Background: an optimization exercise with open tools, aiming at small area. Do not read the settings as production practice. At most, simulation tests tie the RTL to the original design; equivalence was not proved. Not every run is shown, and edits may drop behaviour that the tests do not exercise. The RTL of run 4 was laid out without a check of its function. No driver is modelled on the clock port, so clocking that relies on it looks cheaper here than on a real chip.

Run 1, sequential cells coloured by netlist name:
Scale: 3 px per micron. Other sequential cells in the stronger grey, the rest of the logic in the fainter grey.
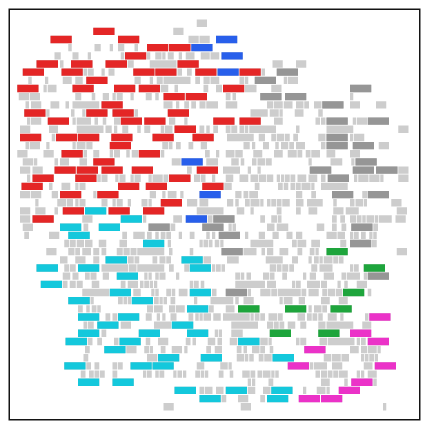
Run 1, clock wires, drivers and flops:
Scale: 4 px per micron.
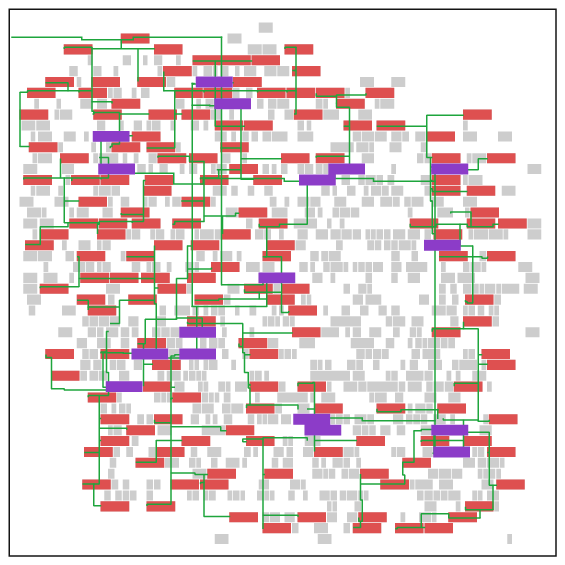
Run 1, cells coloured by class:
Scale: 6 px per micron.
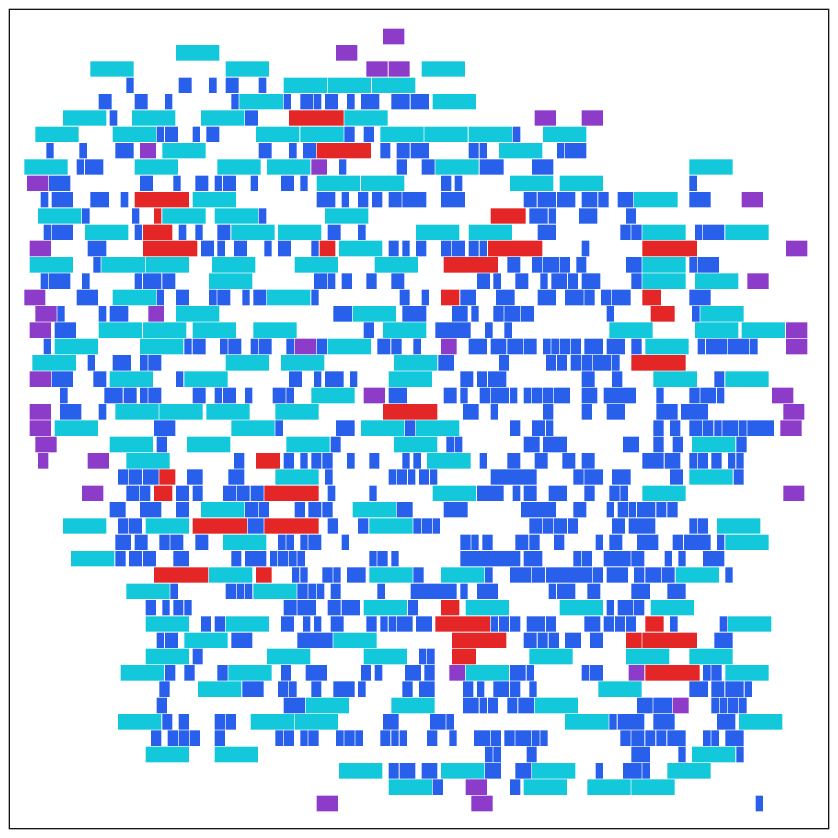
Run 1, clock wiring as the flow saved it:
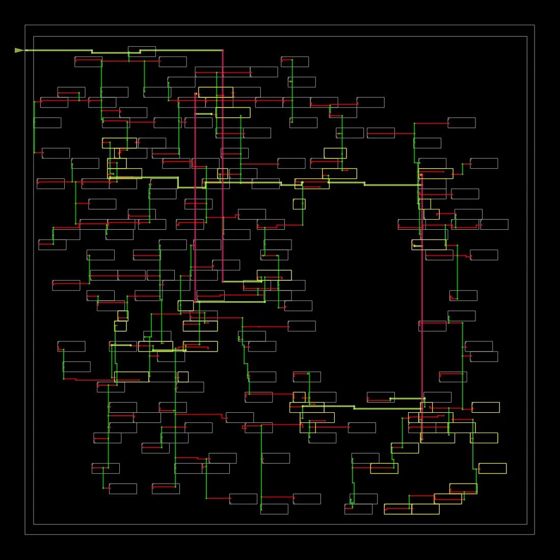
[config.mk]
export PLATFORM = sky130hd
export DESIGN_NAME = at21_ctrl
export DESIGN_NICKNAME = at21_ctrl
export VERILOG_FILES = /design/flow/design.v
export SDC_FILE = /design/flow/constraint.sdc
export NUM_CORES = 4
export LEC_CHECK = 0
export CAP_MARGIN = 20
export CORE_MARGIN = 2
export CORE_UTILIZATION = 40
export SLEW_MARGIN = 20
[constraint.sdc]
create_clock -name core_clock -period 10.0 [get_ports {clkin}]
set_input_delay 2.0000 -clock core_clock [delete_from_list [all_inputs] [get_ports {clkin}]]
set_output_delay 2.0000 -clock core_clock [all_outputs]
set_load 0.01 [all_outputs]
[design.v]
module at21_ctrl
(
   clkin,
   reset,
   write,
   shift_bytes,
   datain,
   addr,
   read,
   read_sn,
   busy,
   data_valid,
   dataout,
   sdo,
   sdo_en,
   sdi
);
   parameter CLOCK_FREQ = 20_000000;
   parameter DEVADDR    = 3'b000;
   parameter CLOCK_DIV  = CLOCK_FREQ/1000000;
   input          clkin;        
   input          reset;        
   input          write;        
   input          shift_bytes;  
   input  [7:0]   datain;       
   input  [6:0]   addr;         
   input          read;         
   input          read_sn;      
   output         busy;         
   output         data_valid;   
   output [7:0]   dataout;      
   output         sdo;          
   output         sdo_en;       
   input          sdi;          
   reg  [9:0]  clkdiv_cnt;
   always@(posedge clkin) begin
      if(reset) begin
         clkdiv_cnt <= 0;
      end
      else begin
         clkdiv_cnt <= clkdiv_cnt + 1'b1;
         if(clkdiv_cnt==CLOCK_DIV-1)
            clkdiv_cnt <= 0;
      end
   end
   wire                    fsm_en=(clkdiv_cnt==CLOCK_DIV-1);
   reg  [2:0]              fsm_st;
   reg  [14*3-1:0]  fsm_cmd;
   reg  [3:0]              fsm_cnt;
   reg  [7:0]              fsm_time;
   wire [2:0]              fsm_st_next = fsm_cmd[14*3-1:14*3-3];
   reg                     busy;
   always@(posedge clkin) begin
      if(reset) begin
         fsm_st <= 3'b000;
         fsm_cmd <= {3'b001,3'b001,   3'b001,  3'b001,  3'b001,   3'b001,  3'b001,  3'b001,  3'b001,  3'b001,  3'b001,  3'b001, 3'b001, 3'b001};
         fsm_cnt <= 0;
         fsm_time <= 0;
         busy <= 1'b0;
      end
      else begin
         if(fsm_en) begin
            case(fsm_st)
               3'b000: begin
                  fsm_time <= fsm_time + 1'b1;
                  if(fsm_time==96+8+24-1) begin
                     fsm_time <= 0;
                     fsm_cmd <= {fsm_cmd[14*3-4:0],3'b001};
                     fsm_st <= fsm_st_next;
                  end
                  if(fsm_time==96+8+4)
                     busy <= sdi;
               end
               3'b001: begin
                  if(fsm_st_next!=3'b001) begin
                     fsm_time <= fsm_time + 1'b1;
                     if(fsm_time==150-1) begin
                        fsm_time <= 0;
                        fsm_cmd <= {fsm_cmd[14*3-4:0],3'b001};
                        fsm_st <= fsm_st_next;
                     end
                     busy <= 1'b1;
                  end
                  else begin
                     fsm_time <= 0;
                     fsm_cmd <= {fsm_cmd[14*3-4:0],3'b001};
                     fsm_st <= fsm_st_next;
                     busy <= 1'b0;
                  end
               end
               3'b011: begin  
                  fsm_time <= fsm_time + 1'b1;
                  if(fsm_time==16-1) begin
                     fsm_time <= 0;
                     fsm_cnt <= fsm_cnt + 1'b1;
                     if(fsm_cnt==8+1-1) begin
                        fsm_cnt <= 0;
                        fsm_cmd <= {fsm_cmd[14*3-4:0],3'b001};
                        fsm_st <= fsm_st_next;
                     end
                  end
               end
               3'b010: begin  
                  fsm_time <= fsm_time + 1'b1;
                  if(fsm_time==16-1) begin
                     fsm_time <= 0;
                     fsm_cnt <= fsm_cnt + 1'b1;
                     if(fsm_cnt==8+1-1) begin
                        fsm_cnt <= 0;
                        fsm_cmd <= {fsm_cmd[14*3-4:0],3'b001};
                        fsm_st <= fsm_st_next;
                     end
                  end
               end
               3'b100: begin  
                  fsm_time <= fsm_time + 1'b1;
                  if(fsm_time==16-1) begin
                     fsm_time <= 0;
                     fsm_cnt <= fsm_cnt + 1'b1;
                     if(fsm_cnt==8+1-1) begin
                        fsm_cnt <= 0;
                        fsm_cmd <= {fsm_cmd[14*3-4:0],3'b001};
                        fsm_st <= fsm_st_next;
                     end
                  end
               end
               3'b101: begin  
                  fsm_time <= fsm_time + 1'b1;
                  if(fsm_time==16-1) begin
                     fsm_time <= 0;
                     fsm_cnt <= fsm_cnt + 1'b1;
                     if(fsm_cnt==8+1-1) begin
                        fsm_cnt <= 0;
                        fsm_cmd <= {fsm_cmd[14*3-4:0],3'b001};
                        fsm_st <= fsm_st_next;
                     end
                  end
               end 
               3'b110: begin  
                  fsm_time <= fsm_time + 1'b1;
                  if(fsm_time==16-1) begin
                     fsm_time <= 0;
                     fsm_cnt <= fsm_cnt + 1'b1;
                     if(fsm_cnt==8+1-1) begin
                        fsm_cnt <= 0;
                        fsm_cmd <= {fsm_cmd[14*3-4:0],3'b001};
                        fsm_st <= fsm_st_next;
                     end
                  end
               end
               3'b111: begin
                  fsm_time <= fsm_time + 1'b1;
                  if(fsm_time==2-1) begin
                     fsm_time <= 0;
                     fsm_cmd <= {fsm_cmd[14*3-4:0],3'b001};
                     fsm_st <= fsm_st_next;
                  end
               end
            endcase
         end
         if(fsm_st==3'b001) begin
            if(write)
               fsm_cmd <= {3'b001,3'b011,3'b100,3'b110,3'b110, 3'b110,3'b110,3'b110,3'b110,3'b110,3'b110,3'b111,  3'b001, 3'b001};
            else if(read)
               fsm_cmd <= {3'b001,3'b011,3'b100,3'b001,  3'b010,3'b101, 3'b101, 3'b101, 3'b101, 3'b101, 3'b101, 3'b101,3'b101,3'b111 };
            else if(read_sn)
               fsm_cmd <= {3'b001,3'b011,3'b100,3'b001,  3'b010,3'b101, 3'b101, 3'b101, 3'b101, 3'b101, 3'b101, 3'b101,3'b101,3'b111 };
         end
      end
   end
   reg  [7:0]               tx_devaddr;
   reg  [7:0]               tx_memaddr;
   reg  [8*8-1:0]  tx_dataout;
   reg  [7:0]               shift_byte;
   reg                      data_valid;
   reg  [7:0]               dataout;
   always@(posedge clkin) begin
      if(reset) begin
         tx_devaddr <= 0;
         tx_memaddr <= 0;
         tx_dataout <= 0;
         shift_byte <= 0;
         data_valid <= 1'b0;
         dataout <= 0;
      end
      else begin
         if(shift_bytes)
            tx_dataout <= {tx_dataout[8*8-9:0],datain};
         case(fsm_st)
            3'b000: begin
               tx_dataout <= 0;
               shift_byte <= 0;
            end
            3'b001: begin
               if(write | read) begin
                  tx_devaddr <= {4'b1010,DEVADDR,1'b0};
                  tx_memaddr <= {1'b0,addr};
               end
               else if(read_sn) begin
                  tx_devaddr <= {4'b1011,DEVADDR,1'b0};
                  tx_memaddr <= 0;
               end
            end
            3'b011: begin
               if(fsm_cnt==0&fsm_time==0)
                  shift_byte <= tx_devaddr|1'b0;
               if(fsm_en&fsm_time==16-1)
                  shift_byte <= {shift_byte[6:0],1'b0};
            end
            3'b010: begin
               if(fsm_cnt==0&fsm_time==0)
                  shift_byte <= tx_devaddr|1'b1;
               if(fsm_en&fsm_time==16-1)
                  shift_byte <= {shift_byte[6:0],1'b0};
            end
            3'b100: begin
               if(fsm_cnt==0&fsm_time==0)
                  shift_byte <= tx_memaddr;
               if(fsm_en&fsm_time==16-1)
                  shift_byte <= {shift_byte[6:0],1'b0};
            end
            3'b101: begin
               if(fsm_en&fsm_time==3-1)
                  shift_byte <= {shift_byte[6:0],sdi};
               data_valid <= 1'b0;
               if(fsm_en&fsm_time==16-1&fsm_cnt==8-1) begin
                  data_valid <= 1'b1;
                  dataout <= shift_byte;
               end
            end 
            3'b110: begin
               if(fsm_en&fsm_cnt==0&fsm_time==0) begin
                  shift_byte <= tx_dataout[8*8-1:8*8-8];
                  tx_dataout <= {tx_dataout[8*8-9:0],8'h00};
               end
               if(fsm_en&fsm_time==16-1)
                  shift_byte <= {shift_byte[6:0],1'b0};
            end
            3'b111: begin
               shift_byte <= 0;
            end
         endcase
      end
   end
   reg   sdo;
   reg   sdo_en;
   wire  sdo_next = shift_byte[7];
   always@* begin
      if(reset) begin
         sdo <= 1'b0;
         sdo_en <= 1'b0;
      end
      else begin
         case(fsm_st)
            3'b000: begin
               sdo <= 1'b0;    
               if(fsm_time<96)   
                  sdo_en <= 1'b1;
               else if(fsm_time<96+8)  
                  sdo_en <= 1'b0;
               else if(fsm_time<96+8+2)  
                  sdo_en <= 1'b1;
               else
                  sdo_en <= 1'b0;
            end
            3'b001: begin
               sdo <= 1'b0;
               sdo_en <= 1'b0;
            end
            3'b010: begin
               sdo <= 1'b0;
               sdo_en <= fsm_cnt<8 ? (sdo_next ? fsm_time<2 : fsm_time<8) : (fsm_time<2);
            end
            3'b011: begin
               sdo <= 1'b0;
               sdo_en <= fsm_cnt<8 ? (sdo_next ? fsm_time<2 : fsm_time<8) : (fsm_time<2);
            end
            3'b100: begin
               sdo <= 1'b0;
               sdo_en <= fsm_cnt<8 ? (sdo_next ? fsm_time<2 : fsm_time<8) : (fsm_time<2);
            end
            3'b101: begin
               sdo <= 1'b0;
               sdo_en <= fsm_cnt<8 ? (fsm_time<2) : (fsm_st_next==3'b111 ? fsm_time<2 : fsm_time<8);
            end 
            3'b110: begin
               sdo <= 1'b0;
               sdo_en <= fsm_cnt<8 ? (sdo_next ? fsm_time<2 : fsm_time<8) : (fsm_time<2);
            end
            3'b111: begin
               sdo <= 1'b0;
               sdo_en <= 1'b0;
            end
         endcase
      end
   end
endmodule
[run.sh]
#!/bin/bash
# synth_recipe.tcl (not shown) runs the flow's synth.tcl, then flattens the netlist and writes it again
# the make line also repeats each setting of config.mk as NAME=value (left out here)
make -C /OpenROAD-flow-scripts/flow DESIGN_CONFIG=/design/flow/config.mk WORK_HOME=/design/flow/orfs CLKGATE_MAP_FILE= SYNTH_SCRIPT=/design/flow/synth_recipe.tcl finish
==> impl_results.md, run 1 <==
- Outcome: no timing/DRC/antenna violations
- Cts hold-fix bufs: 0
- Clk buf depth: 2
- R2R Path End: fsm_cmd[8]$_SDFF_PP0_
- Max H-tree Level: 4
- Min-delay worst type: reg2reg
- Worst rel slew slack: 0.262
- Syn_nets: 848
- Post-route insts no fill: between 1000 and 1500
- Avg WL per Cell: 15.9 microns
- Number of fill cells in the layout: between 1500 and 2000
- Crit path required time: 8000 ps
- Initial antenna violation count: 1
- Pre-CTS setup slack: about 5000 ps
- Worst R2R Setup Slack: 6870 ps
- Area Overhead vs Synth: 13.8%
- Die area: 18600 sq um
- M3 GR Usage: 0.0440
- Multi-input logic area: around 3500 sq um
- Die height: roughly 140 microns
- Worst Path Max Fanout: 11
- Worst reg2reg startpoint: fsm_st[0]$_SDFFE_PP0P_
- Critical Path Start Type: input pin
- CTS root buf: clkbuf_16
- Tmin final: 5010 ps
- Critical path class: in2out
- Slowest-stage cell, CP: clkdlybuf4s50_1
- Final #Nets: 848
- Port Buffers: 32
- Post-synthesis average cell area: 8.54 sq um
- Die Wd: 136 microns
- 1st-pass router iterations: 5
- Synth unique cells: 69
- Post-synth EDFFs: 0
- Vias in the first global route: 5393
- Clock transition at the registers of the reported paths: 60 ps
- Min setup slack post-route: 4990 ps
- FMAX: approximately 200 MHz
- Pin count of the biggest net entering global routing: slightly below 70
- Max-slew violation count: 0
- Slowest cell delay on critical path: 580 ps
- Predominant post-synthesis flop cell: dfxtp_1
- GRT overflow: 0
- Remaining antenna violation count after routing: 0
- Most Crowded Layer GR: met2
- Post-synthesis cell count: 820
- CTS tree: built
- DP Wirelength: 10800 microns
- Commonest cells in the netlist: dfxtp_1, nand2_1, nor2_1
- Period Utilization, post-route: 0.501
- DR DRC count: 0
- Quantity of gates resized following cts: 0
- Hold depth: 1
- Total Routing Usage GR: 0.188
- Cells along the critical path: buf_2 -> a21oi_1 -> clkdlybuf4s50_1
- Setup TNS: 0 ps
- Post CTS Setup Buffer Count: 0
- Initial Util: 0.406
- CP arrival: between 3000 and 4000 ps
- Sequential fraction of the synthesis area: 0.452
- Final setup vio count: 0
- Max-cap violations: 0
- Seq. cell area: around 3200 sq um
- DR vias: 5922
- Final wirelength: 16900 microns
- Yosys warns: 1
- Drt first-iter violations: between 500 and 600
- Num ports: 34
- Hold EP: fsm_cmd[0]$_SDFF_PP1_
- GR met2 Demand/Resource: 0.274
- Met1 Use GR: 0.270
- Main area contributors after synthesis: dfxtp_1, nand2_1, mux2i_1
- GPL Wtd Cong: roughly 0.83
-- 'sequential cells coloured by netlist name' (at the start) --
[clkdiv_cnt] magenta | flops: 10 | where: bottom right
[tx_dataout] red | flops: 64
[fsm_time] green | flops: 8 | where: bottom right
[tx_memaddr] blue | flops: 7 | where: top middle
[fsm_cmd] cyan | flops: 42
not coloured: 27

-- 'clock wires, drivers and flops' (at the start) --
[flip-flops] red | count: 158
[cells driving clock nets] purple | count: 17
[clock wires] green | length: 2010 microns
flops lie: all over the die
routed clock nets: 18

-- 'cells coloured by class' (at the start) --
[other buffers and delay cells] purple | cells: 39
[all other logic] blue | cells: 604
[clock drivers and dummy loads] red | cells: 32
[flip-flops] cyan | cells: 158
sequential share of cell area: 0.397
Final Util: 0.463
Rows: 48
design area: 7970 sq um
core area: 17200 sq um

-- 'clock wiring as the flow saved it' (at the start) --
Worst-Skew Late Latency: 430 ps
CTS sink cnt: 158
clk_skew: 9.66 ps
CTS Buf Count: 17

[run 1: flip-flops by register name (all words and copies together) (netlist names), 4 cells and up]
| register | count |
|---|---|
| dataout | 8 |
| shift_byte | 8 |
| fsm_cmd | 42 |
| tx_memaddr | 7 |
| fsm_cnt | 4 |
| clkdiv_cnt | 10 |
| tx_dataout | 64 |
| fsm_time | 8 |
[run 1: per-stage QoR]
stage,hold WS [ps],area (sq um),utilization
after floorplan,415,7000,-
after global placement,427,7400,0.429
after detailed placement,430,7400,0.429
after CTS,451,7970,0.462
after global routing,467,7970,0.462
final,447,7970,0.463
[run 1: critical path: cells and delay by family]
kind / cells / cell delay [ps]
compound gates: 1 / 230
buf+inv: 2 / 770
[run 1: metal layers]
layer	up-vias	share of wire	routed length (microns)
li1	2988	-	-
met1	2763	0.50	8490
met2	154	0.43	7270
met3	17	0.051	861
met4	0	0.015	252
met5	-	0	0
[run 1: cell families after synthesis]
| logic type | after synthesis | share of synthesized area |
|---|---|---|
| buffers and inverters | 79 | 0.0488 |
| adders and majority gates | 6 | 0.0107 |
| muxes | 31 | 0.0450 |
| other | 1 | 0.000535 |
| xor gates and xnor gates | 8 | 0.0100 |
| AOI/OAI and AO/OA | 211 | 0.206 |
| and+or+nand+nor | 326 | 0.227 |
| DFF | 158 | 0.452 |
[run 1: placed cells by master, fill, tap and decap left out, types with 3 or more instances in the layout]
cell / netlist / layout
dfxtp_1: 158 / 158
nand2_1: 107 / 107
nor2_1: 65 / 64
nand3_1: 53 / 53
a21oi_1: 49 / 48
o22ai_1: 35 / 35
clkdlybuf4s50_1: 0 / 31
o21ai_0: 30 / 30
nor3_1: 29 / 29
mux2i_1: 27 / 27
inv_1: 21 / 21
and3_1: 19 / 19
a22oi_1: 19 / 19
clkbuf_16: 0 / 17
o32ai_1: 13 / 13
a21boi_0: 10 / 10
a31oi_1: 10 / 10
nand4_1: 8 / 8
a22o_1: 7 / 7
nand2b_1: 7 / 7
buf_4: 2 / 7
a211oi_1: 6 / 6
ha_1: 6 / 6
xor2_1: 5 / 5
a32oi_1: 5 / 5
nor4_1: 4 / 4
a31o_2: 4 / 4
nand3b_1: 4 / 4
mux2_2: 4 / 4
clkinvlp_4: 0 / 4
nor2b_1: 3 / 3
xnor2_1: 3 / 3
inv_6: 0 / 3
inv_8: 0 / 3
[run 1: cell type report]
class,instances,share of cell area
Clock inverter,13,0.0155
Sequential cell,158,0.397
Clock buffer,19,0.0555
Timing Repair Buffer,39,0.0461
Multi-Input combinational cell,583,0.441
Tap cell,225,0.0353
Inverter,21,0.00989
Antenna cell,1,0.000314
[run 1: worst max path at each step]
stage	startpoint	to	slack [ps]
floorplan	reset	sdo_en	5350
global placement	reset	sdo_en	5000
detailed placement	reset	sdo_en	4990
CTS	reset	sdo_en	4990
global route	fsm_st[1]$_SDFFE_PP0P_	sdo_en	4720
finish	reset	sdo_en	4990
==> run 2, diff against run 1 <==
==> design.v (replaced) <==
module at21_ctrl
(
   clkin,
   reset,
   write,
   shift_bytes,
   datain,
   addr,
   read,
   read_sn,
   busy,
   data_valid,
   dataout,
   sdo,
   sdo_en,
   sdi
);
   input          clkin;
   input          reset;
   input          write;
   input          shift_bytes;
   input  [7:0]   datain;
   input  [6:0]   addr;
   input          read;
   input          read_sn;
   output         busy;
   output         data_valid;
   output [7:0]   dataout;
   output         sdo;
   output         sdo_en;
   input          sdi;
   localparam C_RESET = 3'd0;
   localparam C_START = 3'd1;
   localparam C_STOP  = 3'd2;
   localparam C_DEV   = 3'd4;    
   localparam C_MEM   = 3'd5;    
   localparam C_DIN   = 3'd6;    
   localparam C_DOUT  = 3'd7;    
   localparam A_IDLE  = 2'd0;    
   localparam A_LOAD  = 2'd1;    
   localparam A_S0    = 2'd2;    
   localparam A_S1    = 2'd3;    
   reg  [4:0] div;
   wire       en = div[4] & div[1] & div[0];    
   always @(posedge clkin) begin
      if (reset | en)
         div <= 5'd0;
      else
         div <= div + 5'd1;
   end
   reg  [2:0] cls;
   reg  [2:0] aux;
   reg  [7:0] t;       
   reg        sn;      
   reg  [7:0] sb;      
   reg  [63:0] pbuf;   
   reg        busy;
   reg        data_valid;
   wire [3:0] tu = t[3:0];
   wire       c_reset = (cls == C_RESET);
   wire       c_start = (cls == C_START);
   wire       c_stop  = (cls == C_STOP);
   wire       c_bit   = cls[2];
   wire       c_dev   = (cls == C_DEV);
   wire       c_mem   = (cls == C_MEM);
   wire       c_din   = (cls == C_DIN);
   wire       c_dout  = (cls == C_DOUT);
   wire       s_wait  = ~aux[1];             
   wire       req     = c_start & (write | read | read_sn);
   reg term;
   always @* begin
      case (cls)
         C_RESET: term = &t[6:0];                         
         C_START: term = s_wait | (t[7] & t[4] & t[2] & t[0]);  
         C_STOP:  term = t[0];                            
         default: term = t[7] & (&tu);                    
      endcase
   end
   reg [2:0] cls_n;
   reg [2:0] aux_n;
   always @* begin
      cls_n = cls;
      aux_n = aux;
      case (cls)
         C_RESET: begin cls_n = C_START; aux_n = {1'b0, A_IDLE}; end
         C_START: begin
            case (aux[1:0])
               A_IDLE: ;
               A_LOAD: aux_n[1:0] = A_S0;
               A_S0:   begin cls_n = C_DEV; aux_n[1:0] = 2'b00; end
               A_S1:   begin cls_n = C_DEV; aux_n[1:0] = 2'b01; end
            endcase
         end
         C_STOP: begin cls_n = C_START; aux_n = {1'b0, A_IDLE}; end
         C_DEV: begin
            if (aux[1])
               begin cls_n = C_START; aux_n[1:0] = A_S0; end
            else if (aux[0])
               begin cls_n = C_DIN; aux_n = 3'd0; end
            else
               cls_n = C_MEM;
         end
         C_MEM: begin
            if (aux[2])
               begin cls_n = C_DOUT; aux_n = 3'd0; end
            else
               begin cls_n = C_START; aux_n[1:0] = A_S1; end
         end
         default: begin  
            if (&aux)
               cls_n = C_STOP;
            aux_n = aux + 3'd1;
         end
      endcase
   end
   always @(posedge clkin) begin
      if (reset) begin
         cls <= C_RESET;
         t <= 8'd0;
         busy <= 1'b0;
      end
      else begin
         if (en) begin
            if (term) begin
               t <= 8'd0;
               cls <= cls_n;
               aux <= aux_n;
            end
            else
               t <= t + 8'd1;
            if (c_reset && t[6:0] == 7'd108)
               busy <= sdi;
            if (c_start)
               busy <= aux[1];
         end
         if (req) begin
            aux[2] <= write;
            if (!(en && term && aux[1]))
               aux[1:0] <= A_LOAD;
            else
               aux[1:0] <= {1'b1, aux[0]};
         end
      end
   end
   always @(posedge clkin) begin
      if (req)
         sn <= ~(write | read);
   end
   wire dload = c_dout & en & (t == 8'd0);
   always @(posedge clkin) begin
      if (req)
         sb <= {1'b0, addr & {7{write | read}}};
      else if (dload)
         sb <= pbuf[63:56];
      else if (en && ((c_din && tu == 4'd2) || ((c_mem || c_dout) && tu == 4'd15)))
         sb <= {sb[6:0], sdi};
   end
   always @(posedge clkin) begin
      data_valid <= ~reset & en & c_din & (&t[6:0]);
   end
   always @(posedge clkin) begin
      if (shift_bytes | dload | c_reset)
         pbuf <= {pbuf[55:0], (dload | c_reset) ? 8'h00 : datain};
   end
   assign dataout = sb;
   assign sdo = 1'b0;
   reg pat;
   always @* begin
      case (t[6:4])
         3'd0: pat = 1'b1;
         3'd2: pat = 1'b1;
         3'd3: pat = sn;
         3'd7: pat = aux[0];
         default: pat = 1'b0;
      endcase
   end
   wire b = t[7] ? (~c_din | (&aux)) : (c_din | (c_dev ? pat : sb[7]));
   wire drv_bit = ~tu[3] & ((~tu[2] & ~tu[1]) | ~b);
   wire drv_rst = ~(t[6] & t[5]) | (t[6:1] == 6'b110100);
   assign sdo_en = ~reset & (c_bit ? drv_bit : (c_reset & drv_rst));
endmodule
==> impl_results.md, run 2 <==
- Clock transition at the registers of the reported paths: 100 ps (+40 ps)
- Die Wd: 104 microns (-24%)
- Critical path class: in2out
- CTS Buf Count: 9 (-8)
- Die area: 10800 sq um (-42%)
- Max-slew violation count: 0 (unchanged)
- Post CTS Setup Buffer Count: 0 (unchanged)
- Final setup vio count: 0 (unchanged)
- Worst Path Max Fanout: 18 (+7)
- Largest register FFs: 64 (unchanged)
- Main area contributors after synthesis: edfxtp_1, dfxtp_1, ha_1
- Final Util: 0.470 (+0.00768)
- R2R Path End: pbuf[40]$_DFFE_PP_
- Dpl cell area: 4380 sq um (-41%)
- FMAX: 179 MHz (-10%)
- DR DRC count: 0 (unchanged)
- Pin count of the biggest net entering global routing: 54 (-21%)
- Design area: 4580 sq um (-43%)
- Quantity of gates resized following cts: 0 (unchanged)
- Rows: 36 (-25%)
- Commonest cells after routing, fill and taps aside: edfxtp_1, clkdlybuf4s50_1, nand2_1
- CTS root buf: clkbuf_8
- GR met2 Demand/Resource: 0.181 (-0.0928)
- Drt first-iter violations: 169 (-69%)
- Setup TNS: 0 ps (unchanged)
- Total Routing Usage GR: 0.136 (-0.0515)
- Synth unique cells: 52 (-25%)
- Hold depth: 0 (-1)
- Die height: 104 microns (-24%)
- Cts hold-fix bufs: 0 (unchanged)
- Most Crowded Layer GR: met1
- Initial antenna violation count: 0 (-1)
- CTS tree: built
- Remaining antenna violation count after routing: 0 (unchanged)
- Biggest regs: pbuf x64, sb x8, t x8
- Avg WL per Cell: 14.9 microns (-6.5%)
- CP arrival: 3600 ps (+590 ps)
- Worst-Skew Late Latency: 360 ps (-70 ps)
- Initial Util: 0.410 (+0.00323)
- Sequential fraction of the synthesis area: 0.661 (+0.209)
- Commonest cells in the netlist: edfxtp_1, nand2_1, dfxtp_1
- Post-synthesis average cell area: 12.9 sq um (+51%)
- Yosys warns: 1 (unchanged)
- Core area: 9730 sq um (-44%)
- Outcome: no timing/DRC/antenna violations
- Largest Register: pbuf
- M3 GR Usage: 0.0352 (-0.00875)
- Predominant post-synthesis flop cell: edfxtp_1
- Period Utilization, post-route: 0.560 (+0.0584)
- Post-synthesis cell count: 308 (-62%)
- GPL Wtd Cong: 0.857 (+2.9%)
- Crit path required time: 8000 ps (about the same)
- Area Overhead vs Synth: 14.8%
- Critical Path Start Type: input pin
- Hold EP: pbuf[41]$_DFFE_PP_
- GRT overflow: 0 (unchanged)
[run 2: cell types whose count changed after synthesis, sizes merged, moves of 15 or more]
cell | before | now
a21oi | 50 | 18
a22oi | 19 | 2
and3 | 19 | 3
clkbuf | 36 | 4
dfxtp | 158 | 19
edfxtp | 0 | 75
mux2i | 27 | 9
nand2 | 108 | 24
nand3 | 53 | 11
nor2 | 65 | 12
nor3 | 29 | 11
o21ai | 31 | 16
o22ai | 35 | 0
[run 2: worst max-delay path: stages]
cell,delay [ps]
clkdlybuf4s50_1,760
a21oi_1,270
clkdlybuf4s50_1,560
[run 2: metal layers]
layer	share of wire	routed length, microns
met1	0.49	3440
met3	0.057	402
met2	0.43	3070
met4	0.019	135
met5	0	0
[run 2: metrics by stage]
stage,setup slack (ps),hold WS (ps)
2_1_floorplan,5340,400
3_3_place_gp,4430,401
3_5_place_dp,4380,405
4_1_cts,4370,423
5_1_grt,4320,428
6_report,4400,420
[run 2: cells by family (layout without fill, tap and decap cells)]
group                      count (synthesis)  count (layout)  share of synthesized area
buffers and inverters                     26              58                     0.0348
adders and majority gates                 10              10                     0.0314
DFF                                       94              94                      0.661
AOI/OAI and AO/OA                         59              59                     0.0983
xor gates and xnor gates                   7               7                     0.0154
and+or+nand+nor                          100             100                      0.130
other                                      1               1                   0.000941
muxes                                     11              11                     0.0283
[run 2: how the worst max path moves through the flow]
stage	start	to	cells past startpoint
2_1_floorplan	reset	sdo_en	3
3_3_place_gp	reset	sdo_en	3
3_5_place_dp	reset	sdo_en	3
4_1_cts	reset	sdo_en	3
5_1_grt	reset	sdo_en	3
6_report	reset	sdo_en	3
[run 2: final cells by class]
type	count	area, sq um
fill	905	5150
timing repair buffer	33	328
inverter	9	33.8
clock inverter	7	75.1
tap	133	166
clock buffer	9	124
sequential	94	2630
multi-input combinational	188	1220
Run 2, cells coloured by class:
Scale: 8 px per micron.
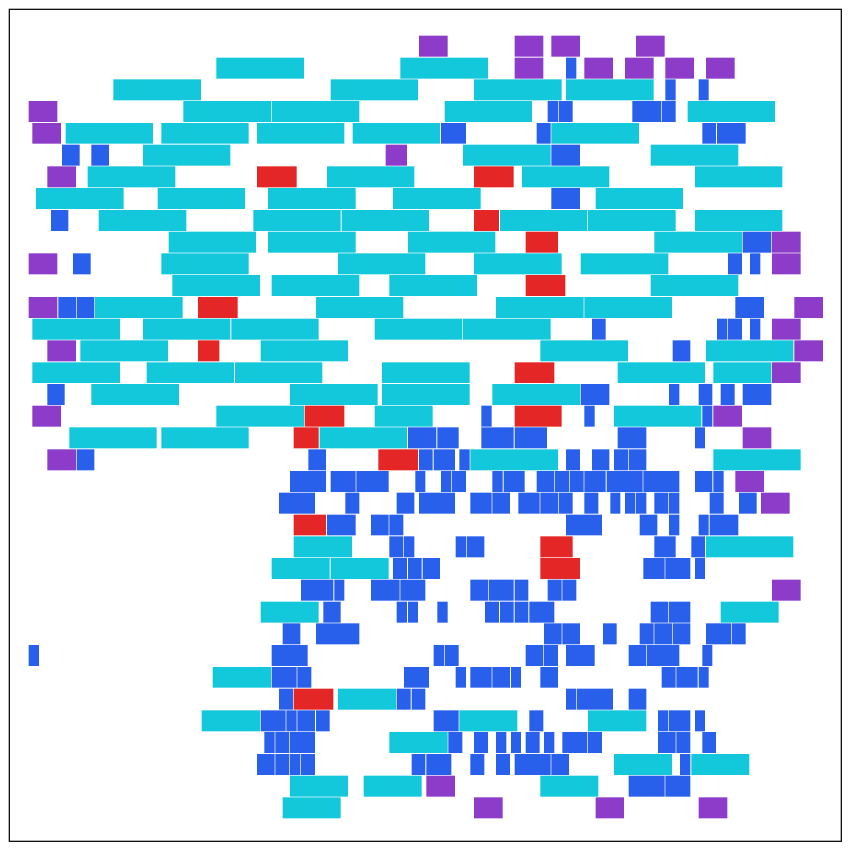
[flip-flops] cyan | cells: 94
[all other logic] blue | cells: 197
[other buffers and delay cells] purple | cells: 33
[clock drivers and dummy loads] red | cells: 16

Run 2, signal wires on met1:
Scale: 6 px per micron. Supply wires on this layer in grey.
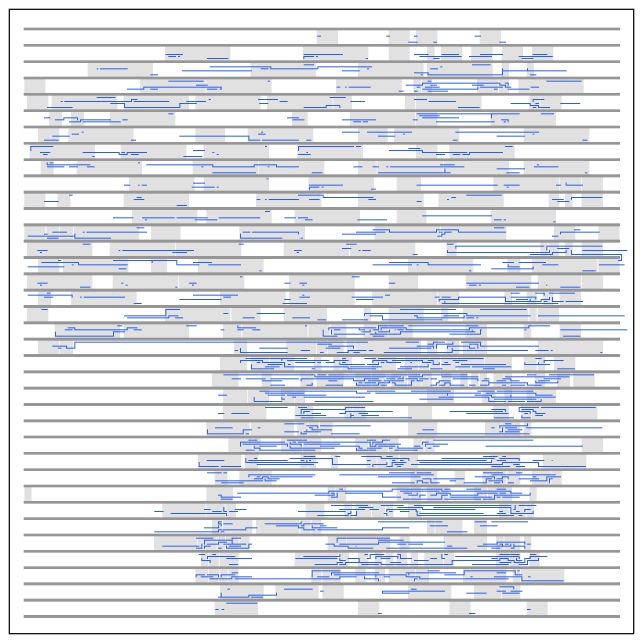
main direction: horizontal
longest straight run: 48.8 microns
wire length on this layer: 3440 microns
DR vias: 2416
met1 Use GR: 0.204
final wirelength: 7050 microns

Run 2, sequential cells coloured by netlist name:
Scale: 4 px per micron. Other sequential cells in the stronger grey, the rest of the logic in the fainter grey.
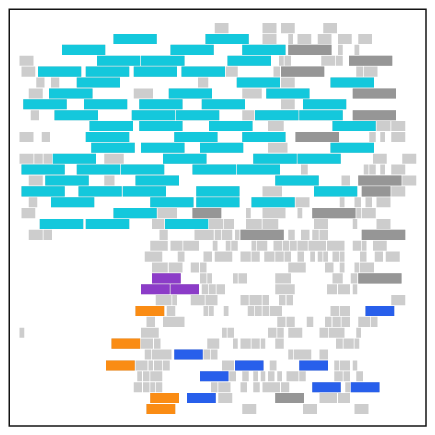
[div] orange | flops: 5
[pbuf] cyan | flops: 64
[t] blue | flops: 8
[cls] purple | flops: 3

==> run 3, diff against run 2 <==
==> flow/run.sh (new file) <==
#!/bin/bash
# Layout flow: the standard flow, with the smallest buffer for the port
# buffers and a clock tree without dummy loads.
set -euo pipefail
export BUFFER_PORTS_ARGS="-buffer_cell sky130_fd_sc_hd__buf_1"
export CTS_ARGS="-sink_clustering_enable -repair_clock_nets -dont_use_dummy_load"
bash standard.sh synth > synth.log 2>&1
bash standard.sh > layout.log 2>&1
==> standard.sh (new file) <==
#!/bin/bash
# synth_recipe.tcl (not shown) runs the flow's synth.tcl, then flattens the netlist and writes it again
# the make line also repeats each setting of config.mk as NAME=value (left out here)
make -C /OpenROAD-flow-scripts/flow DESIGN_CONFIG=/design/flow/config.mk WORK_HOME=/design/flow/orfs CLKGATE_MAP_FILE= SYNTH_SCRIPT=/design/flow/synth_recipe.tcl "${@:-finish}"
removed: run.sh
==> impl_results.md, run 3 <==
- Outcome: no timing/DRC/antenna violations
- Synth unique cells: 52 (unchanged)
- Main area contributors after synthesis: edfxtp_1, dfxtp_1, ha_1
- Period Utilization, post-route: 0.456 (-0.103)
- Clock transition at the registers of the reported paths: 90 ps (about the same)
- Worst-Skew Late Latency: 340 ps (-20 ps)
- Post-synthesis cell count: 308 (unchanged)
- CP most frequent cell: buf_1
- Slowest-stage cell, CP: buf_4
- Critical Path Start Type: input pin
- GPL Wtd Cong: 0.858 (about the same)
- CTS root buf: clkbuf_8
- Worst Path Max Fanout: 18 (unchanged)
- Cells along the critical path: buf_1 -> buf_4 -> a21oi_1 -> buf_1
- Crit path required time: 8000 ps (about the same)
- Quantity of gates resized following cts: 0 (unchanged)
- Predominant post-synthesis flop cell: edfxtp_1
- Cts hold-fix bufs: 0 (unchanged)
- Commonest cells in the netlist: edfxtp_1, nand2_1, dfxtp_1
- GRT overflow: 0 (unchanged)
- Critical path class: in2out
- Largest Register: pbuf
- Largest register FFs: 64 (unchanged)
- Remaining antenna violation count after routing: 0 (unchanged)
- Slowest cell delay on critical path: 200 ps (-560 ps)
- Drt first-iter violations: 124 (-27%)
- CTS tree: built
- Area Overhead vs Synth: 8.10%
- DR vias: 2393 (-0.95%)
- FMAX: 219 MHz (+23%)
- Total Routing Usage GR: 0.139 (+0.00229)
- R2R Path End: pbuf[23]$_DFFE_PP_
- CP arrival: 2560 ps (-1040 ps)
- Sequential fraction of the synthesis area: 0.661 (unchanged)
- Post CTS Setup Buffer Count: 0 (unchanged)
- Pin count of the biggest net entering global routing: 53 (-1.9%)
- CP Capture Point: sdo_en
- Final setup vio count: 0 (unchanged)
- Yosys warns: 1 (unchanged)
- Slew @ Worst Pin: just under 800 ps
- Worst Setup SP: reset
-- run 3: cell count changes in the layout (fill, tap and decap cells not counted), sizes merged --
cell	change
clkdlybuf4s50	-32
buf	+33
inv	-4
clkinv	-2
clkinvlp	-1
-- run 3: layer usage --
metal  global-route usage  part of all wire
met4               0.0560             0.017
met5                    0                 0
met1                0.191              0.48
met2                0.210              0.46
met3               0.0352             0.042
-- run 3: layout make-up --
cell class	instances	area, sq um
sequential	94	2630
inverter	9	33.8
tap	133	166
timing repair buffer	34	135
fill	936	5420
clock buffer	9	124
multi-input combinational	188	1220
-- run 3: logic make-up (layout without fill, tap and decap cells) --
kind of cell,after synthesis,after routing,share of synthesized area
adders and majority gates,10,10,0.0314
other,1,1,0.000941
AOI/OAI and AO/OA,59,59,0.0983
and+or+nand+nor,100,100,0.130
DFF,94,94,0.661
buffers and inverters,26,52,0.0348
xor gates and xnor gates,7,7,0.0154
muxes,11,11,0.0283
-- run 3: metrics by stage --
stage	setup slack [ps]	std cells	area, sq um
5_1_grt	5390	467	4310
2_1_floorplan	5340	308	3990
3_3_place_gp	5430	458	4180
6_report	5440	467	4310
4_1_cts	5420	467	4310
3_5_place_dp	5430	458	4180
-- run 3: worst min-delay path by stage --
stage,from,to,depth (start not counted)
2_1_floorplan,pbuf[2]$_SDFFCE_PP0P_,pbuf[10]$_DFFE_PP_,0
3_3_place_gp,pbuf[4]$_SDFFCE_PP0P_,pbuf[12]$_DFFE_PP_,0
3_5_place_dp,pbuf[26]$_DFFE_PP_,pbuf[34]$_DFFE_PP_,0
4_1_cts,pbuf[30]$_DFFE_PP_,pbuf[38]$_DFFE_PP_,0
5_1_grt,pbuf[30]$_DFFE_PP_,pbuf[38]$_DFFE_PP_,0
6_report,pbuf[30]$_DFFE_PP_,pbuf[38]$_DFFE_PP_,0
-- run 3: critical path: cells and delay by family --
family / cells / cell delay, ps
AOI/OAI and AO/OA: 1 / 130
buffers and inverters: 3 / 430
Run 3, cells coloured by class:
Scale: 8 px per micron.
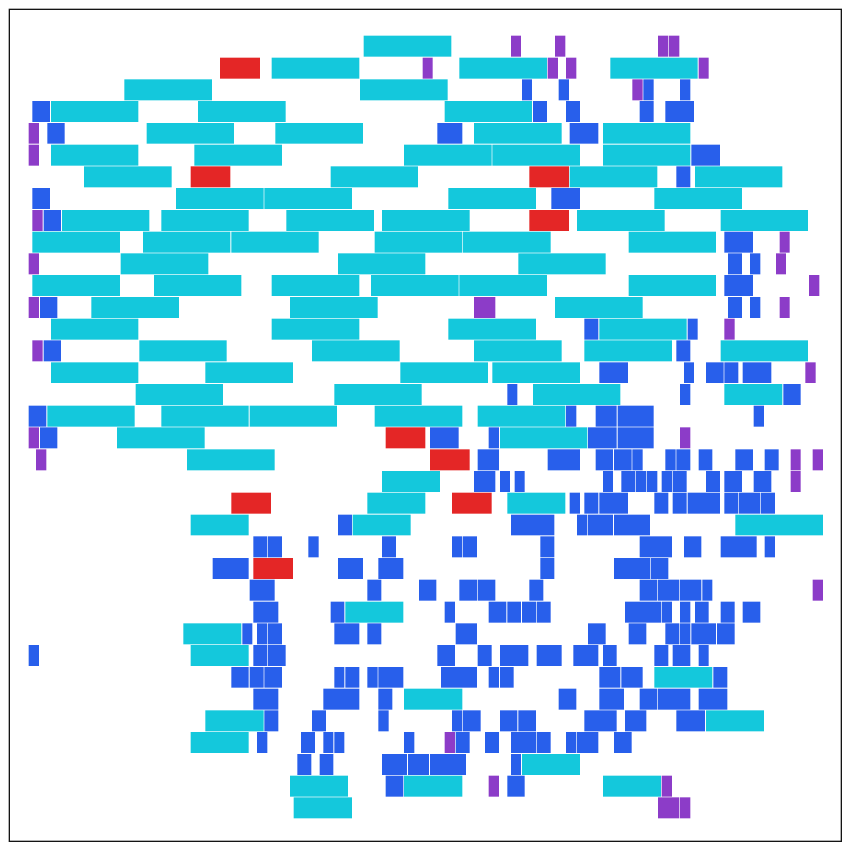
[flip-flops] cyan | cells: 94
[cells driving clock nets] red | cells: 9
[other buffers and delay cells] purple | cells: 34
[all other logic] blue | cells: 197
Final Util: 0.443
design area: 4310 sq um
Rows: 36
core area: 9730 sq um
sequential share of cell area: 0.611

Run 3, sequential cells coloured by netlist name:
Scale: 4 px per micron. Other sequential cells in the stronger grey, the rest of the logic in the fainter grey.
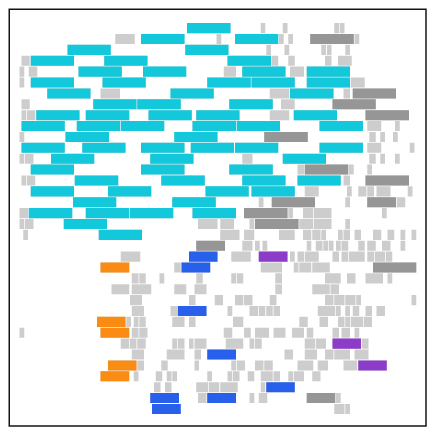
[pbuf] cyan | flops: 64
[cls] purple | flops: 3
[t] blue | flops: 8 | where: bottom middle
[div] orange | flops: 5 | where: bottom left
Seq. cell area: 2630 sq um

Run 3, the whole layout, all layers:
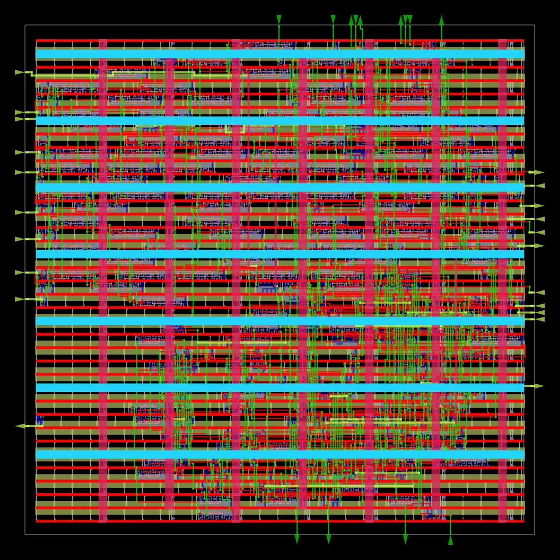
post-route insts no fill: 467
die area: 10800 sq um
final wirelength: 7180 microns
Die Wd: 104 microns
num ports: 34

==> run 4, diff against run 3 <==
--- a/design.v
+++ b/design.v
@@ -41,12 +41,12 @@
    localparam A_S0    = 2'd2;    
    localparam A_S1    = 2'd3;    
    reg  [4:0] div;
-   wire       en = div[4] & div[1] & div[0];    
+   wire       en = div[4] & ~div[1] & ~div[0];
    always @(posedge clkin) begin
       if (reset | en)
          div <= 5'd0;
       else
-         div <= div + 5'd1;
+         div <= {div[3:0], ~(div[4] ^ div[1])};
    end
    reg  [2:0] cls;
    reg  [2:0] aux;
@@ -149,7 +149,7 @@
    wire dload = c_dout & en & (t == 8'd0);
    always @(posedge clkin) begin
       if (req)
-         sb <= {1'b0, addr & {7{write | read}}};
+         sb <= {1'b0, addr};
       else if (dload)
          sb <= pbuf[63:56];
       else if (en && ((c_din && tu == 4'd2) || ((c_mem || c_dout) && tu == 4'd15)))
@@ -174,7 +174,7 @@
          default: pat = 1'b0;
       endcase
    end
-   wire b = t[7] ? (~c_din | (&aux)) : (c_din | (c_dev ? pat : sb[7]));
+   wire b = t[7] ? (~c_din | (&aux)) : (c_din | (c_dev ? pat : (sb[7] & ~sn)));
    wire drv_bit = ~tu[3] & ((~tu[2] & ~tu[1]) | ~b);
    wire drv_rst = ~(t[6] & t[5]) | (t[6:1] == 6'b110100);
    assign sdo_en = ~reset & (c_bit ? drv_bit : (c_reset & drv_rst));
==> flow/run.sh (replaced) <==
#!/bin/bash
# Layout flow: the standard flow with three changes.
# - synthesis: the standard script, but ABC maps the logic for area
#   (flow/area.abc) and Yosys's adder cells are not used;
# - the port buffers are the smallest buffer, buf_1;
# - the clock tree is built without dummy loads.
set -euo pipefail
W=$(pwd)
export MY_ABC_SCRIPT=$W/flow/area.abc
export BUFFER_PORTS_ARGS="-buffer_cell sky130_fd_sc_hd__buf_1"
export CTS_ARGS="-sink_clustering_enable -repair_clock_nets -dont_use_dummy_load"
sed "s#$W/synth_recipe.tcl#$W/flow/synth.tcl#" standard.sh > my_standard.sh
grep -q "$W/flow/synth.tcl" my_standard.sh
bash my_standard.sh synth > synth.log 2>&1
bash my_standard.sh > layout.log 2>&1
==> flow/area.abc (new file) <==
strash
dch -f
amap
topo
==> flow/synth.tcl (new file) <==
proc synth {args} { yosys synth -nofsm -noshare {*}$args }
# map the combinational logic with the flow's own ABC script (MY_ABC_SCRIPT)
proc my_abc_script {name1 name2 op} {
  upvar #0 abc_args a
  set i [lsearch -exact $a -script]
  if { $i >= 0 && [info exists ::env(MY_ABC_SCRIPT)] } {
    lset a [expr {$i + 1}] $::env(MY_ABC_SCRIPT)
  }
}
trace add variable ::abc_args write my_abc_script
# no adder cells: Yosys maps arithmetic to plain gates for ABC
set ::env(ADDER_MAP_FILE) ""
source $::env(SCRIPTS_DIR)/synth.tcl
# left out here: clear keep_hierarchy, flatten, clean up, hide names made inside functions, write 1_2_yosys.v
==> impl_results.md, run 4 <==
- Outcome: no timing/DRC/antenna violations
- Biggest regs: pbuf x64, sb x8, t x8
- Cts hold-fix bufs: 0 (unchanged)
- Pre-CTS setup slack: 5420 ps (-13.6 ps)
- Pin count of the biggest net entering global routing: 65 (+23%)
- Largest register FFs: 64 (unchanged)
- GPL Wtd Cong: 0.823 (-4.1%)
- Drt first-iter violations: 111 (-10%)
- Period Utilization, post-route: 0.461 (+0.00494)
- Min setup slack post-route: 5390 ps (-49.4 ps)
- Critical Path Start Type: input pin
- Synth unique cells: 32 (-38%)
- Worst Path Max Fanout: 10 (-8)
- Commonest cells in the netlist: edfxtp_1, nor2_1, clkinv_1
- Final #Nets: 333
- Clock transition at the registers of the reported paths: 90 ps (about the same)
- Largest Register: pbuf
- Num ports: 34 (unchanged)
- Sequential fraction of the synthesis area: 0.740 (+0.0792)
- Yosys warns: 1 (unchanged)
- GRT overflow: 0 (unchanged)
- Final Hold Vio Count: 0
- Critical path class: in2out
- Initial antenna violation count: 0
- Hold depth: 0 (unchanged)
- DR DRC count: 0
- Slew @ Worst Pin: 1000 ps (+232 ps)
- Core area: 8680 sq um (-11%)
- Post-synthesis cell count: 267 (-13%)
- Area Overhead vs Synth: 10.9%
- Min Hold Slack: approximately 400 ps
- Main area contributors after synthesis: edfxtp_1, dfxtp_1, nor2_1
- Port Buffers: 32
- Post CTS Setup Buffer Count: 0 (unchanged)
- DP Wirelength: 4490 microns
- # placed instances: 408 (-11%)
- Final setup vio count: 0 (unchanged)
- Crit path required time: 8000 ps (about the same)
- CTS root buf: clkbuf_8
- Hold EP: pbuf[54]$_DFFE_PP_
- CP arrival: 2610 ps (+50 ps)
- FMAX: 217 MHz (-1.1%)
- R2R Path End: sb[6]$_DFFE_PP_
- CTS tree: built
- Predominant post-synthesis flop cell: edfxtp_1
- Max-cap violations: 0
- Remaining antenna violation count after routing: 0 (unchanged)
- Dpl cell area: 3820 sq um (-8.6%)
- Total Routing Usage GR: 0.142 (+0.00294)
- DR vias: 2214 (-7.5%)
- Hold_sp: pbuf[46]$_DFFE_PP_
- Quantity of gates resized following cts: 0 (unchanged)
==> run 4: routing by layer <==
| layer | share of wire | vias up | global-route usage | wire, microns |
|---|---|---|---|---|
| met2 | 0.46 | 51 | 0.210 | 3010 |
| met4 | 0.011 | 0 | 0.0580 | 69 |
| met1 | 0.48 | 1060 | 0.200 | 3130 |
| met5 | 0 | - | 0 | 0 |
| met3 | 0.047 | 5 | 0.0351 | 307 |
| li1 | - | 1098 | - | - |
==> run 4: critical path, cell delays in order <==
cell	delay [ps]
buf_1	360
nor2_1	100
buf_1	140
==> run 4: logic make-up after synthesis <==
group,synth area share
compound gates,0.107
buf+inv,0.0316
flops,0.740
other cells,0.00105
simple gates,0.121
==> run 4: cell type report <==
cell class / count / area (sq um)
multi-input combinational: 144 / 815
sequential: 94 / 2630
fill: 807 / 4730
tap: 108 / 135
inverter: 28 / 105
clock buffer: 9 / 124
timing repair buffer: 34 / 135
==> run 4: worst max path at each step <==
| stage | end | cells past startpoint | startpoint | slack [ps] |
|---|---|---|---|---|
| 3_5_place_dp | sdo_en | 3 | reset | 5420 |
| 2_1_floorplan | sdo_en | 1 | reset | 5830 |
| 5_1_grt | sdo_en | 8 | cls[2]$_SDFFE_PP0P_ | 5330 |
| 3_3_place_gp | sdo_en | 3 | reset | 5450 |
| 4_1_cts | sdo_en | 3 | reset | 5410 |
| 6_report | sdo_en | 3 | reset | 5390 |
Run 4, clock wiring as the flow saved it:
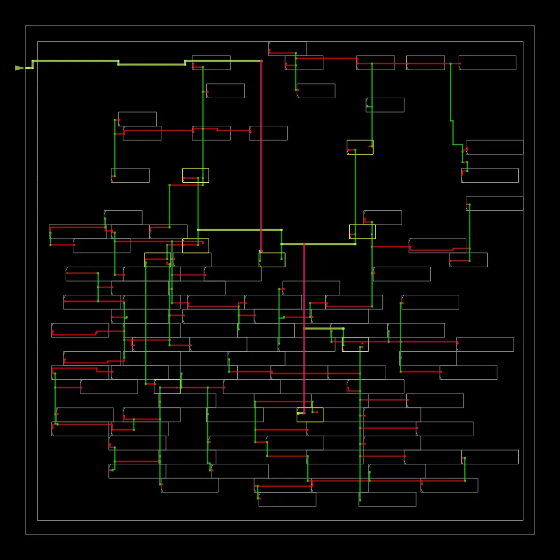
clk_skew: 28.7 ps
Worst-Skew Late Latency: 350 ps
clock buffers: 9

Run 4, cells coloured by class:
Scale: 8 px per micron.
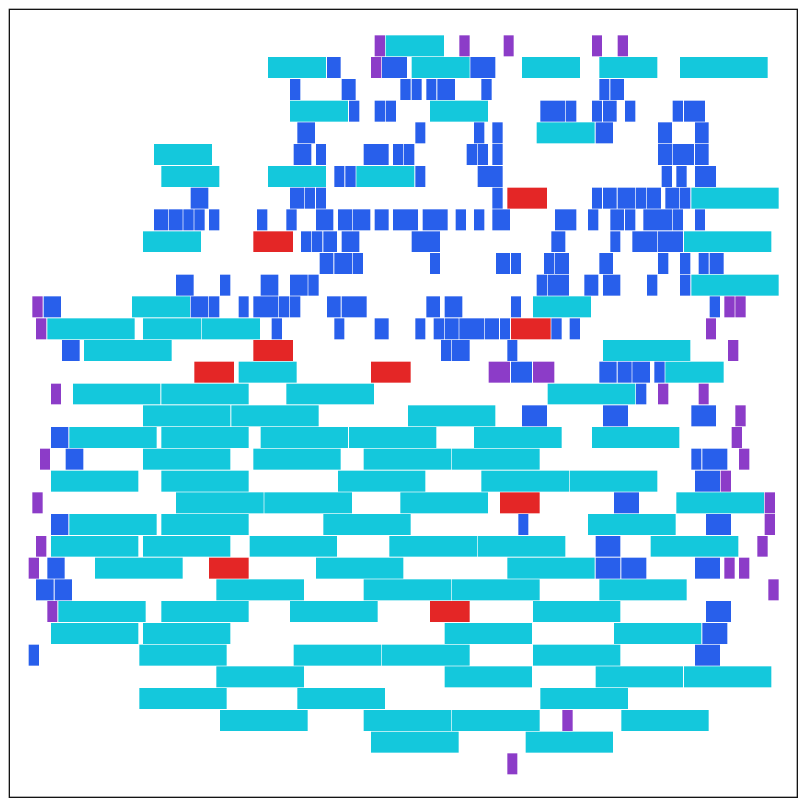
[cells driving clock nets] red | cells: 9
[all other logic] blue | cells: 172
[other buffers and delay cells] purple | cells: 34
[flip-flops] cyan | cells: 94
design area: 3950 sq um
sequential share of cell area: 0.667
Final Util: 0.455
Rows: 34

Run 4, the whole layout, all layers:
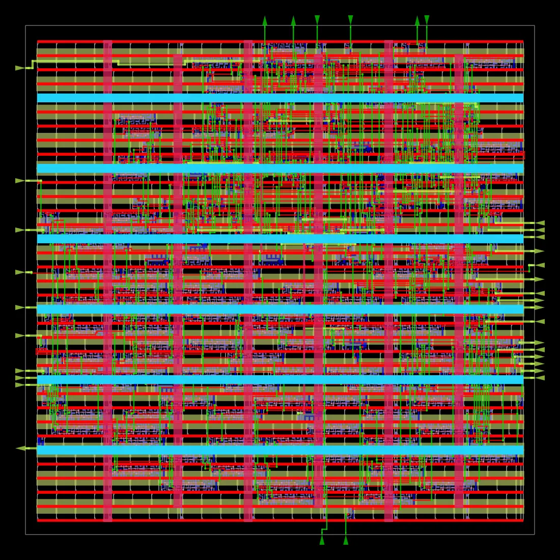
final wirelength: 6510 microns
post-route insts no fill: 417
Die Wd: 98.3 microns
die area: 9670 sq um

==> run 5, diff against run 4 <==
--- a/design.v
+++ b/design.v
@@ -55,7 +55,6 @@
    reg  [7:0] sb;      
    reg  [63:0] pbuf;   
    reg        busy;
-   reg        data_valid;
    wire [3:0] tu = t[3:0];
    wire       c_reset = (cls == C_RESET);
    wire       c_start = (cls == C_START);
@@ -82,7 +81,7 @@
       cls_n = cls;
       aux_n = aux;
       case (cls)
-         C_RESET: begin cls_n = C_START; aux_n = {1'b0, A_IDLE}; end
+         C_RESET: cls_n = C_START;   
          C_START: begin
             case (aux[1:0])
                A_IDLE: ;
@@ -91,7 +90,7 @@
                A_S1:   begin cls_n = C_DEV; aux_n[1:0] = 2'b01; end
             endcase
          end
-         C_STOP: begin cls_n = C_START; aux_n = {1'b0, A_IDLE}; end
+         C_STOP: cls_n = C_START;    
          C_DEV: begin
             if (aux[1])
                begin cls_n = C_START; aux_n[1:0] = A_S0; end
@@ -114,20 +113,23 @@
       endcase
    end
    always @(posedge clkin) begin
+      if (reset | (en & term))
+         t <= 8'd0;
+      else
+         t <= t + {7'd0, en};
+   end
+   always @(posedge clkin) begin
       if (reset) begin
          cls <= C_RESET;
-         t <= 8'd0;
+         aux <= 3'd0;
          busy <= 1'b0;
       end
       else begin
          if (en) begin
             if (term) begin
-               t <= 8'd0;
                cls <= cls_n;
                aux <= aux_n;
             end
-            else
-               t <= t + 8'd1;
             if (c_reset && t[6:0] == 7'd108)
                busy <= sdi;
             if (c_start)
@@ -155,9 +157,7 @@
       else if (en && ((c_din && tu == 4'd2) || ((c_mem || c_dout) && tu == 4'd15)))
          sb <= {sb[6:0], sdi};
    end
-   always @(posedge clkin) begin
-      data_valid <= ~reset & en & c_din & (&t[6:0]);
-   end
+   assign data_valid = c_din & t[7] & ~(|tu) & ~(|div[2:0]);
    always @(posedge clkin) begin
       if (shift_bytes | dload | c_reset)
          pbuf <= {pbuf[55:0], (dload | c_reset) ? 8'h00 : datain};
==> flow/run.sh (replaced) <==
#!/bin/bash
# Layout flow: the standard flow with three changes.
# - synthesis: the standard script, but ABC maps the logic for area with
#   several scripts (flow/area*.abc) and the smallest result is kept, and
#   Yosys's adder cells are not used (flow/synth.tcl);
# - the port buffers are the smallest buffer, buf_1;
# - the clock tree is built without dummy loads.
# Each make step's full log is in orfs/logs/; make's output is in synth.log
# and layout.log.
set -euo pipefail
W=$(pwd)
export MY_ABC_SCRIPTS="$(ls $W/flow/area*.abc | tr '\n' ' ')"
export BUFFER_PORTS_ARGS="-buffer_cell sky130_fd_sc_hd__buf_1"
export CTS_ARGS="-sink_clustering_enable -repair_clock_nets -dont_use_dummy_load"
sed "s#$W/synth_recipe.tcl#$W/flow/synth.tcl#" standard.sh > my_standard.sh
grep -q "$W/flow/synth.tcl" my_standard.sh
bash my_standard.sh synth > synth.log 2>&1
bash my_standard.sh > layout.log 2>&1
==> flow/area1.abc (new file) <==
strash
&get -n
&deepsyn -J 200 -S 1
&put
dch -f
amap
topo
==> flow/area2.abc (new file) <==
strash
&get -n
&deepsyn -J 200 -S 2
&put
dch -f
amap
topo
==> flow/area3.abc (new file) <==
strash
&get -n
&deepsyn -J 200 -S 3
&put
dch -f
amap
topo
==> flow/area4.abc (new file) <==
strash
&get -n
&deepsyn -J 200 -S 4
&put
dch -f
amap
topo
==> flow/area5.abc (new file) <==
strash
&get -n
&deepsyn -J 200 -S 5
&put
dch -f
amap
topo
==> flow/area6.abc (new file) <==
strash
&get -n
&deepsyn -J 200 -S 6
&put
dch -f
amap
topo
==> flow/synth.tcl (replaced) <==
# synth_recipe.tcl with one change: ABC maps the combinational logic with
# each of the flow's area scripts (MY_ABC_SCRIPTS) in turn and the smallest
# result is kept. Registers are mapped before ABC, so they are unchanged.
proc synth {args} { yosys synth -nofsm -noshare {*}$args }
proc my_area {} {
  set s [tee -q -s result.string stat {*}$::lib_args]
  if { [regexp {Chip area for module[^:]*:\s*([0-9.]+)} $s -> a] } { return $a }
  return 1e18
}
proc my_abc {args} {
  set i [lsearch -exact $args -script]
  design -save my_pre_abc
  set best 1e18
  foreach scr $::env(MY_ABC_SCRIPTS) {
    design -load my_pre_abc
    yosys abc {*}[lreplace $args [expr {$i + 1}] [expr {$i + 1}] $scr]
    set a [my_area]
    puts "MY_ABC $scr area $a"
    if { $a < $best } {
      set best $a
      design -save my_best_abc
    }
  }
  design -load my_best_abc
  puts "MY_ABC best area $best"
}
# the preamble sets abc_args after importing Yosys's commands: replace abc then
proc my_hook {name1 name2 op} {
  if { [info commands abc] ne "" && [info commands my_orig_abc] eq "" } {
    rename abc my_orig_abc
    proc abc {args} { my_abc {*}$args }
  }
}
trace add variable ::abc_args write my_hook
# no adder cells: Yosys maps arithmetic to plain gates for ABC
set ::env(ADDER_MAP_FILE) ""
source $::env(SCRIPTS_DIR)/synth.tcl
# left out here: clear keep_hierarchy, flatten, clean up, hide names made inside functions, write 1_2_yosys.v
removed: flow/area.abc
==> impl_results.md, run 5 <==
- Outcome: no timing/DRC/antenna violations
- Synth unique cells: 30 (-6.3%)
- CP most frequent cell: buf_1
- Critical Path Start Type: input pin
- Min Hold Slack: 412 ps (+13.4 ps)
- Quantity of gates resized following cts: 0 (unchanged)
- M3 GR Usage: 0.0329 (-0.00219)
- Design area: 3800 sq um (-3.8%)
- Final setup vio count: 0 (unchanged)
- CTS root buf: clkbuf_8
- FMAX: 219 MHz (+0.97%)
- Pin count of the biggest net entering global routing: 65 (unchanged)
- Post CTS Setup Buffer Count: 0 (unchanged)
- Period Utilization, post-route: 0.457 (-0.00443)
- Slowest cell delay on critical path: 330 ps (-30 ps)
- Slew @ Worst Pin: 748 ps (-254 ps)
- Initial antenna violation count: 0 (unchanged)
- Total Routing Usage GR: 0.127 (-0.0148)
- Drt first-iter violations: 176 (+59%)
- Largest Register: pbuf
- Final Hold Vio Count: 0 (unchanged)
- Worst Path Max Fanout: 10 (unchanged)
- Cts hold-fix bufs: 0 (unchanged)
- GR met2 Demand/Resource: 0.181 (-0.0287)
- CP arrival: 2570 ps (-40 ps)
- Cells along the critical path: buf_1 -> nor2_1 -> buf_1
- Die area: 9270 sq um (-4.1%)
- DR DRC count: 0 (unchanged)
- Largest register FFs: 64 (unchanged)
- Crit path required time: 8000 ps (about the same)
- Final #Nets: 321 (-3.6%)
- Core area: 8220 sq um (-5.3%)
- Die Wd: 96.3 microns (-2.1%)
- Buffers plus inverters on the worst setup path: 2 (unchanged)
- Top delay family on crit path: buffers and inverters
- Remaining antenna violation count after routing: 0 (unchanged)
[run 5: changes by cell type after synthesis, sizes merged, moves of 3 or more]
| cell | before | now |
|---|---|---|
| o22a | 14 | 1 |
| and3 | 11 | 3 |
| nor2b | 0 | 8 |
| nor3 | 12 | 4 |
| a222oi | 0 | 7 |
| a211oi | 2 | 7 |
| a2111oi | 4 | 0 |
| clkinv | 28 | 32 |
| edfxtp | 75 | 72 |
| nand2 | 10 | 13 |
[run 5: cell families (layout without fill, tap and decap cells)]
family	Yosys count	after routing	synth area share
AOI/OAI and AO/OA	43	43	0.0911
and+or+nand+nor	84	84	0.112
DFF	93	93	0.758
other	1	1	0.00110
buffers and inverters	33	76	0.0375
[run 5: area by class of cell]
| cell class | count | area (sq um) |
|---|---|---|
| Multi-Input combinational cell | 128 | 697 |
| Clock buffer | 9 | 124 |
| Fill cell | 736 | 4420 |
| Tap cell | 105 | 131 |
| Inverter | 32 | 120 |
| Timing Repair Buffer | 35 | 143 |
| Sequential cell | 93 | 2580 |
[run 5: per-layer routing]
layer	vias to the layer above	wire length [microns]
met5	-	0
met4	0	74
li1	1020	-
met2	51	2400
met1	953	2760
met3	6	277
[run 5: final timing paths]
check                            from               endpoint  slack (ps)  cells after the start
setup reg to reg  cls[0]$_SDFFE_PP0P_  pbuf[0]$_SDFFCE_PP0P_        6930                      7
hold reg to reg    pbuf[16]$_DFFE_PP_     pbuf[24]$_DFFE_PP_         410                      0
hold / removal     pbuf[16]$_DFFE_PP_     pbuf[24]$_DFFE_PP_         410                      0
setup / recovery                reset                 sdo_en        5430                      3
[run 5: metrics by stage]
step           setup slack [ps]  instances
4_1_cts                    5430        402
3_5_place_dp               5420        393
6_report                   5430        402
5_1_grt                    5330        402
2_1_floorplan              5260        254
3_3_place_gp               5440        393
Run 5, clock wires, drivers and flops:
Scale: 6 px per micron.
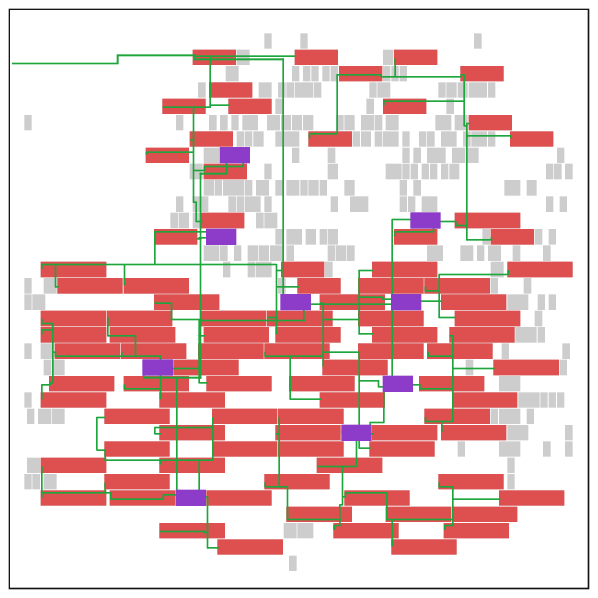
[clock wires] green | length: 992 microns
[cells driving clock nets] purple | count: 9
[flip-flops] red | count: 93
routed clock nets: 10
flops lie: all over the die
clk_skew: 19.1 ps
Worst-Skew Late Latency: 340 ps

Run 5, cells coloured by class:
Scale: 8 px per micron.
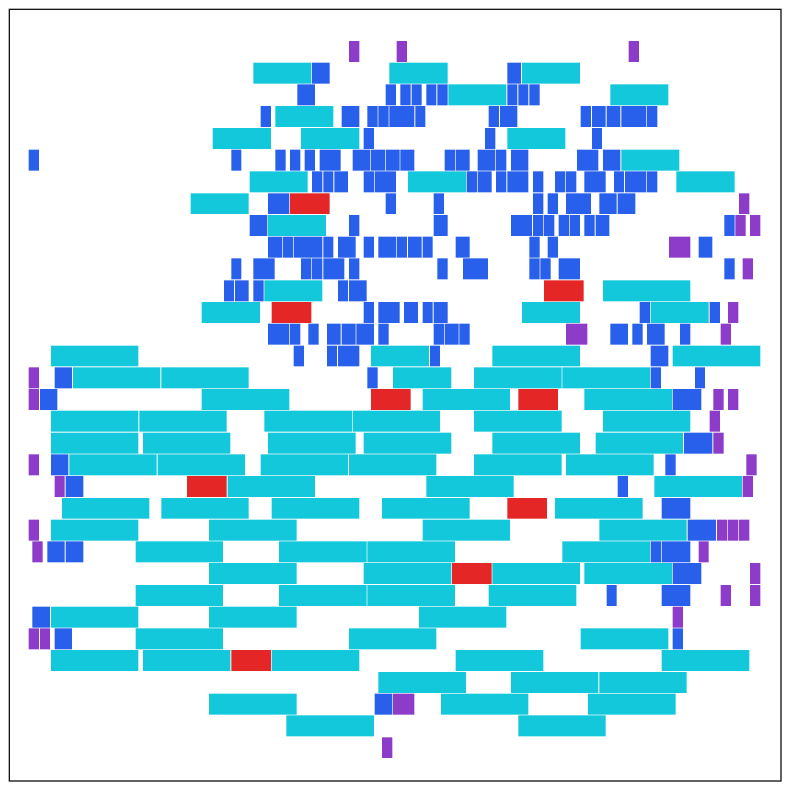
[cells driving clock nets] red | cells: 9
[flip-flops] cyan | cells: 93
[all other logic] blue | cells: 160
[other buffers and delay cells] purple | cells: 35
Rows: 33
sequential share of cell area: 0.680

Run 5, sequential cells coloured by netlist name:
Scale: 4 px per micron. Other sequential cells in the stronger grey, the rest of the logic in the fainter grey.
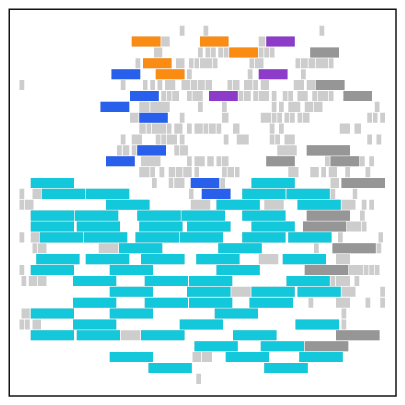
[div] orange | flops: 5 | where: top middle
[pbuf] cyan | flops: 64
[t] blue | flops: 8
[cls] purple | flops: 3
Final Util: 0.462

==> run 6, diff against run 5 <==
==> flow/run.sh (replaced) <==
#!/bin/bash
# Layout flow: the standard flow with three changes.
# - synthesis: the standard script, but ABC maps the logic for area with
#   several scripts (flow/area*.abc) and the smallest result is kept, and
#   Yosys's adder cells are not used (flow/synth.tcl);
# - the port buffers are the smallest buffer, buf_1;
# - the clock tree is built from clkbuf_4 without dummy loads, and
#   flow/cts_post.tcl upsizes the clock buffers whose load slew is high.
# Each make step's full log is in orfs/logs/; make's output is in synth.log
# and layout.log.
set -euo pipefail
W=$(pwd)
export MY_ABC_SCRIPTS="$(ls $W/flow/area*.abc | tr '\n' ' ')"
export BUFFER_PORTS_ARGS="-buffer_cell sky130_fd_sc_hd__buf_1"
export CTS_ARGS="-sink_clustering_enable -repair_clock_nets -dont_use_dummy_load -buf_list sky130_fd_sc_hd__clkbuf_4"
export POST_CTS_TCL=$W/flow/cts_post.tcl
sed "s#$W/synth_recipe.tcl#$W/flow/synth.tcl#" standard.sh > my_standard.sh
grep -q "$W/flow/synth.tcl" my_standard.sh
bash my_standard.sh synth > synth.log 2>&1
bash my_standard.sh > layout.log 2>&1
==> flow/area10.abc (new file) <==
strash
&get -n
&deepsyn -J 200 -S 10
&put
dch -f
amap
topo
==> flow/area7.abc (new file) <==
strash
&get -n
&deepsyn -J 200 -S 7
&put
dch -f
amap
topo
==> flow/area8.abc (new file) <==
strash
&get -n
&deepsyn -J 200 -S 8
&put
dch -f
amap
topo
==> flow/area9.abc (new file) <==
strash
&get -n
&deepsyn -J 200 -S 9
&put
dch -f
amap
topo
==> flow/cts_post.tcl (new file) <==
set my_target 0.110
for {set it 0} {$it < 4} {incr it} {
  estimate_parasitics -placement
  set changed 0
  foreach inst [get_cells *] {
    set m [get_property $inst ref_name]
    if { $m ne "sky130_fd_sc_hd__clkbuf_4" } { continue }
    set out [get_pins -of_objects $inst -filter "direction == output"]
    set mx 0
    foreach p [get_pins -of_objects [get_nets -of_objects $out] -filter "direction == input"] {
      set s [get_property $p slew_max]
      if { $s > $mx } { set mx $s }
    }
    if { $mx > $my_target } {
      puts "cts_post: [get_property $inst full_name] load slew $mx: clkbuf_8"
      replace_cell $inst sky130_fd_sc_hd__clkbuf_8
      incr changed
    }
  }
  if { $changed == 0 } { break }
}
detailed_placement
check_placement -verbose
estimate_parasitics -placement
--- a/flow/synth.tcl
+++ b/flow/synth.tcl
@@ -13,7 +13,10 @@
   set best 1e18
   foreach scr $::env(MY_ABC_SCRIPTS) {
     design -load my_pre_abc
-    yosys abc {*}[lreplace $args [expr {$i + 1}] [expr {$i + 1}] $scr]
+    if { [catch { yosys abc {*}[lreplace $args [expr {$i + 1}] [expr {$i + 1}] $scr] } err] } {
+      puts "MY_ABC $scr failed: $err"
+      continue
+    }
     set a [my_area]
     puts "MY_ABC $scr area $a"
     if { $a < $best } {
==> impl_results.md, run 6 <==
- Total Routing Usage GR: 0.128 (+0.00120)
- Largest register FFs: 64 (unchanged)
- Min setup slack post-route: 5430 ps (+0.280 ps)
- Synth top area share: 0.635
- Outcome: no timing/DRC/antenna violations
- Layout cells sized above 1: 0.0438
- Final #Nets: 321 (unchanged)
- Seq. cell area: 2580 sq um (unchanged)
- Rows: 33 (unchanged)
- Avg WL per Cell: 13.8 microns
- FMAX: 219 MHz (about the same)
- Min Hold Slack: 413 ps (+1.39 ps)
- 1st-pass router iterations: 4
- R2R Path End: pbuf[22]$_DFFE_PP_
- Sequential fraction of the synthesis area: 0.758
- Max-cap violations: 0
- Remaining antenna violation count after routing: 0 (unchanged)
- Drt first-iter violations: 137 (-22%)
- Commonest cells in the netlist: edfxtp_1, nor2_1, clkinv_1
- Final Hold Vio Count: 0 (unchanged)
- Pin count of the biggest net entering global routing: 65 (unchanged)
- Vias in the first global route: 1838
- CP arrival: 2570 ps (about the same)
- Pre-CTS setup slack: 5420 ps (unchanged)
- Multi-input logic area: 697 sq um (unchanged)
- Hold_sp: pbuf[24]$_DFFE_PP_
- Yosys warns: 1
- First-pass GRT wire length: 8570 microns
- Largest Register: pbuf
- Slew @ Worst Pin: 748 ps (+0.202 ps)
- Crit path required time: 8000 ps (about the same)
- Hold EP: pbuf[32]$_DFFE_PP_
- Period Utilization, post-route: 0.457 (about the same)
- Tmin final: 4570 ps
- Syn_nets: roughly 280
- Synth unique cells: 30 (unchanged)
- FF-to-FF path depth: 7 (unchanged)
- Post-synthesis cell count: approximately 250
- Worst reg2reg startpoint: cls[0]$_SDFFE_PP0P_
- Initial Util: 0.415
- Number of fill cells in the layout: 732 (-0.54%)
- Worst R2R Setup Slack: 6940 ps (about the same)
- Final setup vio count: 0 (unchanged)
- Worst-Skew Late Latency: 350 ps (about the same)
- CTS sink cnt: 93
- Biggest regs: pbuf x64, sb x8, t x8
- Core area: 8220 sq um (unchanged)
- Post-synthesis average cell area: 13.4 sq um
- Worst Path Max Fanout: 10 (unchanged)
- DR DRC count: 0 (unchanged)
- Clk_skew: 19.5 ps (+0.407 ps)
- Count leader, synth: edfxtp_1
- Critical Path Start Type: input pin
- Port Buffers: 32
- Hold depth: 0 (unchanged)
- Initial antenna violation count: 0 (unchanged)
## run 6: cell count changes in the layout (fill, tap and decap cells not counted)
cell,previous run,this run
clkbuf_8,9,6
clkbuf_4,0,3
## run 6: logic make-up after synthesis
family | share of synthesized area
DFF | 0.758
and+or+nand+nor | 0.112
AOI/OAI and AO/OA | 0.0911
buffers and inverters | 0.0375
other | 0.00110
## run 6: worst max-delay path by stage
| stage | start | to | depth (start not counted) |
|---|---|---|---|
| floorplan | shift_bytes | pbuf[0]$_SDFFCE_PP0P_ | 1 |
| global placement | reset | sdo_en | 3 |
| detailed placement | reset | sdo_en | 3 |
| global route | reset | sdo_en | 3 |
| finish | reset | sdo_en | 3 |
## run 6: stage by stage
| step | area, sq um | std cells |
|---|---|---|
| 3_3_place_gp | 3670 | 393 |
| 6_report | 3780 | 402 |
| 2_1_floorplan | 3410 | 254 |
| 3_5_place_dp | 3670 | 393 |
| 5_1_grt | 3780 | 402 |
## run 6: layout make-up
type / instances / area share
sequential: 93 / 0.683
tap: 105 / 0.0348
timing repair buffer: 35 / 0.0377
multi-input combinational: 128 / 0.184
inverter: 32 / 0.0318
clock buffer: 9 / 0.0278
## run 6: layer usage
metal	wire length (microns)	track usage	vias to the layer above	share of wire
li1	-	-	1024	-
met1	2770	0.177	950	0.50
met2	2340	0.179	56	0.42
met3	329	0.0345	7	0.059
met4	93	0.0775	0	0.017
met5	0	0	-	0
## run 6: critical path, cell delays in order
cell,delay (ps)
buf_1,330
nor2_1,90
buf_1,140
Run 6, cells coloured by class:
Scale: 8 px per micron.
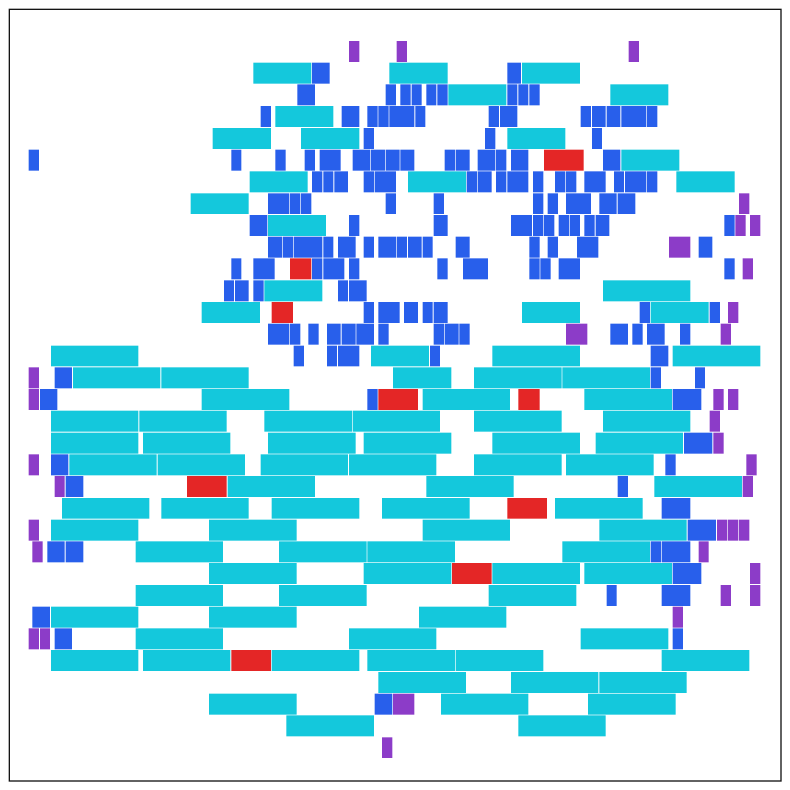
[other buffers and delay cells] purple | cells: 35
[all other logic] blue | cells: 160
[cells driving clock nets] red | cells: 9
[flip-flops] cyan | cells: 93
sequential share of cell area: 0.683
Final Util: 0.460

Run 6, the whole layout, all layers:
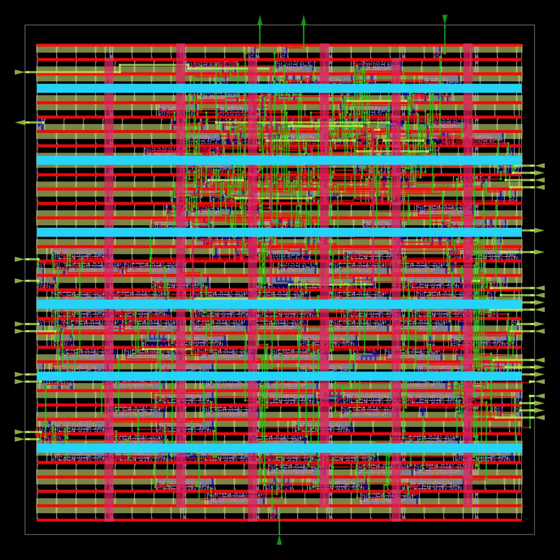
die height: 96.3 microns
design area: 3780 sq um
die area: 9270 sq um
Die Wd: 96.3 microns
post-route insts no fill: 402

Run 6, signal wires on met1:
Scale: 6 px per micron. Supply wires on this layer in grey.
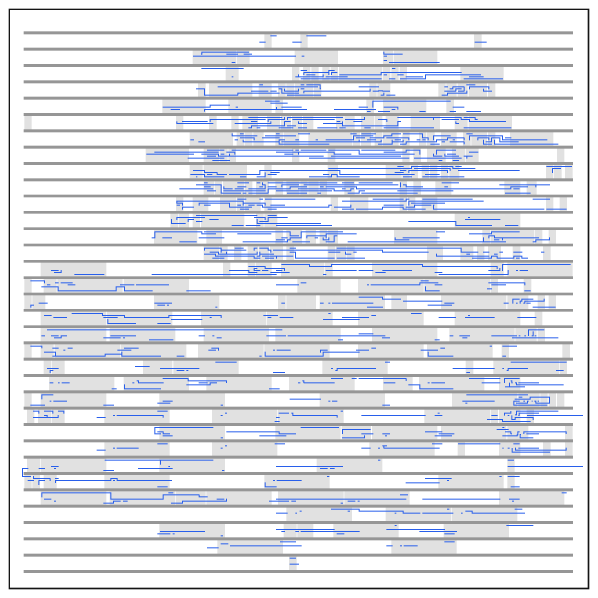
nets with wire on the layer: 289
main direction: horizontal
wire length on this layer: 2770 microns
share of all routed wire: 50%

==> run 7, diff against run 6 <==
==> flow/cts_post.tcl (replaced) <==
set my_target 0.120
for {set it 0} {$it < 12} {incr it} {
  estimate_parasitics -placement
  set worst ""
  set wslew $my_target
  foreach inst [get_cells *] {
    set m [get_property $inst ref_name]
    if { $m ne "sky130_fd_sc_hd__clkbuf_4" } { continue }
    set out [get_pins -of_objects $inst -filter "direction == output"]
    foreach p [get_pins -of_objects [get_nets -of_objects $out] -filter "direction == input"] {
      set s [get_property $p slew_max]
      if { $s > $wslew } {
        set wslew $s
        set worst $inst
      }
    }
  }
  if { $worst eq "" } { break }
  puts "cts_post: [get_property $worst full_name] load slew $wslew: clkbuf_8"
  replace_cell $worst sky130_fd_sc_hd__clkbuf_8
}
detailed_placement
check_placement -verbose
estimate_parasitics -placement
==> impl_results.md, run 7 <==
- Outcome: no timing/DRC/antenna violations
- XOR/XNOR Fraction of Synth Area: 0 (unchanged)
- Commonest cells in the netlist: edfxtp_1, nor2_1, clkinv_1
- Post-synth EDFFs: 72
- Die Wd: 96.3 microns (unchanged)
- Min setup slack post-route: 5430 ps (-3.00 ps)
- Avg WL per Cell: 13.7 microns (-0.58%)
- Slowest-stage cell, CP: buf_1
- Tmin final: 4570 ps (+3.00 ps)
- Largest register FFs: 64 (unchanged)
- Synth top area share: 0.635 (unchanged)
- Cells along the critical path: buf_1 -> nor2_1 -> buf_1
- Worst Path Max Fanout: 10 (unchanged)
- Remaining antenna violation count after routing: 0 (unchanged)
- Mux cell area share after synthesis: 0 (unchanged)
- FMAX: 219 MHz (about the same)
- Clk_skew: 35.2 ps (+15.7 ps)
- CP arrival: 2570 ps (about the same)
- Largest family of logic cells by synthesized area: simple AND/OR/NAND/NOR gates
- Post-synthesis cell count: 254 (unchanged)
- Number of fill cells in the layout: 732 (unchanged)
- FF-to-FF path depth: 7 (unchanged)
- Pin count of the biggest net entering global routing: 65 (unchanged)
- Adder-Cell Fraction of Synth Area: 0 (unchanged)
- Rows: 33 (unchanged)
- Sequential fraction of the synthesis area: 0.758 (unchanged)
- Num ports: 34
- First-pass GRT wire length: 8510 microns (-0.64%)
- Post-synthesis average cell area: 13.4 sq um (unchanged)
- Pre-CTS setup slack: 5420 ps (unchanged)
- Total Routing Usage GR: 0.127 (-0.00101)
- Most common cell after layout, fill and taps aside: edfxtp_1
- DR DRC count: 0 (unchanged)
- Final setup vio count: 0 (unchanged)
- Largest Register: pbuf
- Count leader, synth: edfxtp_1
- Worst-Skew Late Latency: 360 ps (about the same)
- Crit path required time: 8000 ps (about the same)
- Critical Path Start Type: input pin
- Drt first-iter violations: 136 (-0.73%)
- CP most frequent cell: buf_1
- Die height: 96.3 microns (unchanged)
- Synth unique cells: 30 (unchanged)
- Final #Nets: 321 (unchanged)
- Layout cells sized above 1: 0.0438 (unchanged)
- Vias in the first global route: 1807 (-1.7%)
- CTS sink cnt: 93 (unchanged)
- Slew @ Worst Pin: 750 ps (+2.07 ps)
- Slowest cell delay on critical path: 330 ps (about the same)
- Yosys warns: 1 (unchanged)
- Synth Area in Simple Gates: 0.112 (unchanged)
- Initial antenna violation count: 0 (unchanged)
- Port Buffers: 32 (unchanged)
- Hold depth: 2 (+2)
- Dpl cell area: 3670 sq um (unchanged)
- Final Hold Vio Count: 0 (unchanged)
- 1st-pass router iterations: 4 (unchanged)
- Biggest regs: pbuf x64, sb x8, t x8
- Core area: 8220 sq um (unchanged)
- Commonest cells after routing, fill and taps aside: edfxtp_1, nor2_1, clkinv_1, buf_1, dfxtp_1
- Period Utilization, post-route: 0.457 (about the same)
- Synth Area in Compound Gates: 0.0911 (unchanged)
- Initial Util: 0.415 (unchanged)
- Max-cap violations: 0 (unchanged)
run 7: cell counts after synthesis:
No cell type changed its count.
run 7: worst paths after layout:
check / from / end / slack, ps
min reg2reg: div[0]$_SDFF_PP0_ / div[1]$_SDFF_PP0_ / 410
min: div[0]$_SDFF_PP0_ / div[1]$_SDFF_PP0_ / 410
max reg2reg: cls[0]$_SDFFE_PP0P_ / pbuf[22]$_DFFE_PP_ / 6890
max: reset / sdo_en / 5430
run 7: layout make-up:
class,count,area [sq um],share of cell area
Sequential cell,93,2580,0.685
Multi-Input combinational cell,128,697,0.185
Timing Repair Buffer,35,143,0.0378
Tap cell,105,131,0.0348
Inverter,32,120,0.0318
Clock buffer,9,98.8,0.0262
run 7: cells by family after synthesis:
group                  after synthesis
other                                1
buffers and inverters               33
AND/OR/NAND/NOR                     84
flip-flops                          93
AO/OA/AOI/OAI                       43
run 7: through the flow:
step                      std cells  hold slack (ps)
after global routing            402              429
after detailed placement        393              405
after floorplan                 254              400
final                           402              406
after global placement          393              400
run 7: layer usage:
layer | global-route usage | up-vias | routed length [microns] | part of all wire
li1 | - | 1020 | - | -
met2 | 0.179 | 43 | 2330 | 0.42
met3 | 0.0329 | 7 | 233 | 0.042
met5 | 0 | - | 0 | 0
met1 | 0.176 | 956 | 2840 | 0.52
met4 | 0.0739 | 0 | 93 | 0.017
run 7: worst max-delay path, delay by kind of cell:
kind | cells | cell delay (ps)
AND/OR/NAND/NOR | 1 | 90
buffers and inverters | 2 | 470
Run 7, signal wires on met1:
Scale: 6 px per micron. Supply wires on this layer in grey.
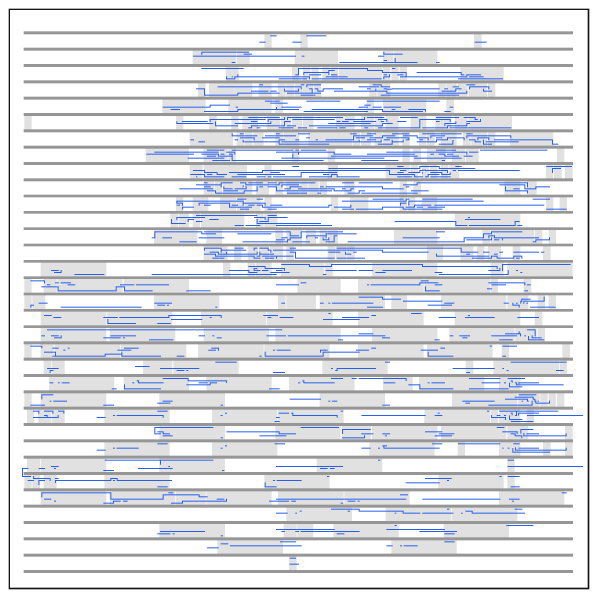
wire length on this layer: 2840 microns
share of all routed wire: 52%
main direction: horizontal
longest straight run: 39.1 microns
met1 Use GR: 0.176
DR vias: 2026

Run 7, cells coloured by class:
Scale: 8 px per micron.
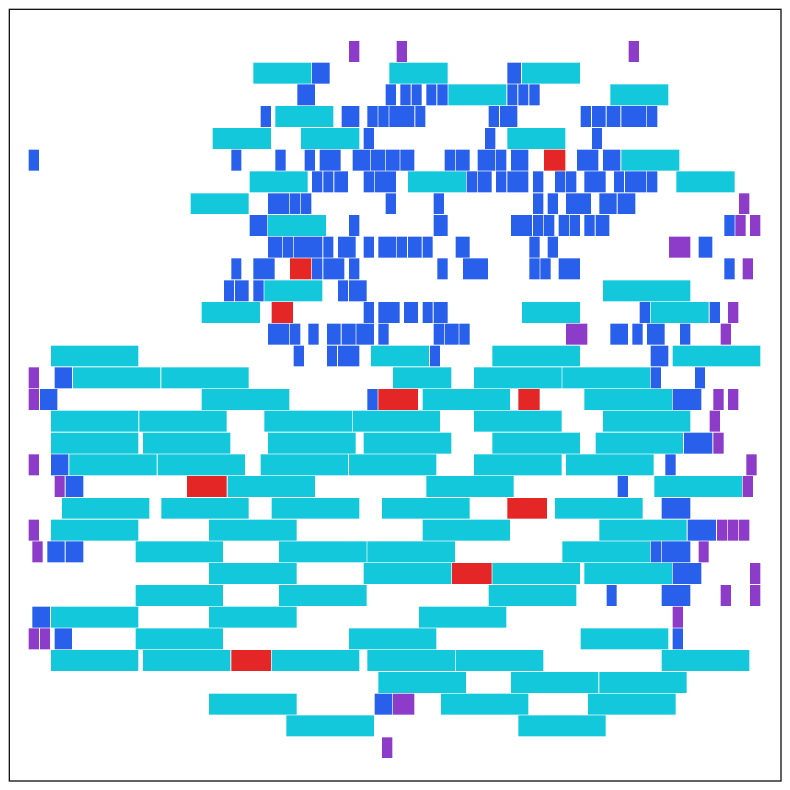
[all other logic] blue | cells: 160
[other buffers and delay cells] purple | cells: 35
[cells driving clock nets] red | cells: 9
[flip-flops] cyan | cells: 93

Run 7, the whole layout, all layers:
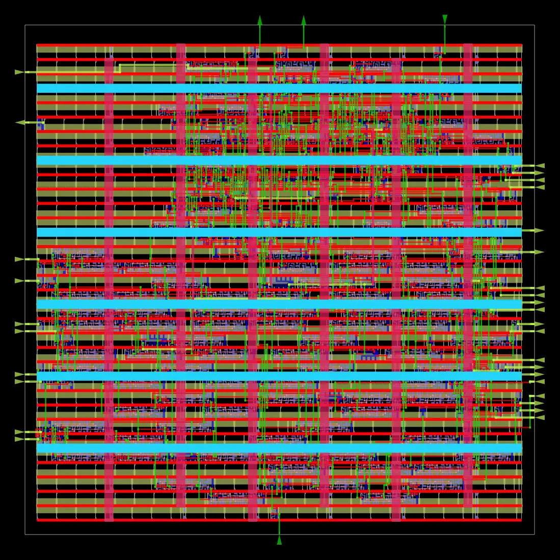
final wirelength: 5500 microns
design area: 3770 sq um
Final Util: 0.459

==> run 8, diff against run 7 <==
--- a/flow/cts_post.tcl
+++ b/flow/cts_post.tcl
@@ -1,4 +1,4 @@
-set my_target 0.120
+set my_target 0.112
 for {set it 0} {$it < 12} {incr it} {
   estimate_parasitics -placement
   set worst ""
==> impl_results.md, run 8 <==
- Worst Setup SP: reset
- Multi-input logic area: 697 sq um (unchanged)
- Initial Util: 0.415 (unchanged)
- Synth unique cells: 30 (unchanged)
- Final wirelength: 5530 microns (+0.58%)
- Avg WL per Cell: 13.8 microns (+0.58%)
- Crit path required time: 8000 ps (about the same)
- Metal1 wirelength: 2770 microns (-2.6%)
- R2R Path End: pbuf[22]$_DFFE_PP_
- First-pass GRT wire length: 8570 microns (+0.65%)
- Slew @ Worst Pin: 748 ps (-2.07 ps)
- Layout cells sized above 1: 0.0438 (unchanged)
- Core area: 8220 sq um (unchanged)
- Final setup vio count: 0 (unchanged)
- Yosys warns: 1 (unchanged)
- Dpl cell area: 3670 sq um (unchanged)
- DR vias: 2037 (+0.54%)
- Sequential fraction of the synthesis area: 0.758 (unchanged)
- FF-to-FF path depth: 7 (unchanged)
- Commonest cells after routing, fill and taps aside: edfxtp_1, nor2_1, clkinv_1, buf_1, dfxtp_1
- Area Overhead vs Synth: 10.9%
- Die Wd: 96.3 microns (unchanged)
- Initial antenna violation count: 0 (unchanged)
- Port Buffers: 32 (unchanged)
- Vias in the first global route: 1838 (+1.7%)
- Number of fill cells in the layout: 732 (unchanged)
- Met2 wire len: 2340 microns (+0.34%)
- Commonest cells in the netlist: edfxtp_1, nor2_1, clkinv_1
- Total Routing Usage GR: 0.128 (+0.00101)
- 1st-pass router iterations: 4 (unchanged)
- Rows: 33 (unchanged)
- Mux cell area share after synthesis: 0 (unchanged)
- Outcome: no timing/DRC/antenna violations
- Critical Path Start Type: input pin
- Most common cell after layout, fill and taps aside: edfxtp_1
- CP Capture Point: sdo_en
- Synth Area in Simple Gates: 0.112 (unchanged)
- Largest Register: pbuf
- Biggest regs: pbuf x64, sb x8, t x8
- Period Utilization, post-route: 0.457 (about the same)
- Count leader, synth: edfxtp_1
- XOR/XNOR Fraction of Synth Area: 0 (unchanged)
- Min Hold Slack: 413 ps (+7.79 ps)
- DR DRC count: 0 (unchanged)
- Critical path class: in2out
- Clk_skew: 19.5 ps (-15.7 ps)
- Synth top area share: 0.635 (unchanged)
- Worst reg2reg startpoint: cls[0]$_SDFFE_PP0P_
- Final Hold Vio Count: 0 (unchanged)
- Met3 wire length: 329 microns (+41%)
- CP arrival: 2570 ps (about the same)
- Adder-Cell Fraction of Synth Area: 0 (unchanged)
- FMAX: 219 MHz (about the same)
- Post-synth EDFFs: 72 (unchanged)
- Design area: 3780 sq um (+0.17%)
- Post-synthesis cell count: 254 (unchanged)
- Die height: 96.3 microns (unchanged)
- Post-synthesis average cell area: 13.4 sq um (unchanged)
- Pin count of the biggest net entering global routing: 65 (unchanged)
- Worst Path Max Fanout: 10 (unchanged)
- Max-cap violations: 0 (unchanged)
- Synth Area in Compound Gates: 0.0911 (unchanged)
- Worst R2R Setup Slack: 6940 ps (+50 ps)
- Remaining antenna violation count after routing: 0 (unchanged)
- Num ports: 34 (unchanged)
- Final #Nets: 321 (unchanged)
- Largest family of logic cells by synthesized area: simple AND/OR/NAND/NOR gates
- Tmin final: 4570 ps (-3.00 ps)
[run 8: cell families (layout without fill, tap and decap cells)]
| family | Yosys count | after routing |
|---|---|---|
| AOI/OAI and AO/OA | 43 | 43 |
| buffers and inverters | 33 | 76 |
| DFF | 93 | 93 |
| and+or+nand+nor | 84 | 84 |
| other | 1 | 1 |
[run 8: metal layers]
layer / vias to the layer above / global-route usage
met2: 56 / 0.179
met5: - / 0
met4: 0 / 0.0775
met1: 950 / 0.177
met3: 7 / 0.0345
li1: 1024 / -
[run 8: how the worst min path moves through the flow]
stage | start | endpoint | cells past startpoint
floorplan | pbuf[2]$_SDFFCE_PP0P_ | pbuf[10]$_DFFE_PP_ | 0
global placement | pbuf[45]$_DFFE_PP_ | pbuf[53]$_DFFE_PP_ | 0
detailed placement | pbuf[7]$_SDFFCE_PP0P_ | pbuf[15]$_DFFE_PP_ | 0
global route | pbuf[11]$_DFFE_PP_ | pbuf[19]$_DFFE_PP_ | 0
finish | pbuf[24]$_DFFE_PP_ | pbuf[32]$_DFFE_PP_ | 0
[run 8: worst max-delay path, cell delays in order]
cell    delay [ps]
buf_1          330
nor2_1          90
buf_1          140
[run 8: area by class of cell]
type                    count  share of cell area
flip-flops and latches     93               0.683
multi-input cells         128               0.184
repair buffers             35              0.0377
well taps                 105              0.0348
inverters                  32              0.0318
clock buffers               9              0.0278
[run 8: per-stage QoR]
stage          cells  worst slack [ps]
6_report         402              5430
5_1_grt          402              5330
3_5_place_dp     393              5420
3_3_place_gp     393              5440
2_1_floorplan    254              5260
Run 8, clock wiring as the flow saved it:
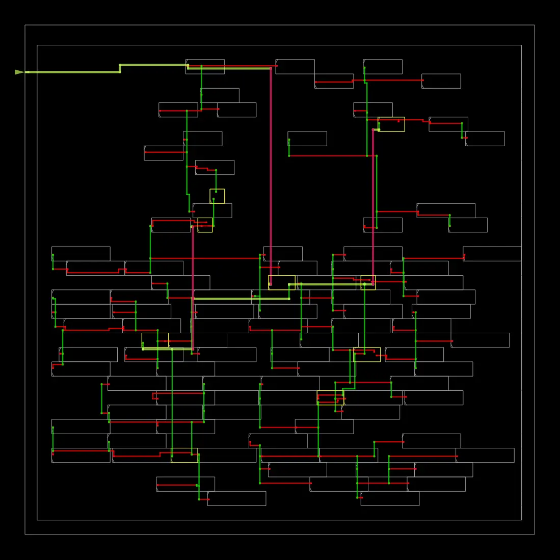
num sequential: 93
Worst-Skew Late Latency: 350 ps
CTS sink cnt: 93

Run 8, sequential cells coloured by netlist name:
Scale: 4 px per micron. Other sequential cells in the stronger grey, the rest of the logic in the fainter grey.
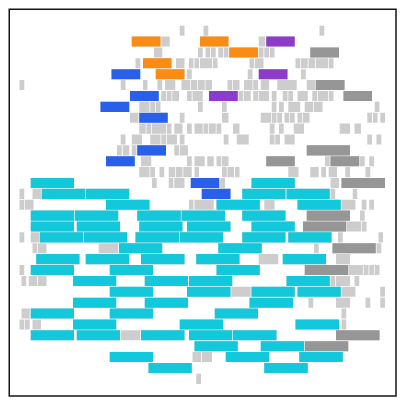
[div] orange | flops: 5 | where: top middle
[t] blue | flops: 8
[cls] purple | flops: 3
[pbuf] cyan | flops: 64
not coloured: 13
Seq. cell area: 2580 sq um
Final Util: 0.460

Run 8, clock wires, drivers and flops:
Scale: 6 px per micron.
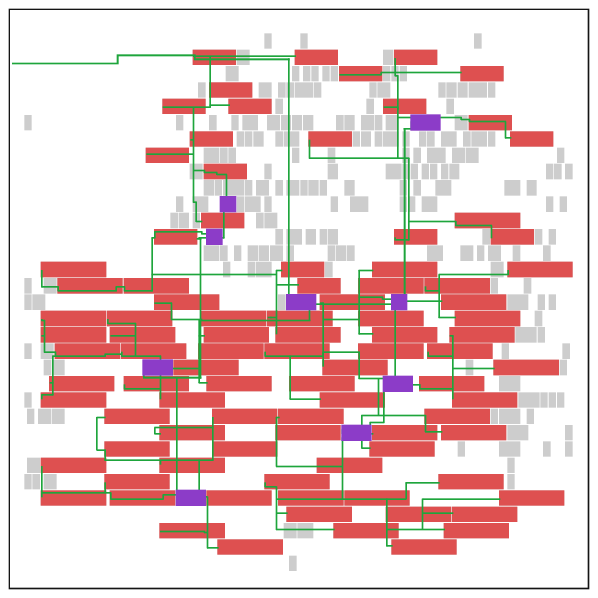
[flip-flops] red | count: 93
[cells driving clock nets] purple | count: 9
[clock wires] green | length: 1030 microns
routed clock nets: 10

==> run 9, diff against run 8 <==
--- a/config.mk
+++ b/config.mk
@@ -5,7 +5,7 @@
 export SDC_FILE = /design/flow/constraint.sdc
 export NUM_CORES = 4
 export LEC_CHECK = 0
-export CAP_MARGIN = 20
+export CAP_MARGIN = 0
 export CORE_MARGIN = 2
 export CORE_UTILIZATION = 40
-export SLEW_MARGIN = 20
+export SLEW_MARGIN = 0
==> impl_results.md, run 9 <==
- Outcome: no timing/DRC/antenna violations
- Biggest regs: pbuf x64, sb x8, t x8
- Worst Path Max Fanout: 10 (unchanged)
- DR vias: 2037 (unchanged)
- Final Util: 0.460 (unchanged)
- FMAX: 219 MHz (unchanged)
- Seq. cell area: 2580 sq um (unchanged)
- Setup TNS: 0 ps
- Slew @ Worst Pin: 748 ps (unchanged)
- Synth top area share: 0.635 (unchanged)
- Count leader, synth: edfxtp_1
- GPL Wtd Cong: about 0.9
- N_diodes: 0
- Remaining antenna violation count after routing: 0 (unchanged)
- Syn_nets: 276
- DP Wirelength: 3680 microns
- Layout cells sized above 1: 0.0438 (unchanged)
- Final setup vio count: 0 (unchanged)
- Core area: 8220 sq um (unchanged)
- Predominant post-synthesis flop cell: edfxtp_1
- # placed instances: 393 (unchanged)
- Critical Path Start Type: input pin
- Clock transition at the registers of the reported paths: 90 ps
- Sequential fraction of the synthesis area: 0.758 (unchanged)
- Final wirelength: 5530 microns (unchanged)
- Num ports: 34 (unchanged)
- Pre-CTS setup slack: 5420 ps (unchanged)
- GRT overflow: 0
- Post-synth EDFFs: 72 (unchanged)
- First-pass GRT wire length: 8570 microns (unchanged)
- FFs w/ async S/R, synth: 0
- Min setup slack post-route: 5430 ps (unchanged)
- Die area: 9270 sq um
- Synthesis-stage register bit count: 93
- Commonest cells after routing, fill and taps aside: edfxtp_1, nor2_1, clkinv_1, buf_1, dfxtp_1
- Critical path class: in2out
- Worst-Skew Late Latency: 350 ps (about the same)
- Most common cell after layout, fill and taps aside: edfxtp_1
- Worst reg2reg startpoint: cls[0]$_SDFFE_PP0P_
- Number of fill cells in the layout: 732 (unchanged)
- Period Utilization, post-route: 0.457 (unchanged)
- Main area contributors after synthesis: edfxtp_1, dfxtp_1, nor2_1
- Min Hold Slack: 413 ps (unchanged)
- CP Capture Point: sdo_en
- CTS sink cnt: 93 (unchanged)
- Post-synthesis average cell area: 13.4 sq um (unchanged)
- Drt first-iter violations: 137
- Final Hold Vio Count: 0 (unchanged)
- CTS tree: built
- Port Buffers: 32 (unchanged)
- Worst rel slew slack: 0.501
- Commonest cells in the netlist: edfxtp_1, nor2_1, clkinv_1
- Area Overhead vs Synth: 10.9% (unchanged)
- Die height: 96.3 microns (unchanged)
- Worst R2R Setup Slack: 6940 ps (about the same)
- Rows: 33 (unchanged)
- Critical path capture point type: primary output
- Avg WL per Cell: 13.8 microns (unchanged)
- Initial Util: 0.415 (unchanged)
- Tmin final: 4570 ps (unchanged)
- DR DRC count: 0 (unchanged)
- DR vias/cell: 5.07
- Synth unique cells: 30 (unchanged)
- 1st-pass router iterations: 4 (unchanged)
- Pin count of the biggest net entering global routing: 65 (unchanged)
- Total Routing Usage GR: 0.128 (unchanged)
- Multi-input logic area: 697 sq um (unchanged)
- RSZ-0062 raised after global routing: no
- Post-synthesis cell count: 254 (unchanged)
- Largest Register: pbuf
- Biggest area consumer among synthesized cells: edfxtp_1
- FF-to-FF path depth: 7 (unchanged)
- Min-delay worst type: reg2reg
- Worst Setup SP: reset
- Crit path required time: 8000 ps (about the same)
- Max-slew violation count: 0
- Max-cap violations: 0 (unchanged)
- Die Wd: 96.3 microns (unchanged)
- Clk_skew: 19.5 ps (unchanged)
- Largest register FFs: 64
- Post-route insts no fill: 402 (unchanged)
- Initial antenna violation count: 0 (unchanged)
- Final #Nets: 321 (unchanged)
- Synth Cell Area: roughly 3400 sq um
- CP arrival: 2570 ps (about the same)
- R2R Path End: pbuf[22]$_DFFE_PP_
- Yosys warns: 1 (unchanged)
- Vias in the first global route: 1838 (unchanged)
## run 9: cell counts after synthesis
Identical to the previous run, type by type.
## run 9: cell families after synthesis
family / count (synthesis) / share of synthesized area
compound gates: 43 / 0.0911
buf+inv: 33 / 0.0375
flops: 93 / 0.758
other cells: 1 / 0.00110
simple gates: 84 / 0.112
## run 9: how the worst min path moves through the flow
stage / depth (start not counted) / start / slack [ps] / to
after floorplan: 0 / pbuf[2]$_SDFFCE_PP0P_ / 400 / pbuf[10]$_DFFE_PP_
after global placement: 0 / pbuf[45]$_DFFE_PP_ / 400 / pbuf[53]$_DFFE_PP_
after detailed placement: 0 / pbuf[7]$_SDFFCE_PP0P_ / 400 / pbuf[15]$_DFFE_PP_
after global routing: 0 / pbuf[11]$_DFFE_PP_ / 430 / pbuf[19]$_DFFE_PP_
final: 0 / pbuf[24]$_DFFE_PP_ / 410 / pbuf[32]$_DFFE_PP_
## run 9: stage by stage
stage	cell area (sq um)
2_1_floorplan	3410
3_3_place_gp	3670
3_5_place_dp	3670
5_1_grt	3780
6_report	3780
## run 9: final cells by class
type / count / area share
Timing Repair Buffer: 35 / 0.0377
Clock buffer: 9 / 0.0278
Tap cell: 105 / 0.0348
Sequential cell: 93 / 0.683
Multi-Input combinational cell: 128 / 0.184
Inverter: 32 / 0.0318
## run 9: critical path, cell delays in order
cell and delay (ps):
buf_1 330, nor2_1 90, buf_1 140
## run 9: metal layers
layer | vias up | wire length [microns] | global-route usage | share of wire
li1 | 1024 | - | - | -
met1 | 950 | 2770 | 0.177 | 0.50
met2 | 56 | 2340 | 0.179 | 0.42
met3 | 7 | 329 | 0.0345 | 0.059
met4 | 0 | 93 | 0.0775 | 0.017
met5 | - | 0 | 0 | 0
==> run 10, diff against run 9 <==
==> flow/area11.abc (new file) <==
strash
&get -n
&deepsyn -J 200 -S 11
&put
dch -f
amap
topo
==> flow/area12.abc (new file) <==
strash
&get -n
&deepsyn -J 200 -S 12
&put
dch -f
amap
topo
==> flow/area13.abc (new file) <==
strash
&get -n
&deepsyn -J 200 -S 13
&put
dch -f
amap
topo
==> flow/area14.abc (new file) <==
strash
&get -n
&deepsyn -J 200 -S 14
&put
dch -f
amap
topo
==> flow/area15.abc (new file) <==
strash
&get -n
&deepsyn -J 200 -S 15
&put
dch -f
amap
topo
==> flow/area16.abc (new file) <==
strash
&get -n
&deepsyn -J 200 -S 16
&put
dch -f
amap
topo
==> flow/area17.abc (new file) <==
strash
&get -n
&deepsyn -J 200 -S 17
&put
dch -f
amap
topo
==> flow/area18.abc (new file) <==
strash
&get -n
&deepsyn -J 200 -S 18
&put
dch -f
amap
topo
==> flow/area19.abc (new file) <==
strash
&get -n
&deepsyn -J 200 -S 19
&put
dch -f
amap
topo
==> flow/area20.abc (new file) <==
strash
&get -n
&deepsyn -J 200 -S 20
&put
dch -f
amap
topo
--- a/config.mk
+++ b/config.mk
@@ -5,7 +5,7 @@
 export SDC_FILE = /design/flow/constraint.sdc
 export NUM_CORES = 4
 export LEC_CHECK = 0
-export CAP_MARGIN = 0
+export CAP_MARGIN = 20
 export CORE_MARGIN = 2
 export CORE_UTILIZATION = 40
-export SLEW_MARGIN = 0
+export SLEW_MARGIN = 20
==> impl_results.md, run 10 <==
- Setup TNS: 0 ps (unchanged)
- DP Wirelength: 3890 microns (+5.6%)
- First-pass GRT wire length: 9110 microns (+6.3%)
- Synth Cell Area: 3390 sq um (-0.40%)
- Post-synth EDFFs: 72 (unchanged)
- CTS tree: built
- Drt first-iter violations: 104 (-24%)
- N_diodes: 0 (unchanged)
- Syn_nets: 276 (unchanged)
- XOR/XNOR Fraction of Synth Area: 0 (unchanged)
- Commonest cells after routing, fill and taps aside: edfxtp_1, nor2_1, buf_1
- Post-synthesis cell count: 254 (unchanged)
- Adder-Cell Fraction of Synth Area: 0 (unchanged)
- Critical Path Start Type: input pin
- Main area contributors after synthesis: edfxtp_1, dfxtp_1, nor2_1
- Min-delay worst type: reg2reg
- DR vias: 2061 (+1.2%)
- Crit path required time: 8000 ps (about the same)
- Most common cell after layout, fill and taps aside: edfxtp_1
- Final setup vio count: 0 (unchanged)
- Synthesis-stage register bit count: 93 (unchanged)
- Mux cell area share after synthesis: 0 (unchanged)
- Die Wd: 96.1 microns (-0.19%)
- FFs w/ async S/R, synth: 0 (unchanged)
- Worst Path Max Fanout: 13 (+3)
- Layout cells sized above 1: 0.0438 (unchanged)
- Multi-input logic area: 713 sq um (+2.3%)
- Rows: 33 (unchanged)
- Pin count of the biggest net entering global routing: 65 (unchanged)
- Initial antenna violation count: 0 (unchanged)
- Largest register FFs: 64 (unchanged)
- FMAX: 215 MHz (-1.9%)
- Commonest cells in the netlist: edfxtp_1, nor2_1, clkinv_1
- Final Hold Vio Count: 0 (unchanged)
- RSZ-0062 raised after global routing: no
- Yosys warns: 1 (unchanged)
- Period Utilization, post-route: 0.466 (+0.00891)
- Critical path capture point type: primary output
- Vias in the first global route: 1896 (+3.2%)
- Tmin final: 4660 ps (+89.1 ps)
- Sequential fraction of the synthesis area: 0.761 (+0.00307)
- Seq. cell area: 2580 sq um (unchanged)
- Die height: 96.1 microns (-0.19%)
- Clock transition at the registers of the reported paths: 100 ps (about the same)
- Max-cap violations: 0 (unchanged)
- DR DRC count: 0 (unchanged)
- Worst R2R Setup Slack: 6760 ps (-180 ps)
- Predominant post-synthesis flop cell: edfxtp_1
- Die area: 9240 sq um (-0.38%)
- Pre-CTS setup slack: 5340 ps (-82.8 ps)
- Largest family of logic cells by synthesized area: simple AND/OR/NAND/NOR gates
- DR vias/cell: 5.13 (+1.2%)
- GRT overflow: 0 (unchanged)
- CTS sink cnt: 93 (unchanged)
- Area Overhead vs Synth: 10.8%
- CP arrival: 2660 ps (+90 ps)
- Critical path class: in2out
- Final #Nets: 321 (unchanged)
- Port Buffers: 32 (unchanged)
- Biggest area consumer among synthesized cells: edfxtp_1
- Post-synthesis average cell area: 13.4 sq um (-0.40%)
- Initial Util: 0.413 (-0.00168)
- GPL Wtd Cong: 0.858 (-4.7%)
- Dpl cell area: 3660 sq um (-0.37%)
- Count leader, synth: edfxtp_1
- Worst rel slew slack: 0.485 (-0.0159)
- Outcome: no timing/DRC/antenna violations
- Synth top area share: 0.637 (+0.00257)
- Total Routing Usage GR: 0.133 (+0.00517)
- Remaining antenna violation count after routing: 0 (unchanged)
- Synth unique cells: 31 (+3.3%)
- Synth Area in Compound Gates: 0.0863 (-0.00479)
- Final wirelength: 5660 microns (+2.3%)
-- run 10: layout make-up --
cell class	instances	area share
Tap cell	105	0.0350
Clock buffer	9	0.0263
Multi-Input combinational cell	136	0.190
Inverter	24	0.0240
Timing Repair Buffer	35	0.0379
Sequential cell	93	0.687
-- run 10: critical path, cell delays in order --
cell    delay (ps)
buf_1          400
nor2_1         110
buf_1          150
-- run 10: final timing paths --
check                                          from  cells after the start                 end
worst min register to register   pbuf[39]$_DFFE_PP_                      0  pbuf[47]$_DFFE_PP_
worst max register to register  cls[1]$_SDFFE_PP0P_                      9  pbuf[39]$_DFFE_PP_
worst min-delay path             pbuf[39]$_DFFE_PP_                      0  pbuf[47]$_DFFE_PP_
worst max-delay path                          reset                      3              sdo_en
-- run 10: metrics by stage --
stage | hold WS (ps) | instances
after global routing | 415 | 402
after floorplan | 400 | 254
after detailed placement | 405 | 393
after global placement | 400 | 393
final | 404 | 402
-- run 10: layer usage --
metal | up-vias | GRT usage | part of all wire
met3 | 6 | 0.0305 | 0.058
met1 | 978 | 0.191 | 0.48
li1 | 1030 | - | -
met5 | - | 0 | 0
met2 | 47 | 0.185 | 0.44
met4 | 0 | 0.0738 | 0.015
-- run 10: cell families (layout without fill, tap and decap cells) --
family                 after synthesis  count (layout)
AOI/OAI and AO/OA                   44              44
buffers and inverters               25              68
DFF                                 93              93
other                                1               1
and+or+nand+nor                     91              91
Run 10, cells coloured by class:
Scale: 8 px per micron.
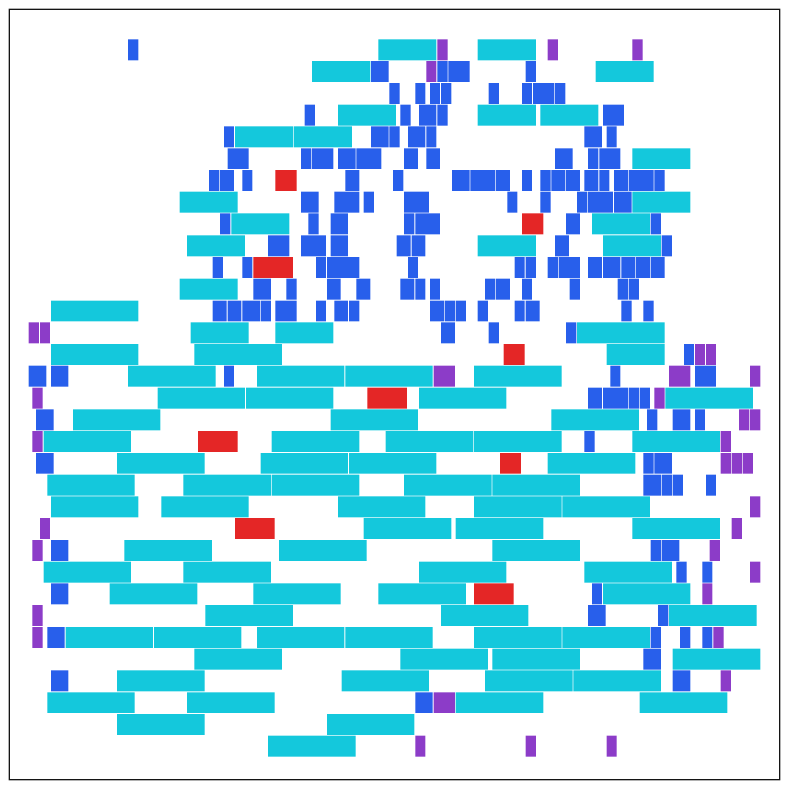
[other buffers and delay cells] purple | cells: 35
[all other logic] blue | cells: 160
[flip-flops] cyan | cells: 93
[cells driving clock nets] red | cells: 9
Final Util: 0.457
design area: 3760 sq um
sequential share of cell area: 0.687
core area: 8220 sq um

Run 10, signal wires on met1:
Scale: 6 px per micron. Supply wires on this layer in grey.
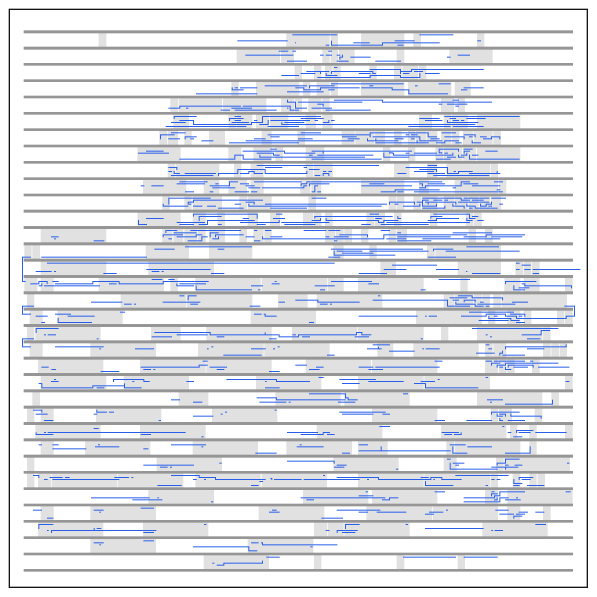
longest straight run: 47.8 microns
main direction: horizontal
nets with wire on the layer: 286
wire length on this layer: 2730 microns
share of all routed wire: 48%

Run 10, clock wiring as the flow saved it:
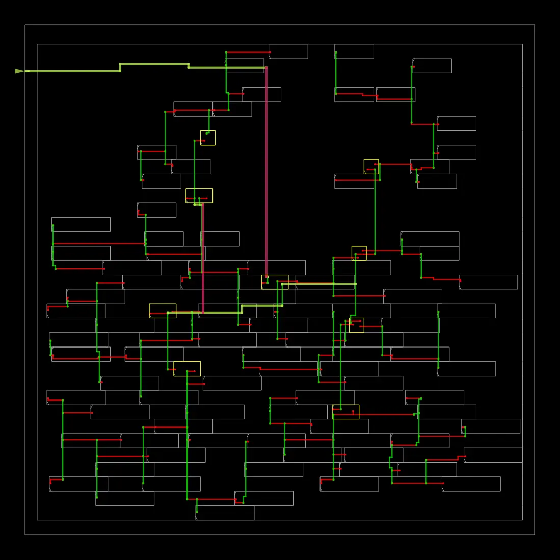
clk_skew: 25.9 ps
Worst-Skew Late Latency: 340 ps

==> run 11, diff against run 10 <==
--- a/flow/run.sh
+++ b/flow/run.sh
@@ -1,7 +1,8 @@
 #!/bin/bash
 # Layout flow: the standard flow with three changes.
 # - synthesis: the standard script, but ABC maps the logic for area with
-#   several scripts (flow/area*.abc) and the smallest result is kept, and
+#   several scripts (flow/area*.abc: one ABC area flow with different
+#   random seeds) and the smallest result is kept, and
 #   Yosys's adder cells are not used (flow/synth.tcl);
 # - the port buffers are the smallest buffer, buf_1;
 # - the clock tree is built from clkbuf_4 without dummy loads, and
==> impl_results.md, run 11 <==
- Remaining antenna violation count after routing: 0 (unchanged)
- Design area: 3760 sq um (unchanged)
- Pin count of the biggest net entering global routing: 65 (unchanged)
- Slowest cell delay on critical path: 400 ps (about the same)
- Worst-Skew Late Latency: 340 ps (about the same)
- Biggest area consumer among synthesized cells: edfxtp_1
- Most common cell after layout, fill and taps aside: edfxtp_1
- CP arrival: 2660 ps (about the same)
- Final setup vio count: 0 (unchanged)
- Post-synth EDFFs: 72 (unchanged)
- Worst rel slew slack: 0.485 (unchanged)
- Count leader, synth: edfxtp_1
- Layout cells sized above 1: 0.0438 (unchanged)
- Predominant post-synthesis flop cell: edfxtp_1
- Dpl cell area: 3660 sq um (unchanged)
- FFs w/ async S/R, synth: 0 (unchanged)
- Max-cap violations: 0 (unchanged)
- Core area: 8220 sq um (unchanged)
- Clk_skew: 25.9 ps (unchanged)
- Clock transition at the registers of the reported paths: 100 ps (about the same)
- GPL Wtd Cong: 0.858 (unchanged)
- Synth unique cells: 31 (unchanged)
- CTS tree: built
- Tmin final: 4660 ps (unchanged)
- DR vias: 2061 (unchanged)
- Main area contributors after synthesis: edfxtp_1, dfxtp_1, nor2_1
- Slew @ Worst Pin: 772 ps
- FMAX: 215 MHz (unchanged)
- Min-delay worst type: reg2reg
- Area Overhead vs Synth: 10.8% (unchanged)
- DR DRC count: 0 (unchanged)
- Outcome: no timing/DRC/antenna violations
- Drt first-iter violations: 104 (unchanged)
- GRT overflow: 0 (unchanged)
- Synthesis-stage register bit count: 93 (unchanged)
- Final #Nets: 321 (unchanged)
- Critical path class: in2out
- Period Utilization, post-route: 0.466 (unchanged)
- Synth top area share: 0.637 (unchanged)
- CP most frequent cell: buf_1
- CTS sink cnt: 93 (unchanged)
- Initial Util: 0.413 (unchanged)
- Vias in the first global route: 1896 (unchanged)
- Critical path capture point type: primary output
- Crit path required time: 8000 ps (about the same)
- Largest register FFs: 64 (unchanged)
- Cells along the critical path: buf_1 -> nor2_1 -> buf_1
- Slowest-stage cell, CP: buf_1
- Worst Path Max Fanout: 13 (unchanged)
- DR vias/cell: 5.13 (unchanged)
- Initial antenna violation count: 0 (unchanged)
- RSZ-0062 raised after global routing: no
- Setup TNS: 0 ps (unchanged)
- DP Wirelength: 3890 microns (unchanged)
- Buffers plus inverters on the worst setup path: 2 (unchanged)
- 1st-pass router iterations: 4
- Critical Path Start Type: input pin
- N_diodes: 0 (unchanged)
- Total Routing Usage GR: 0.133 (unchanged)
- Sequential fraction of the synthesis area: 0.761 (unchanged)
- First-pass GRT wire length: 9110 microns (unchanged)
- Syn_nets: 276 (unchanged)
- Post-synthesis average cell area: 13.4 sq um (unchanged)
- Post-synthesis cell count: 254 (unchanged)
- Top delay family on crit path: buffers and inverters
- Commonest cells after routing, fill and taps aside: edfxtp_1, nor2_1, buf_1
- Yosys warns: 1 (unchanged)
- Commonest cells in the netlist: edfxtp_1, nor2_1, clkinv_1
- Rows: 33 (unchanged)
- Port Buffers: 32 (unchanged)
- Synth Cell Area: 3390 sq um (unchanged)
- Final Hold Vio Count: 0 (unchanged)
## run 11: cell counts after synthesis
No cell type changed its count.
## run 11: routing by layer
layer,share of wire,track usage
met3,0.058,0.0305
met2,0.44,0.185
met1,0.48,0.191
met4,0.015,0.0738
met5,0,0
## run 11: path summary, 6_finish.rpt
kind | end | slack [ps] | from | cells after the start
worst max-delay path | sdo_en | 5340 | reset | 3
worst min-delay path | pbuf[47]$_DFFE_PP_ | 400 | pbuf[39]$_DFFE_PP_ | 0
worst max register to register | pbuf[39]$_DFFE_PP_ | 6760 | cls[1]$_SDFFE_PP0P_ | 9
worst min register to register | pbuf[47]$_DFFE_PP_ | 400 | pbuf[39]$_DFFE_PP_ | 0
## run 11: kinds of logic (layout without fill, tap and decap cells)
| logic type | Yosys count | count (layout) | share of synthesized area |
|---|---|---|---|
| simple gates | 91 | 91 | 0.123 |
| compound gates | 44 | 44 | 0.0863 |
| flops | 93 | 93 | 0.761 |
| other cells | 1 | 1 | 0.00111 |
| buf+inv | 25 | 68 | 0.0288 |
## run 11: per-stage QoR
step                      hold WS [ps]  std cells  setup WS [ps]  utilization
after detailed placement           405        393           5340        0.445
after global routing               415        402           5270        0.457
final                              404        402           5340        0.457
after floorplan                    400        254           5260            -
after global placement             400        393           5390        0.445
## run 11: final cells by class
class,count,area [sq um],area share
clock buffer,9,98.8,0.0263
inverter,24,90.1,0.0240
multi-input combinational,136,713,0.190
sequential,93,2580,0.687
tap,105,131,0.0350
timing repair buffer,35,143,0.0379
Run 11, sequential cells coloured by netlist name:
Scale: 4 px per micron. Other sequential cells in the stronger grey, the rest of the logic in the fainter grey.
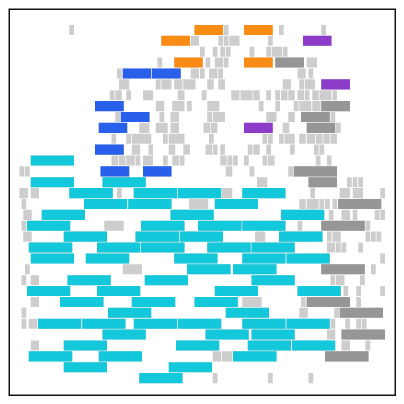
[div] orange | flops: 5 | where: top middle
[pbuf] cyan | flops: 64
[t] blue | flops: 8
[cls] purple | flops: 3

Run 11, clock wires, drivers and flops:
Scale: 6 px per micron.
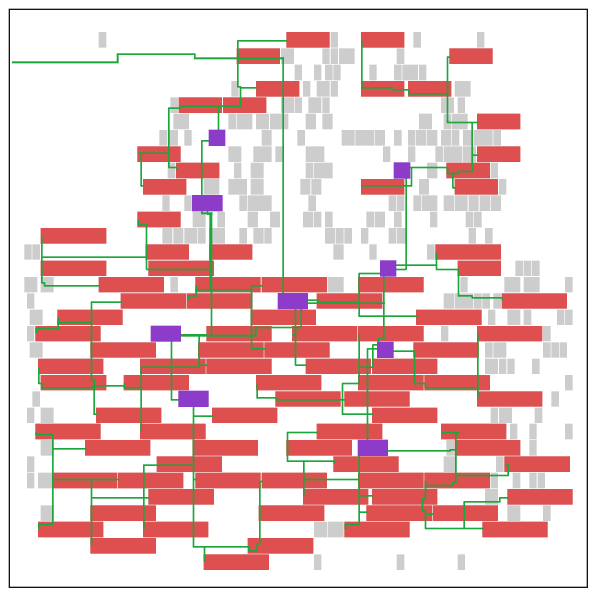
[clock wires] green | length: 975 microns
[cells driving clock nets] purple | count: 9
[flip-flops] red | count: 93
flops lie: all over the die

Run 11, the whole layout, all layers:
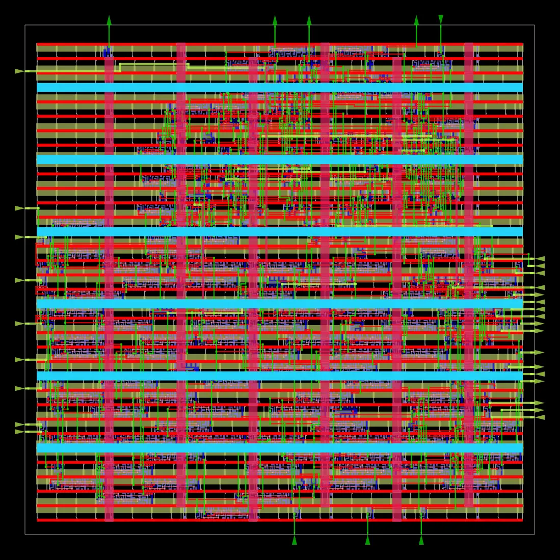
final wirelength: 5660 microns
die area: 9240 sq um
die height: 96.1 microns
Die Wd: 96.1 microns


==> layout pictures side by side <==
Clock wires, drivers and flops.
Scale: 6 px per micron.
picture 1
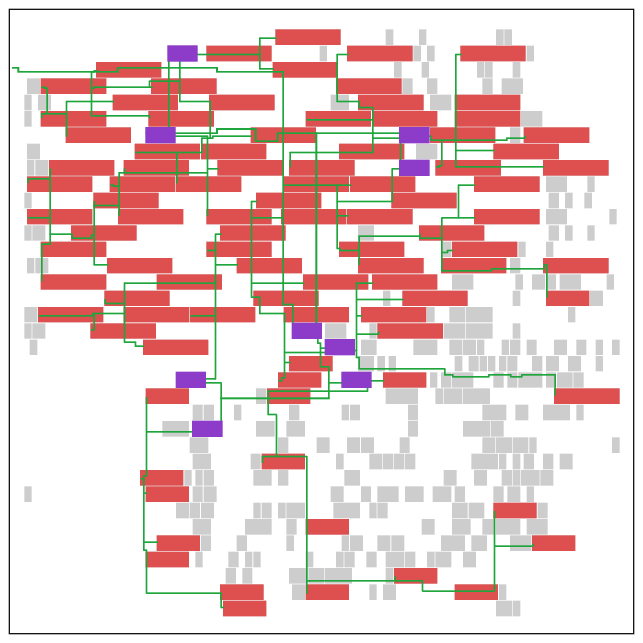
picture 2
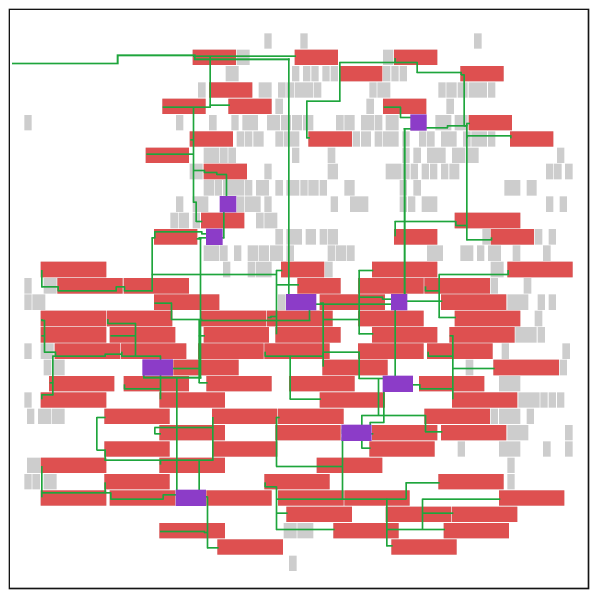
picture 3
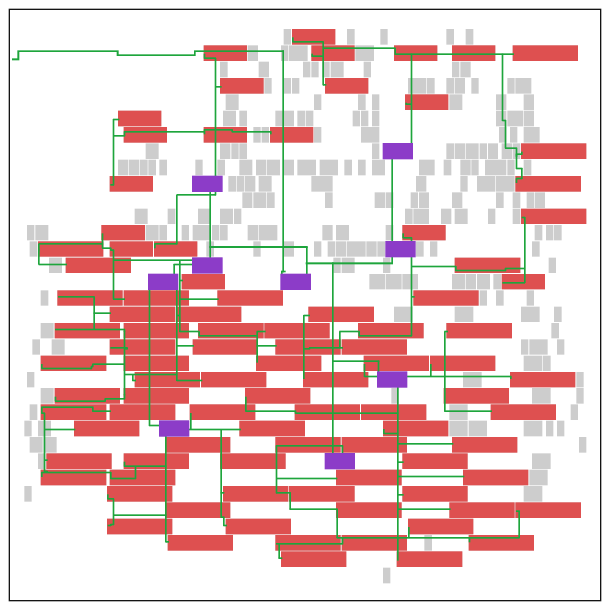
picture 3 -> run 4
picture 1 -> run 3
picture 2 -> run 7

Key to picture 2:
[clock wires] green | length: 1030 microns
[cells driving clock nets] purple | count: 9
[flip-flops] red | count: 93
routed clock nets: 10


==> gallery <==
The whole layout, all layers.
Plate I
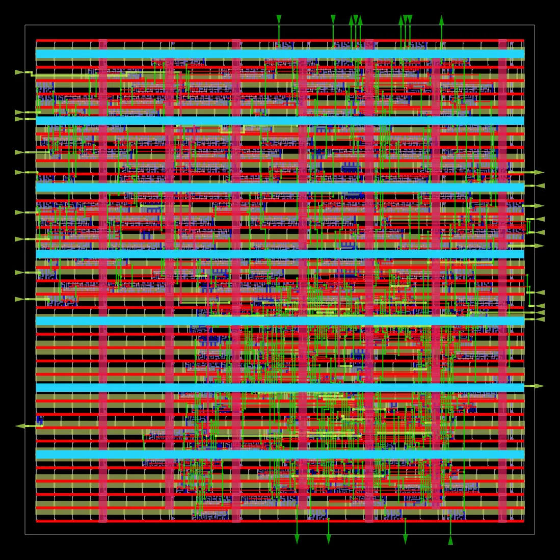
Plate II
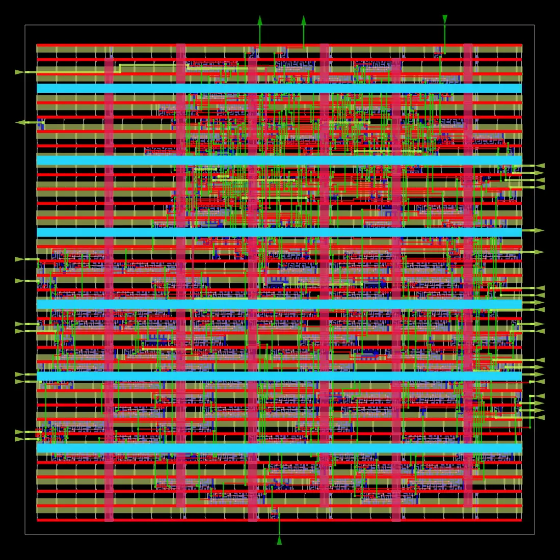
Plate III
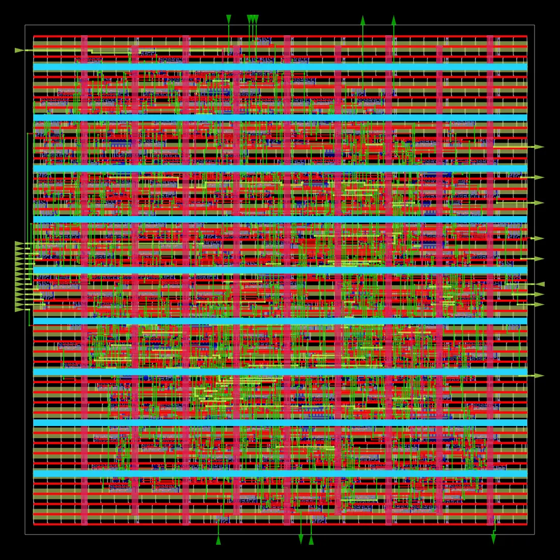
Plate III: run 1
Plate II: run 5
Plate I: run 2

-- afterwards: timing with drivers on the ports --
Ports are ideal in the flow. The routed layouts listed here were re-timed in OpenROAD.
Step 1 sets driving cells, clkbuf_16 on the clock port and buf_2 on the other inputs (assumed; they add their load-dependent delay and slew).
Step 2 adds t to the input delays and takes it off the output delays; t is the mean of the earliest and latest rising clock arrival at the registers after step 1. Input paths then give back, and output paths get back, about the clock's delay inside the block.
a / b / c = ideal / step 1 / step 2; a / b = the first two.
run	t, ns	setup slack, ns	latest minus earliest clock arrival (ns)	worst data-port slew with drivers (ns)	cell pins on the clock port's net
run 1	0.468	4.989 / 4.967 / 4.968	0.010 / 0.010	0.07	1
run 2	0.393	4.404 / 4.384 / 4.384	0.008 / 0.007	0.03	1
run 3	0.357	5.437 / 5.417 / 5.417	0.031 / 0.031	0.03	1
run 4	0.367	5.387 / 5.365 / 5.365	0.028 / 0.029	0.03	1
run 5	0.365	5.432 / 5.408 / 5.408	0.019 / 0.020	0.03	1
run 6	0.368	5.432 / 5.409 / 5.409	0.020 / 0.020	0.03	1
run 7	0.373	5.429 / 5.406 / 5.406	0.035 / 0.036	0.03	1
run 8	0.368	5.432 / 5.409 / 5.409	0.020 / 0.020	0.03	1
run 9	0.368	5.432 / 5.409 / 5.409	0.020 / 0.020	0.03	1
run 10	0.360	5.343 / 5.320 / 5.320	0.027 / 0.027	0.04	1
run 11	0.360	5.343 / 5.320 / 5.320	0.027 / 0.027	0.04	1
After both steps every run listed still meets setup and hold. The setup slack of run 5, which loses most, moves by -0.024 ns with the drivers and by -0.024 ns with both steps.
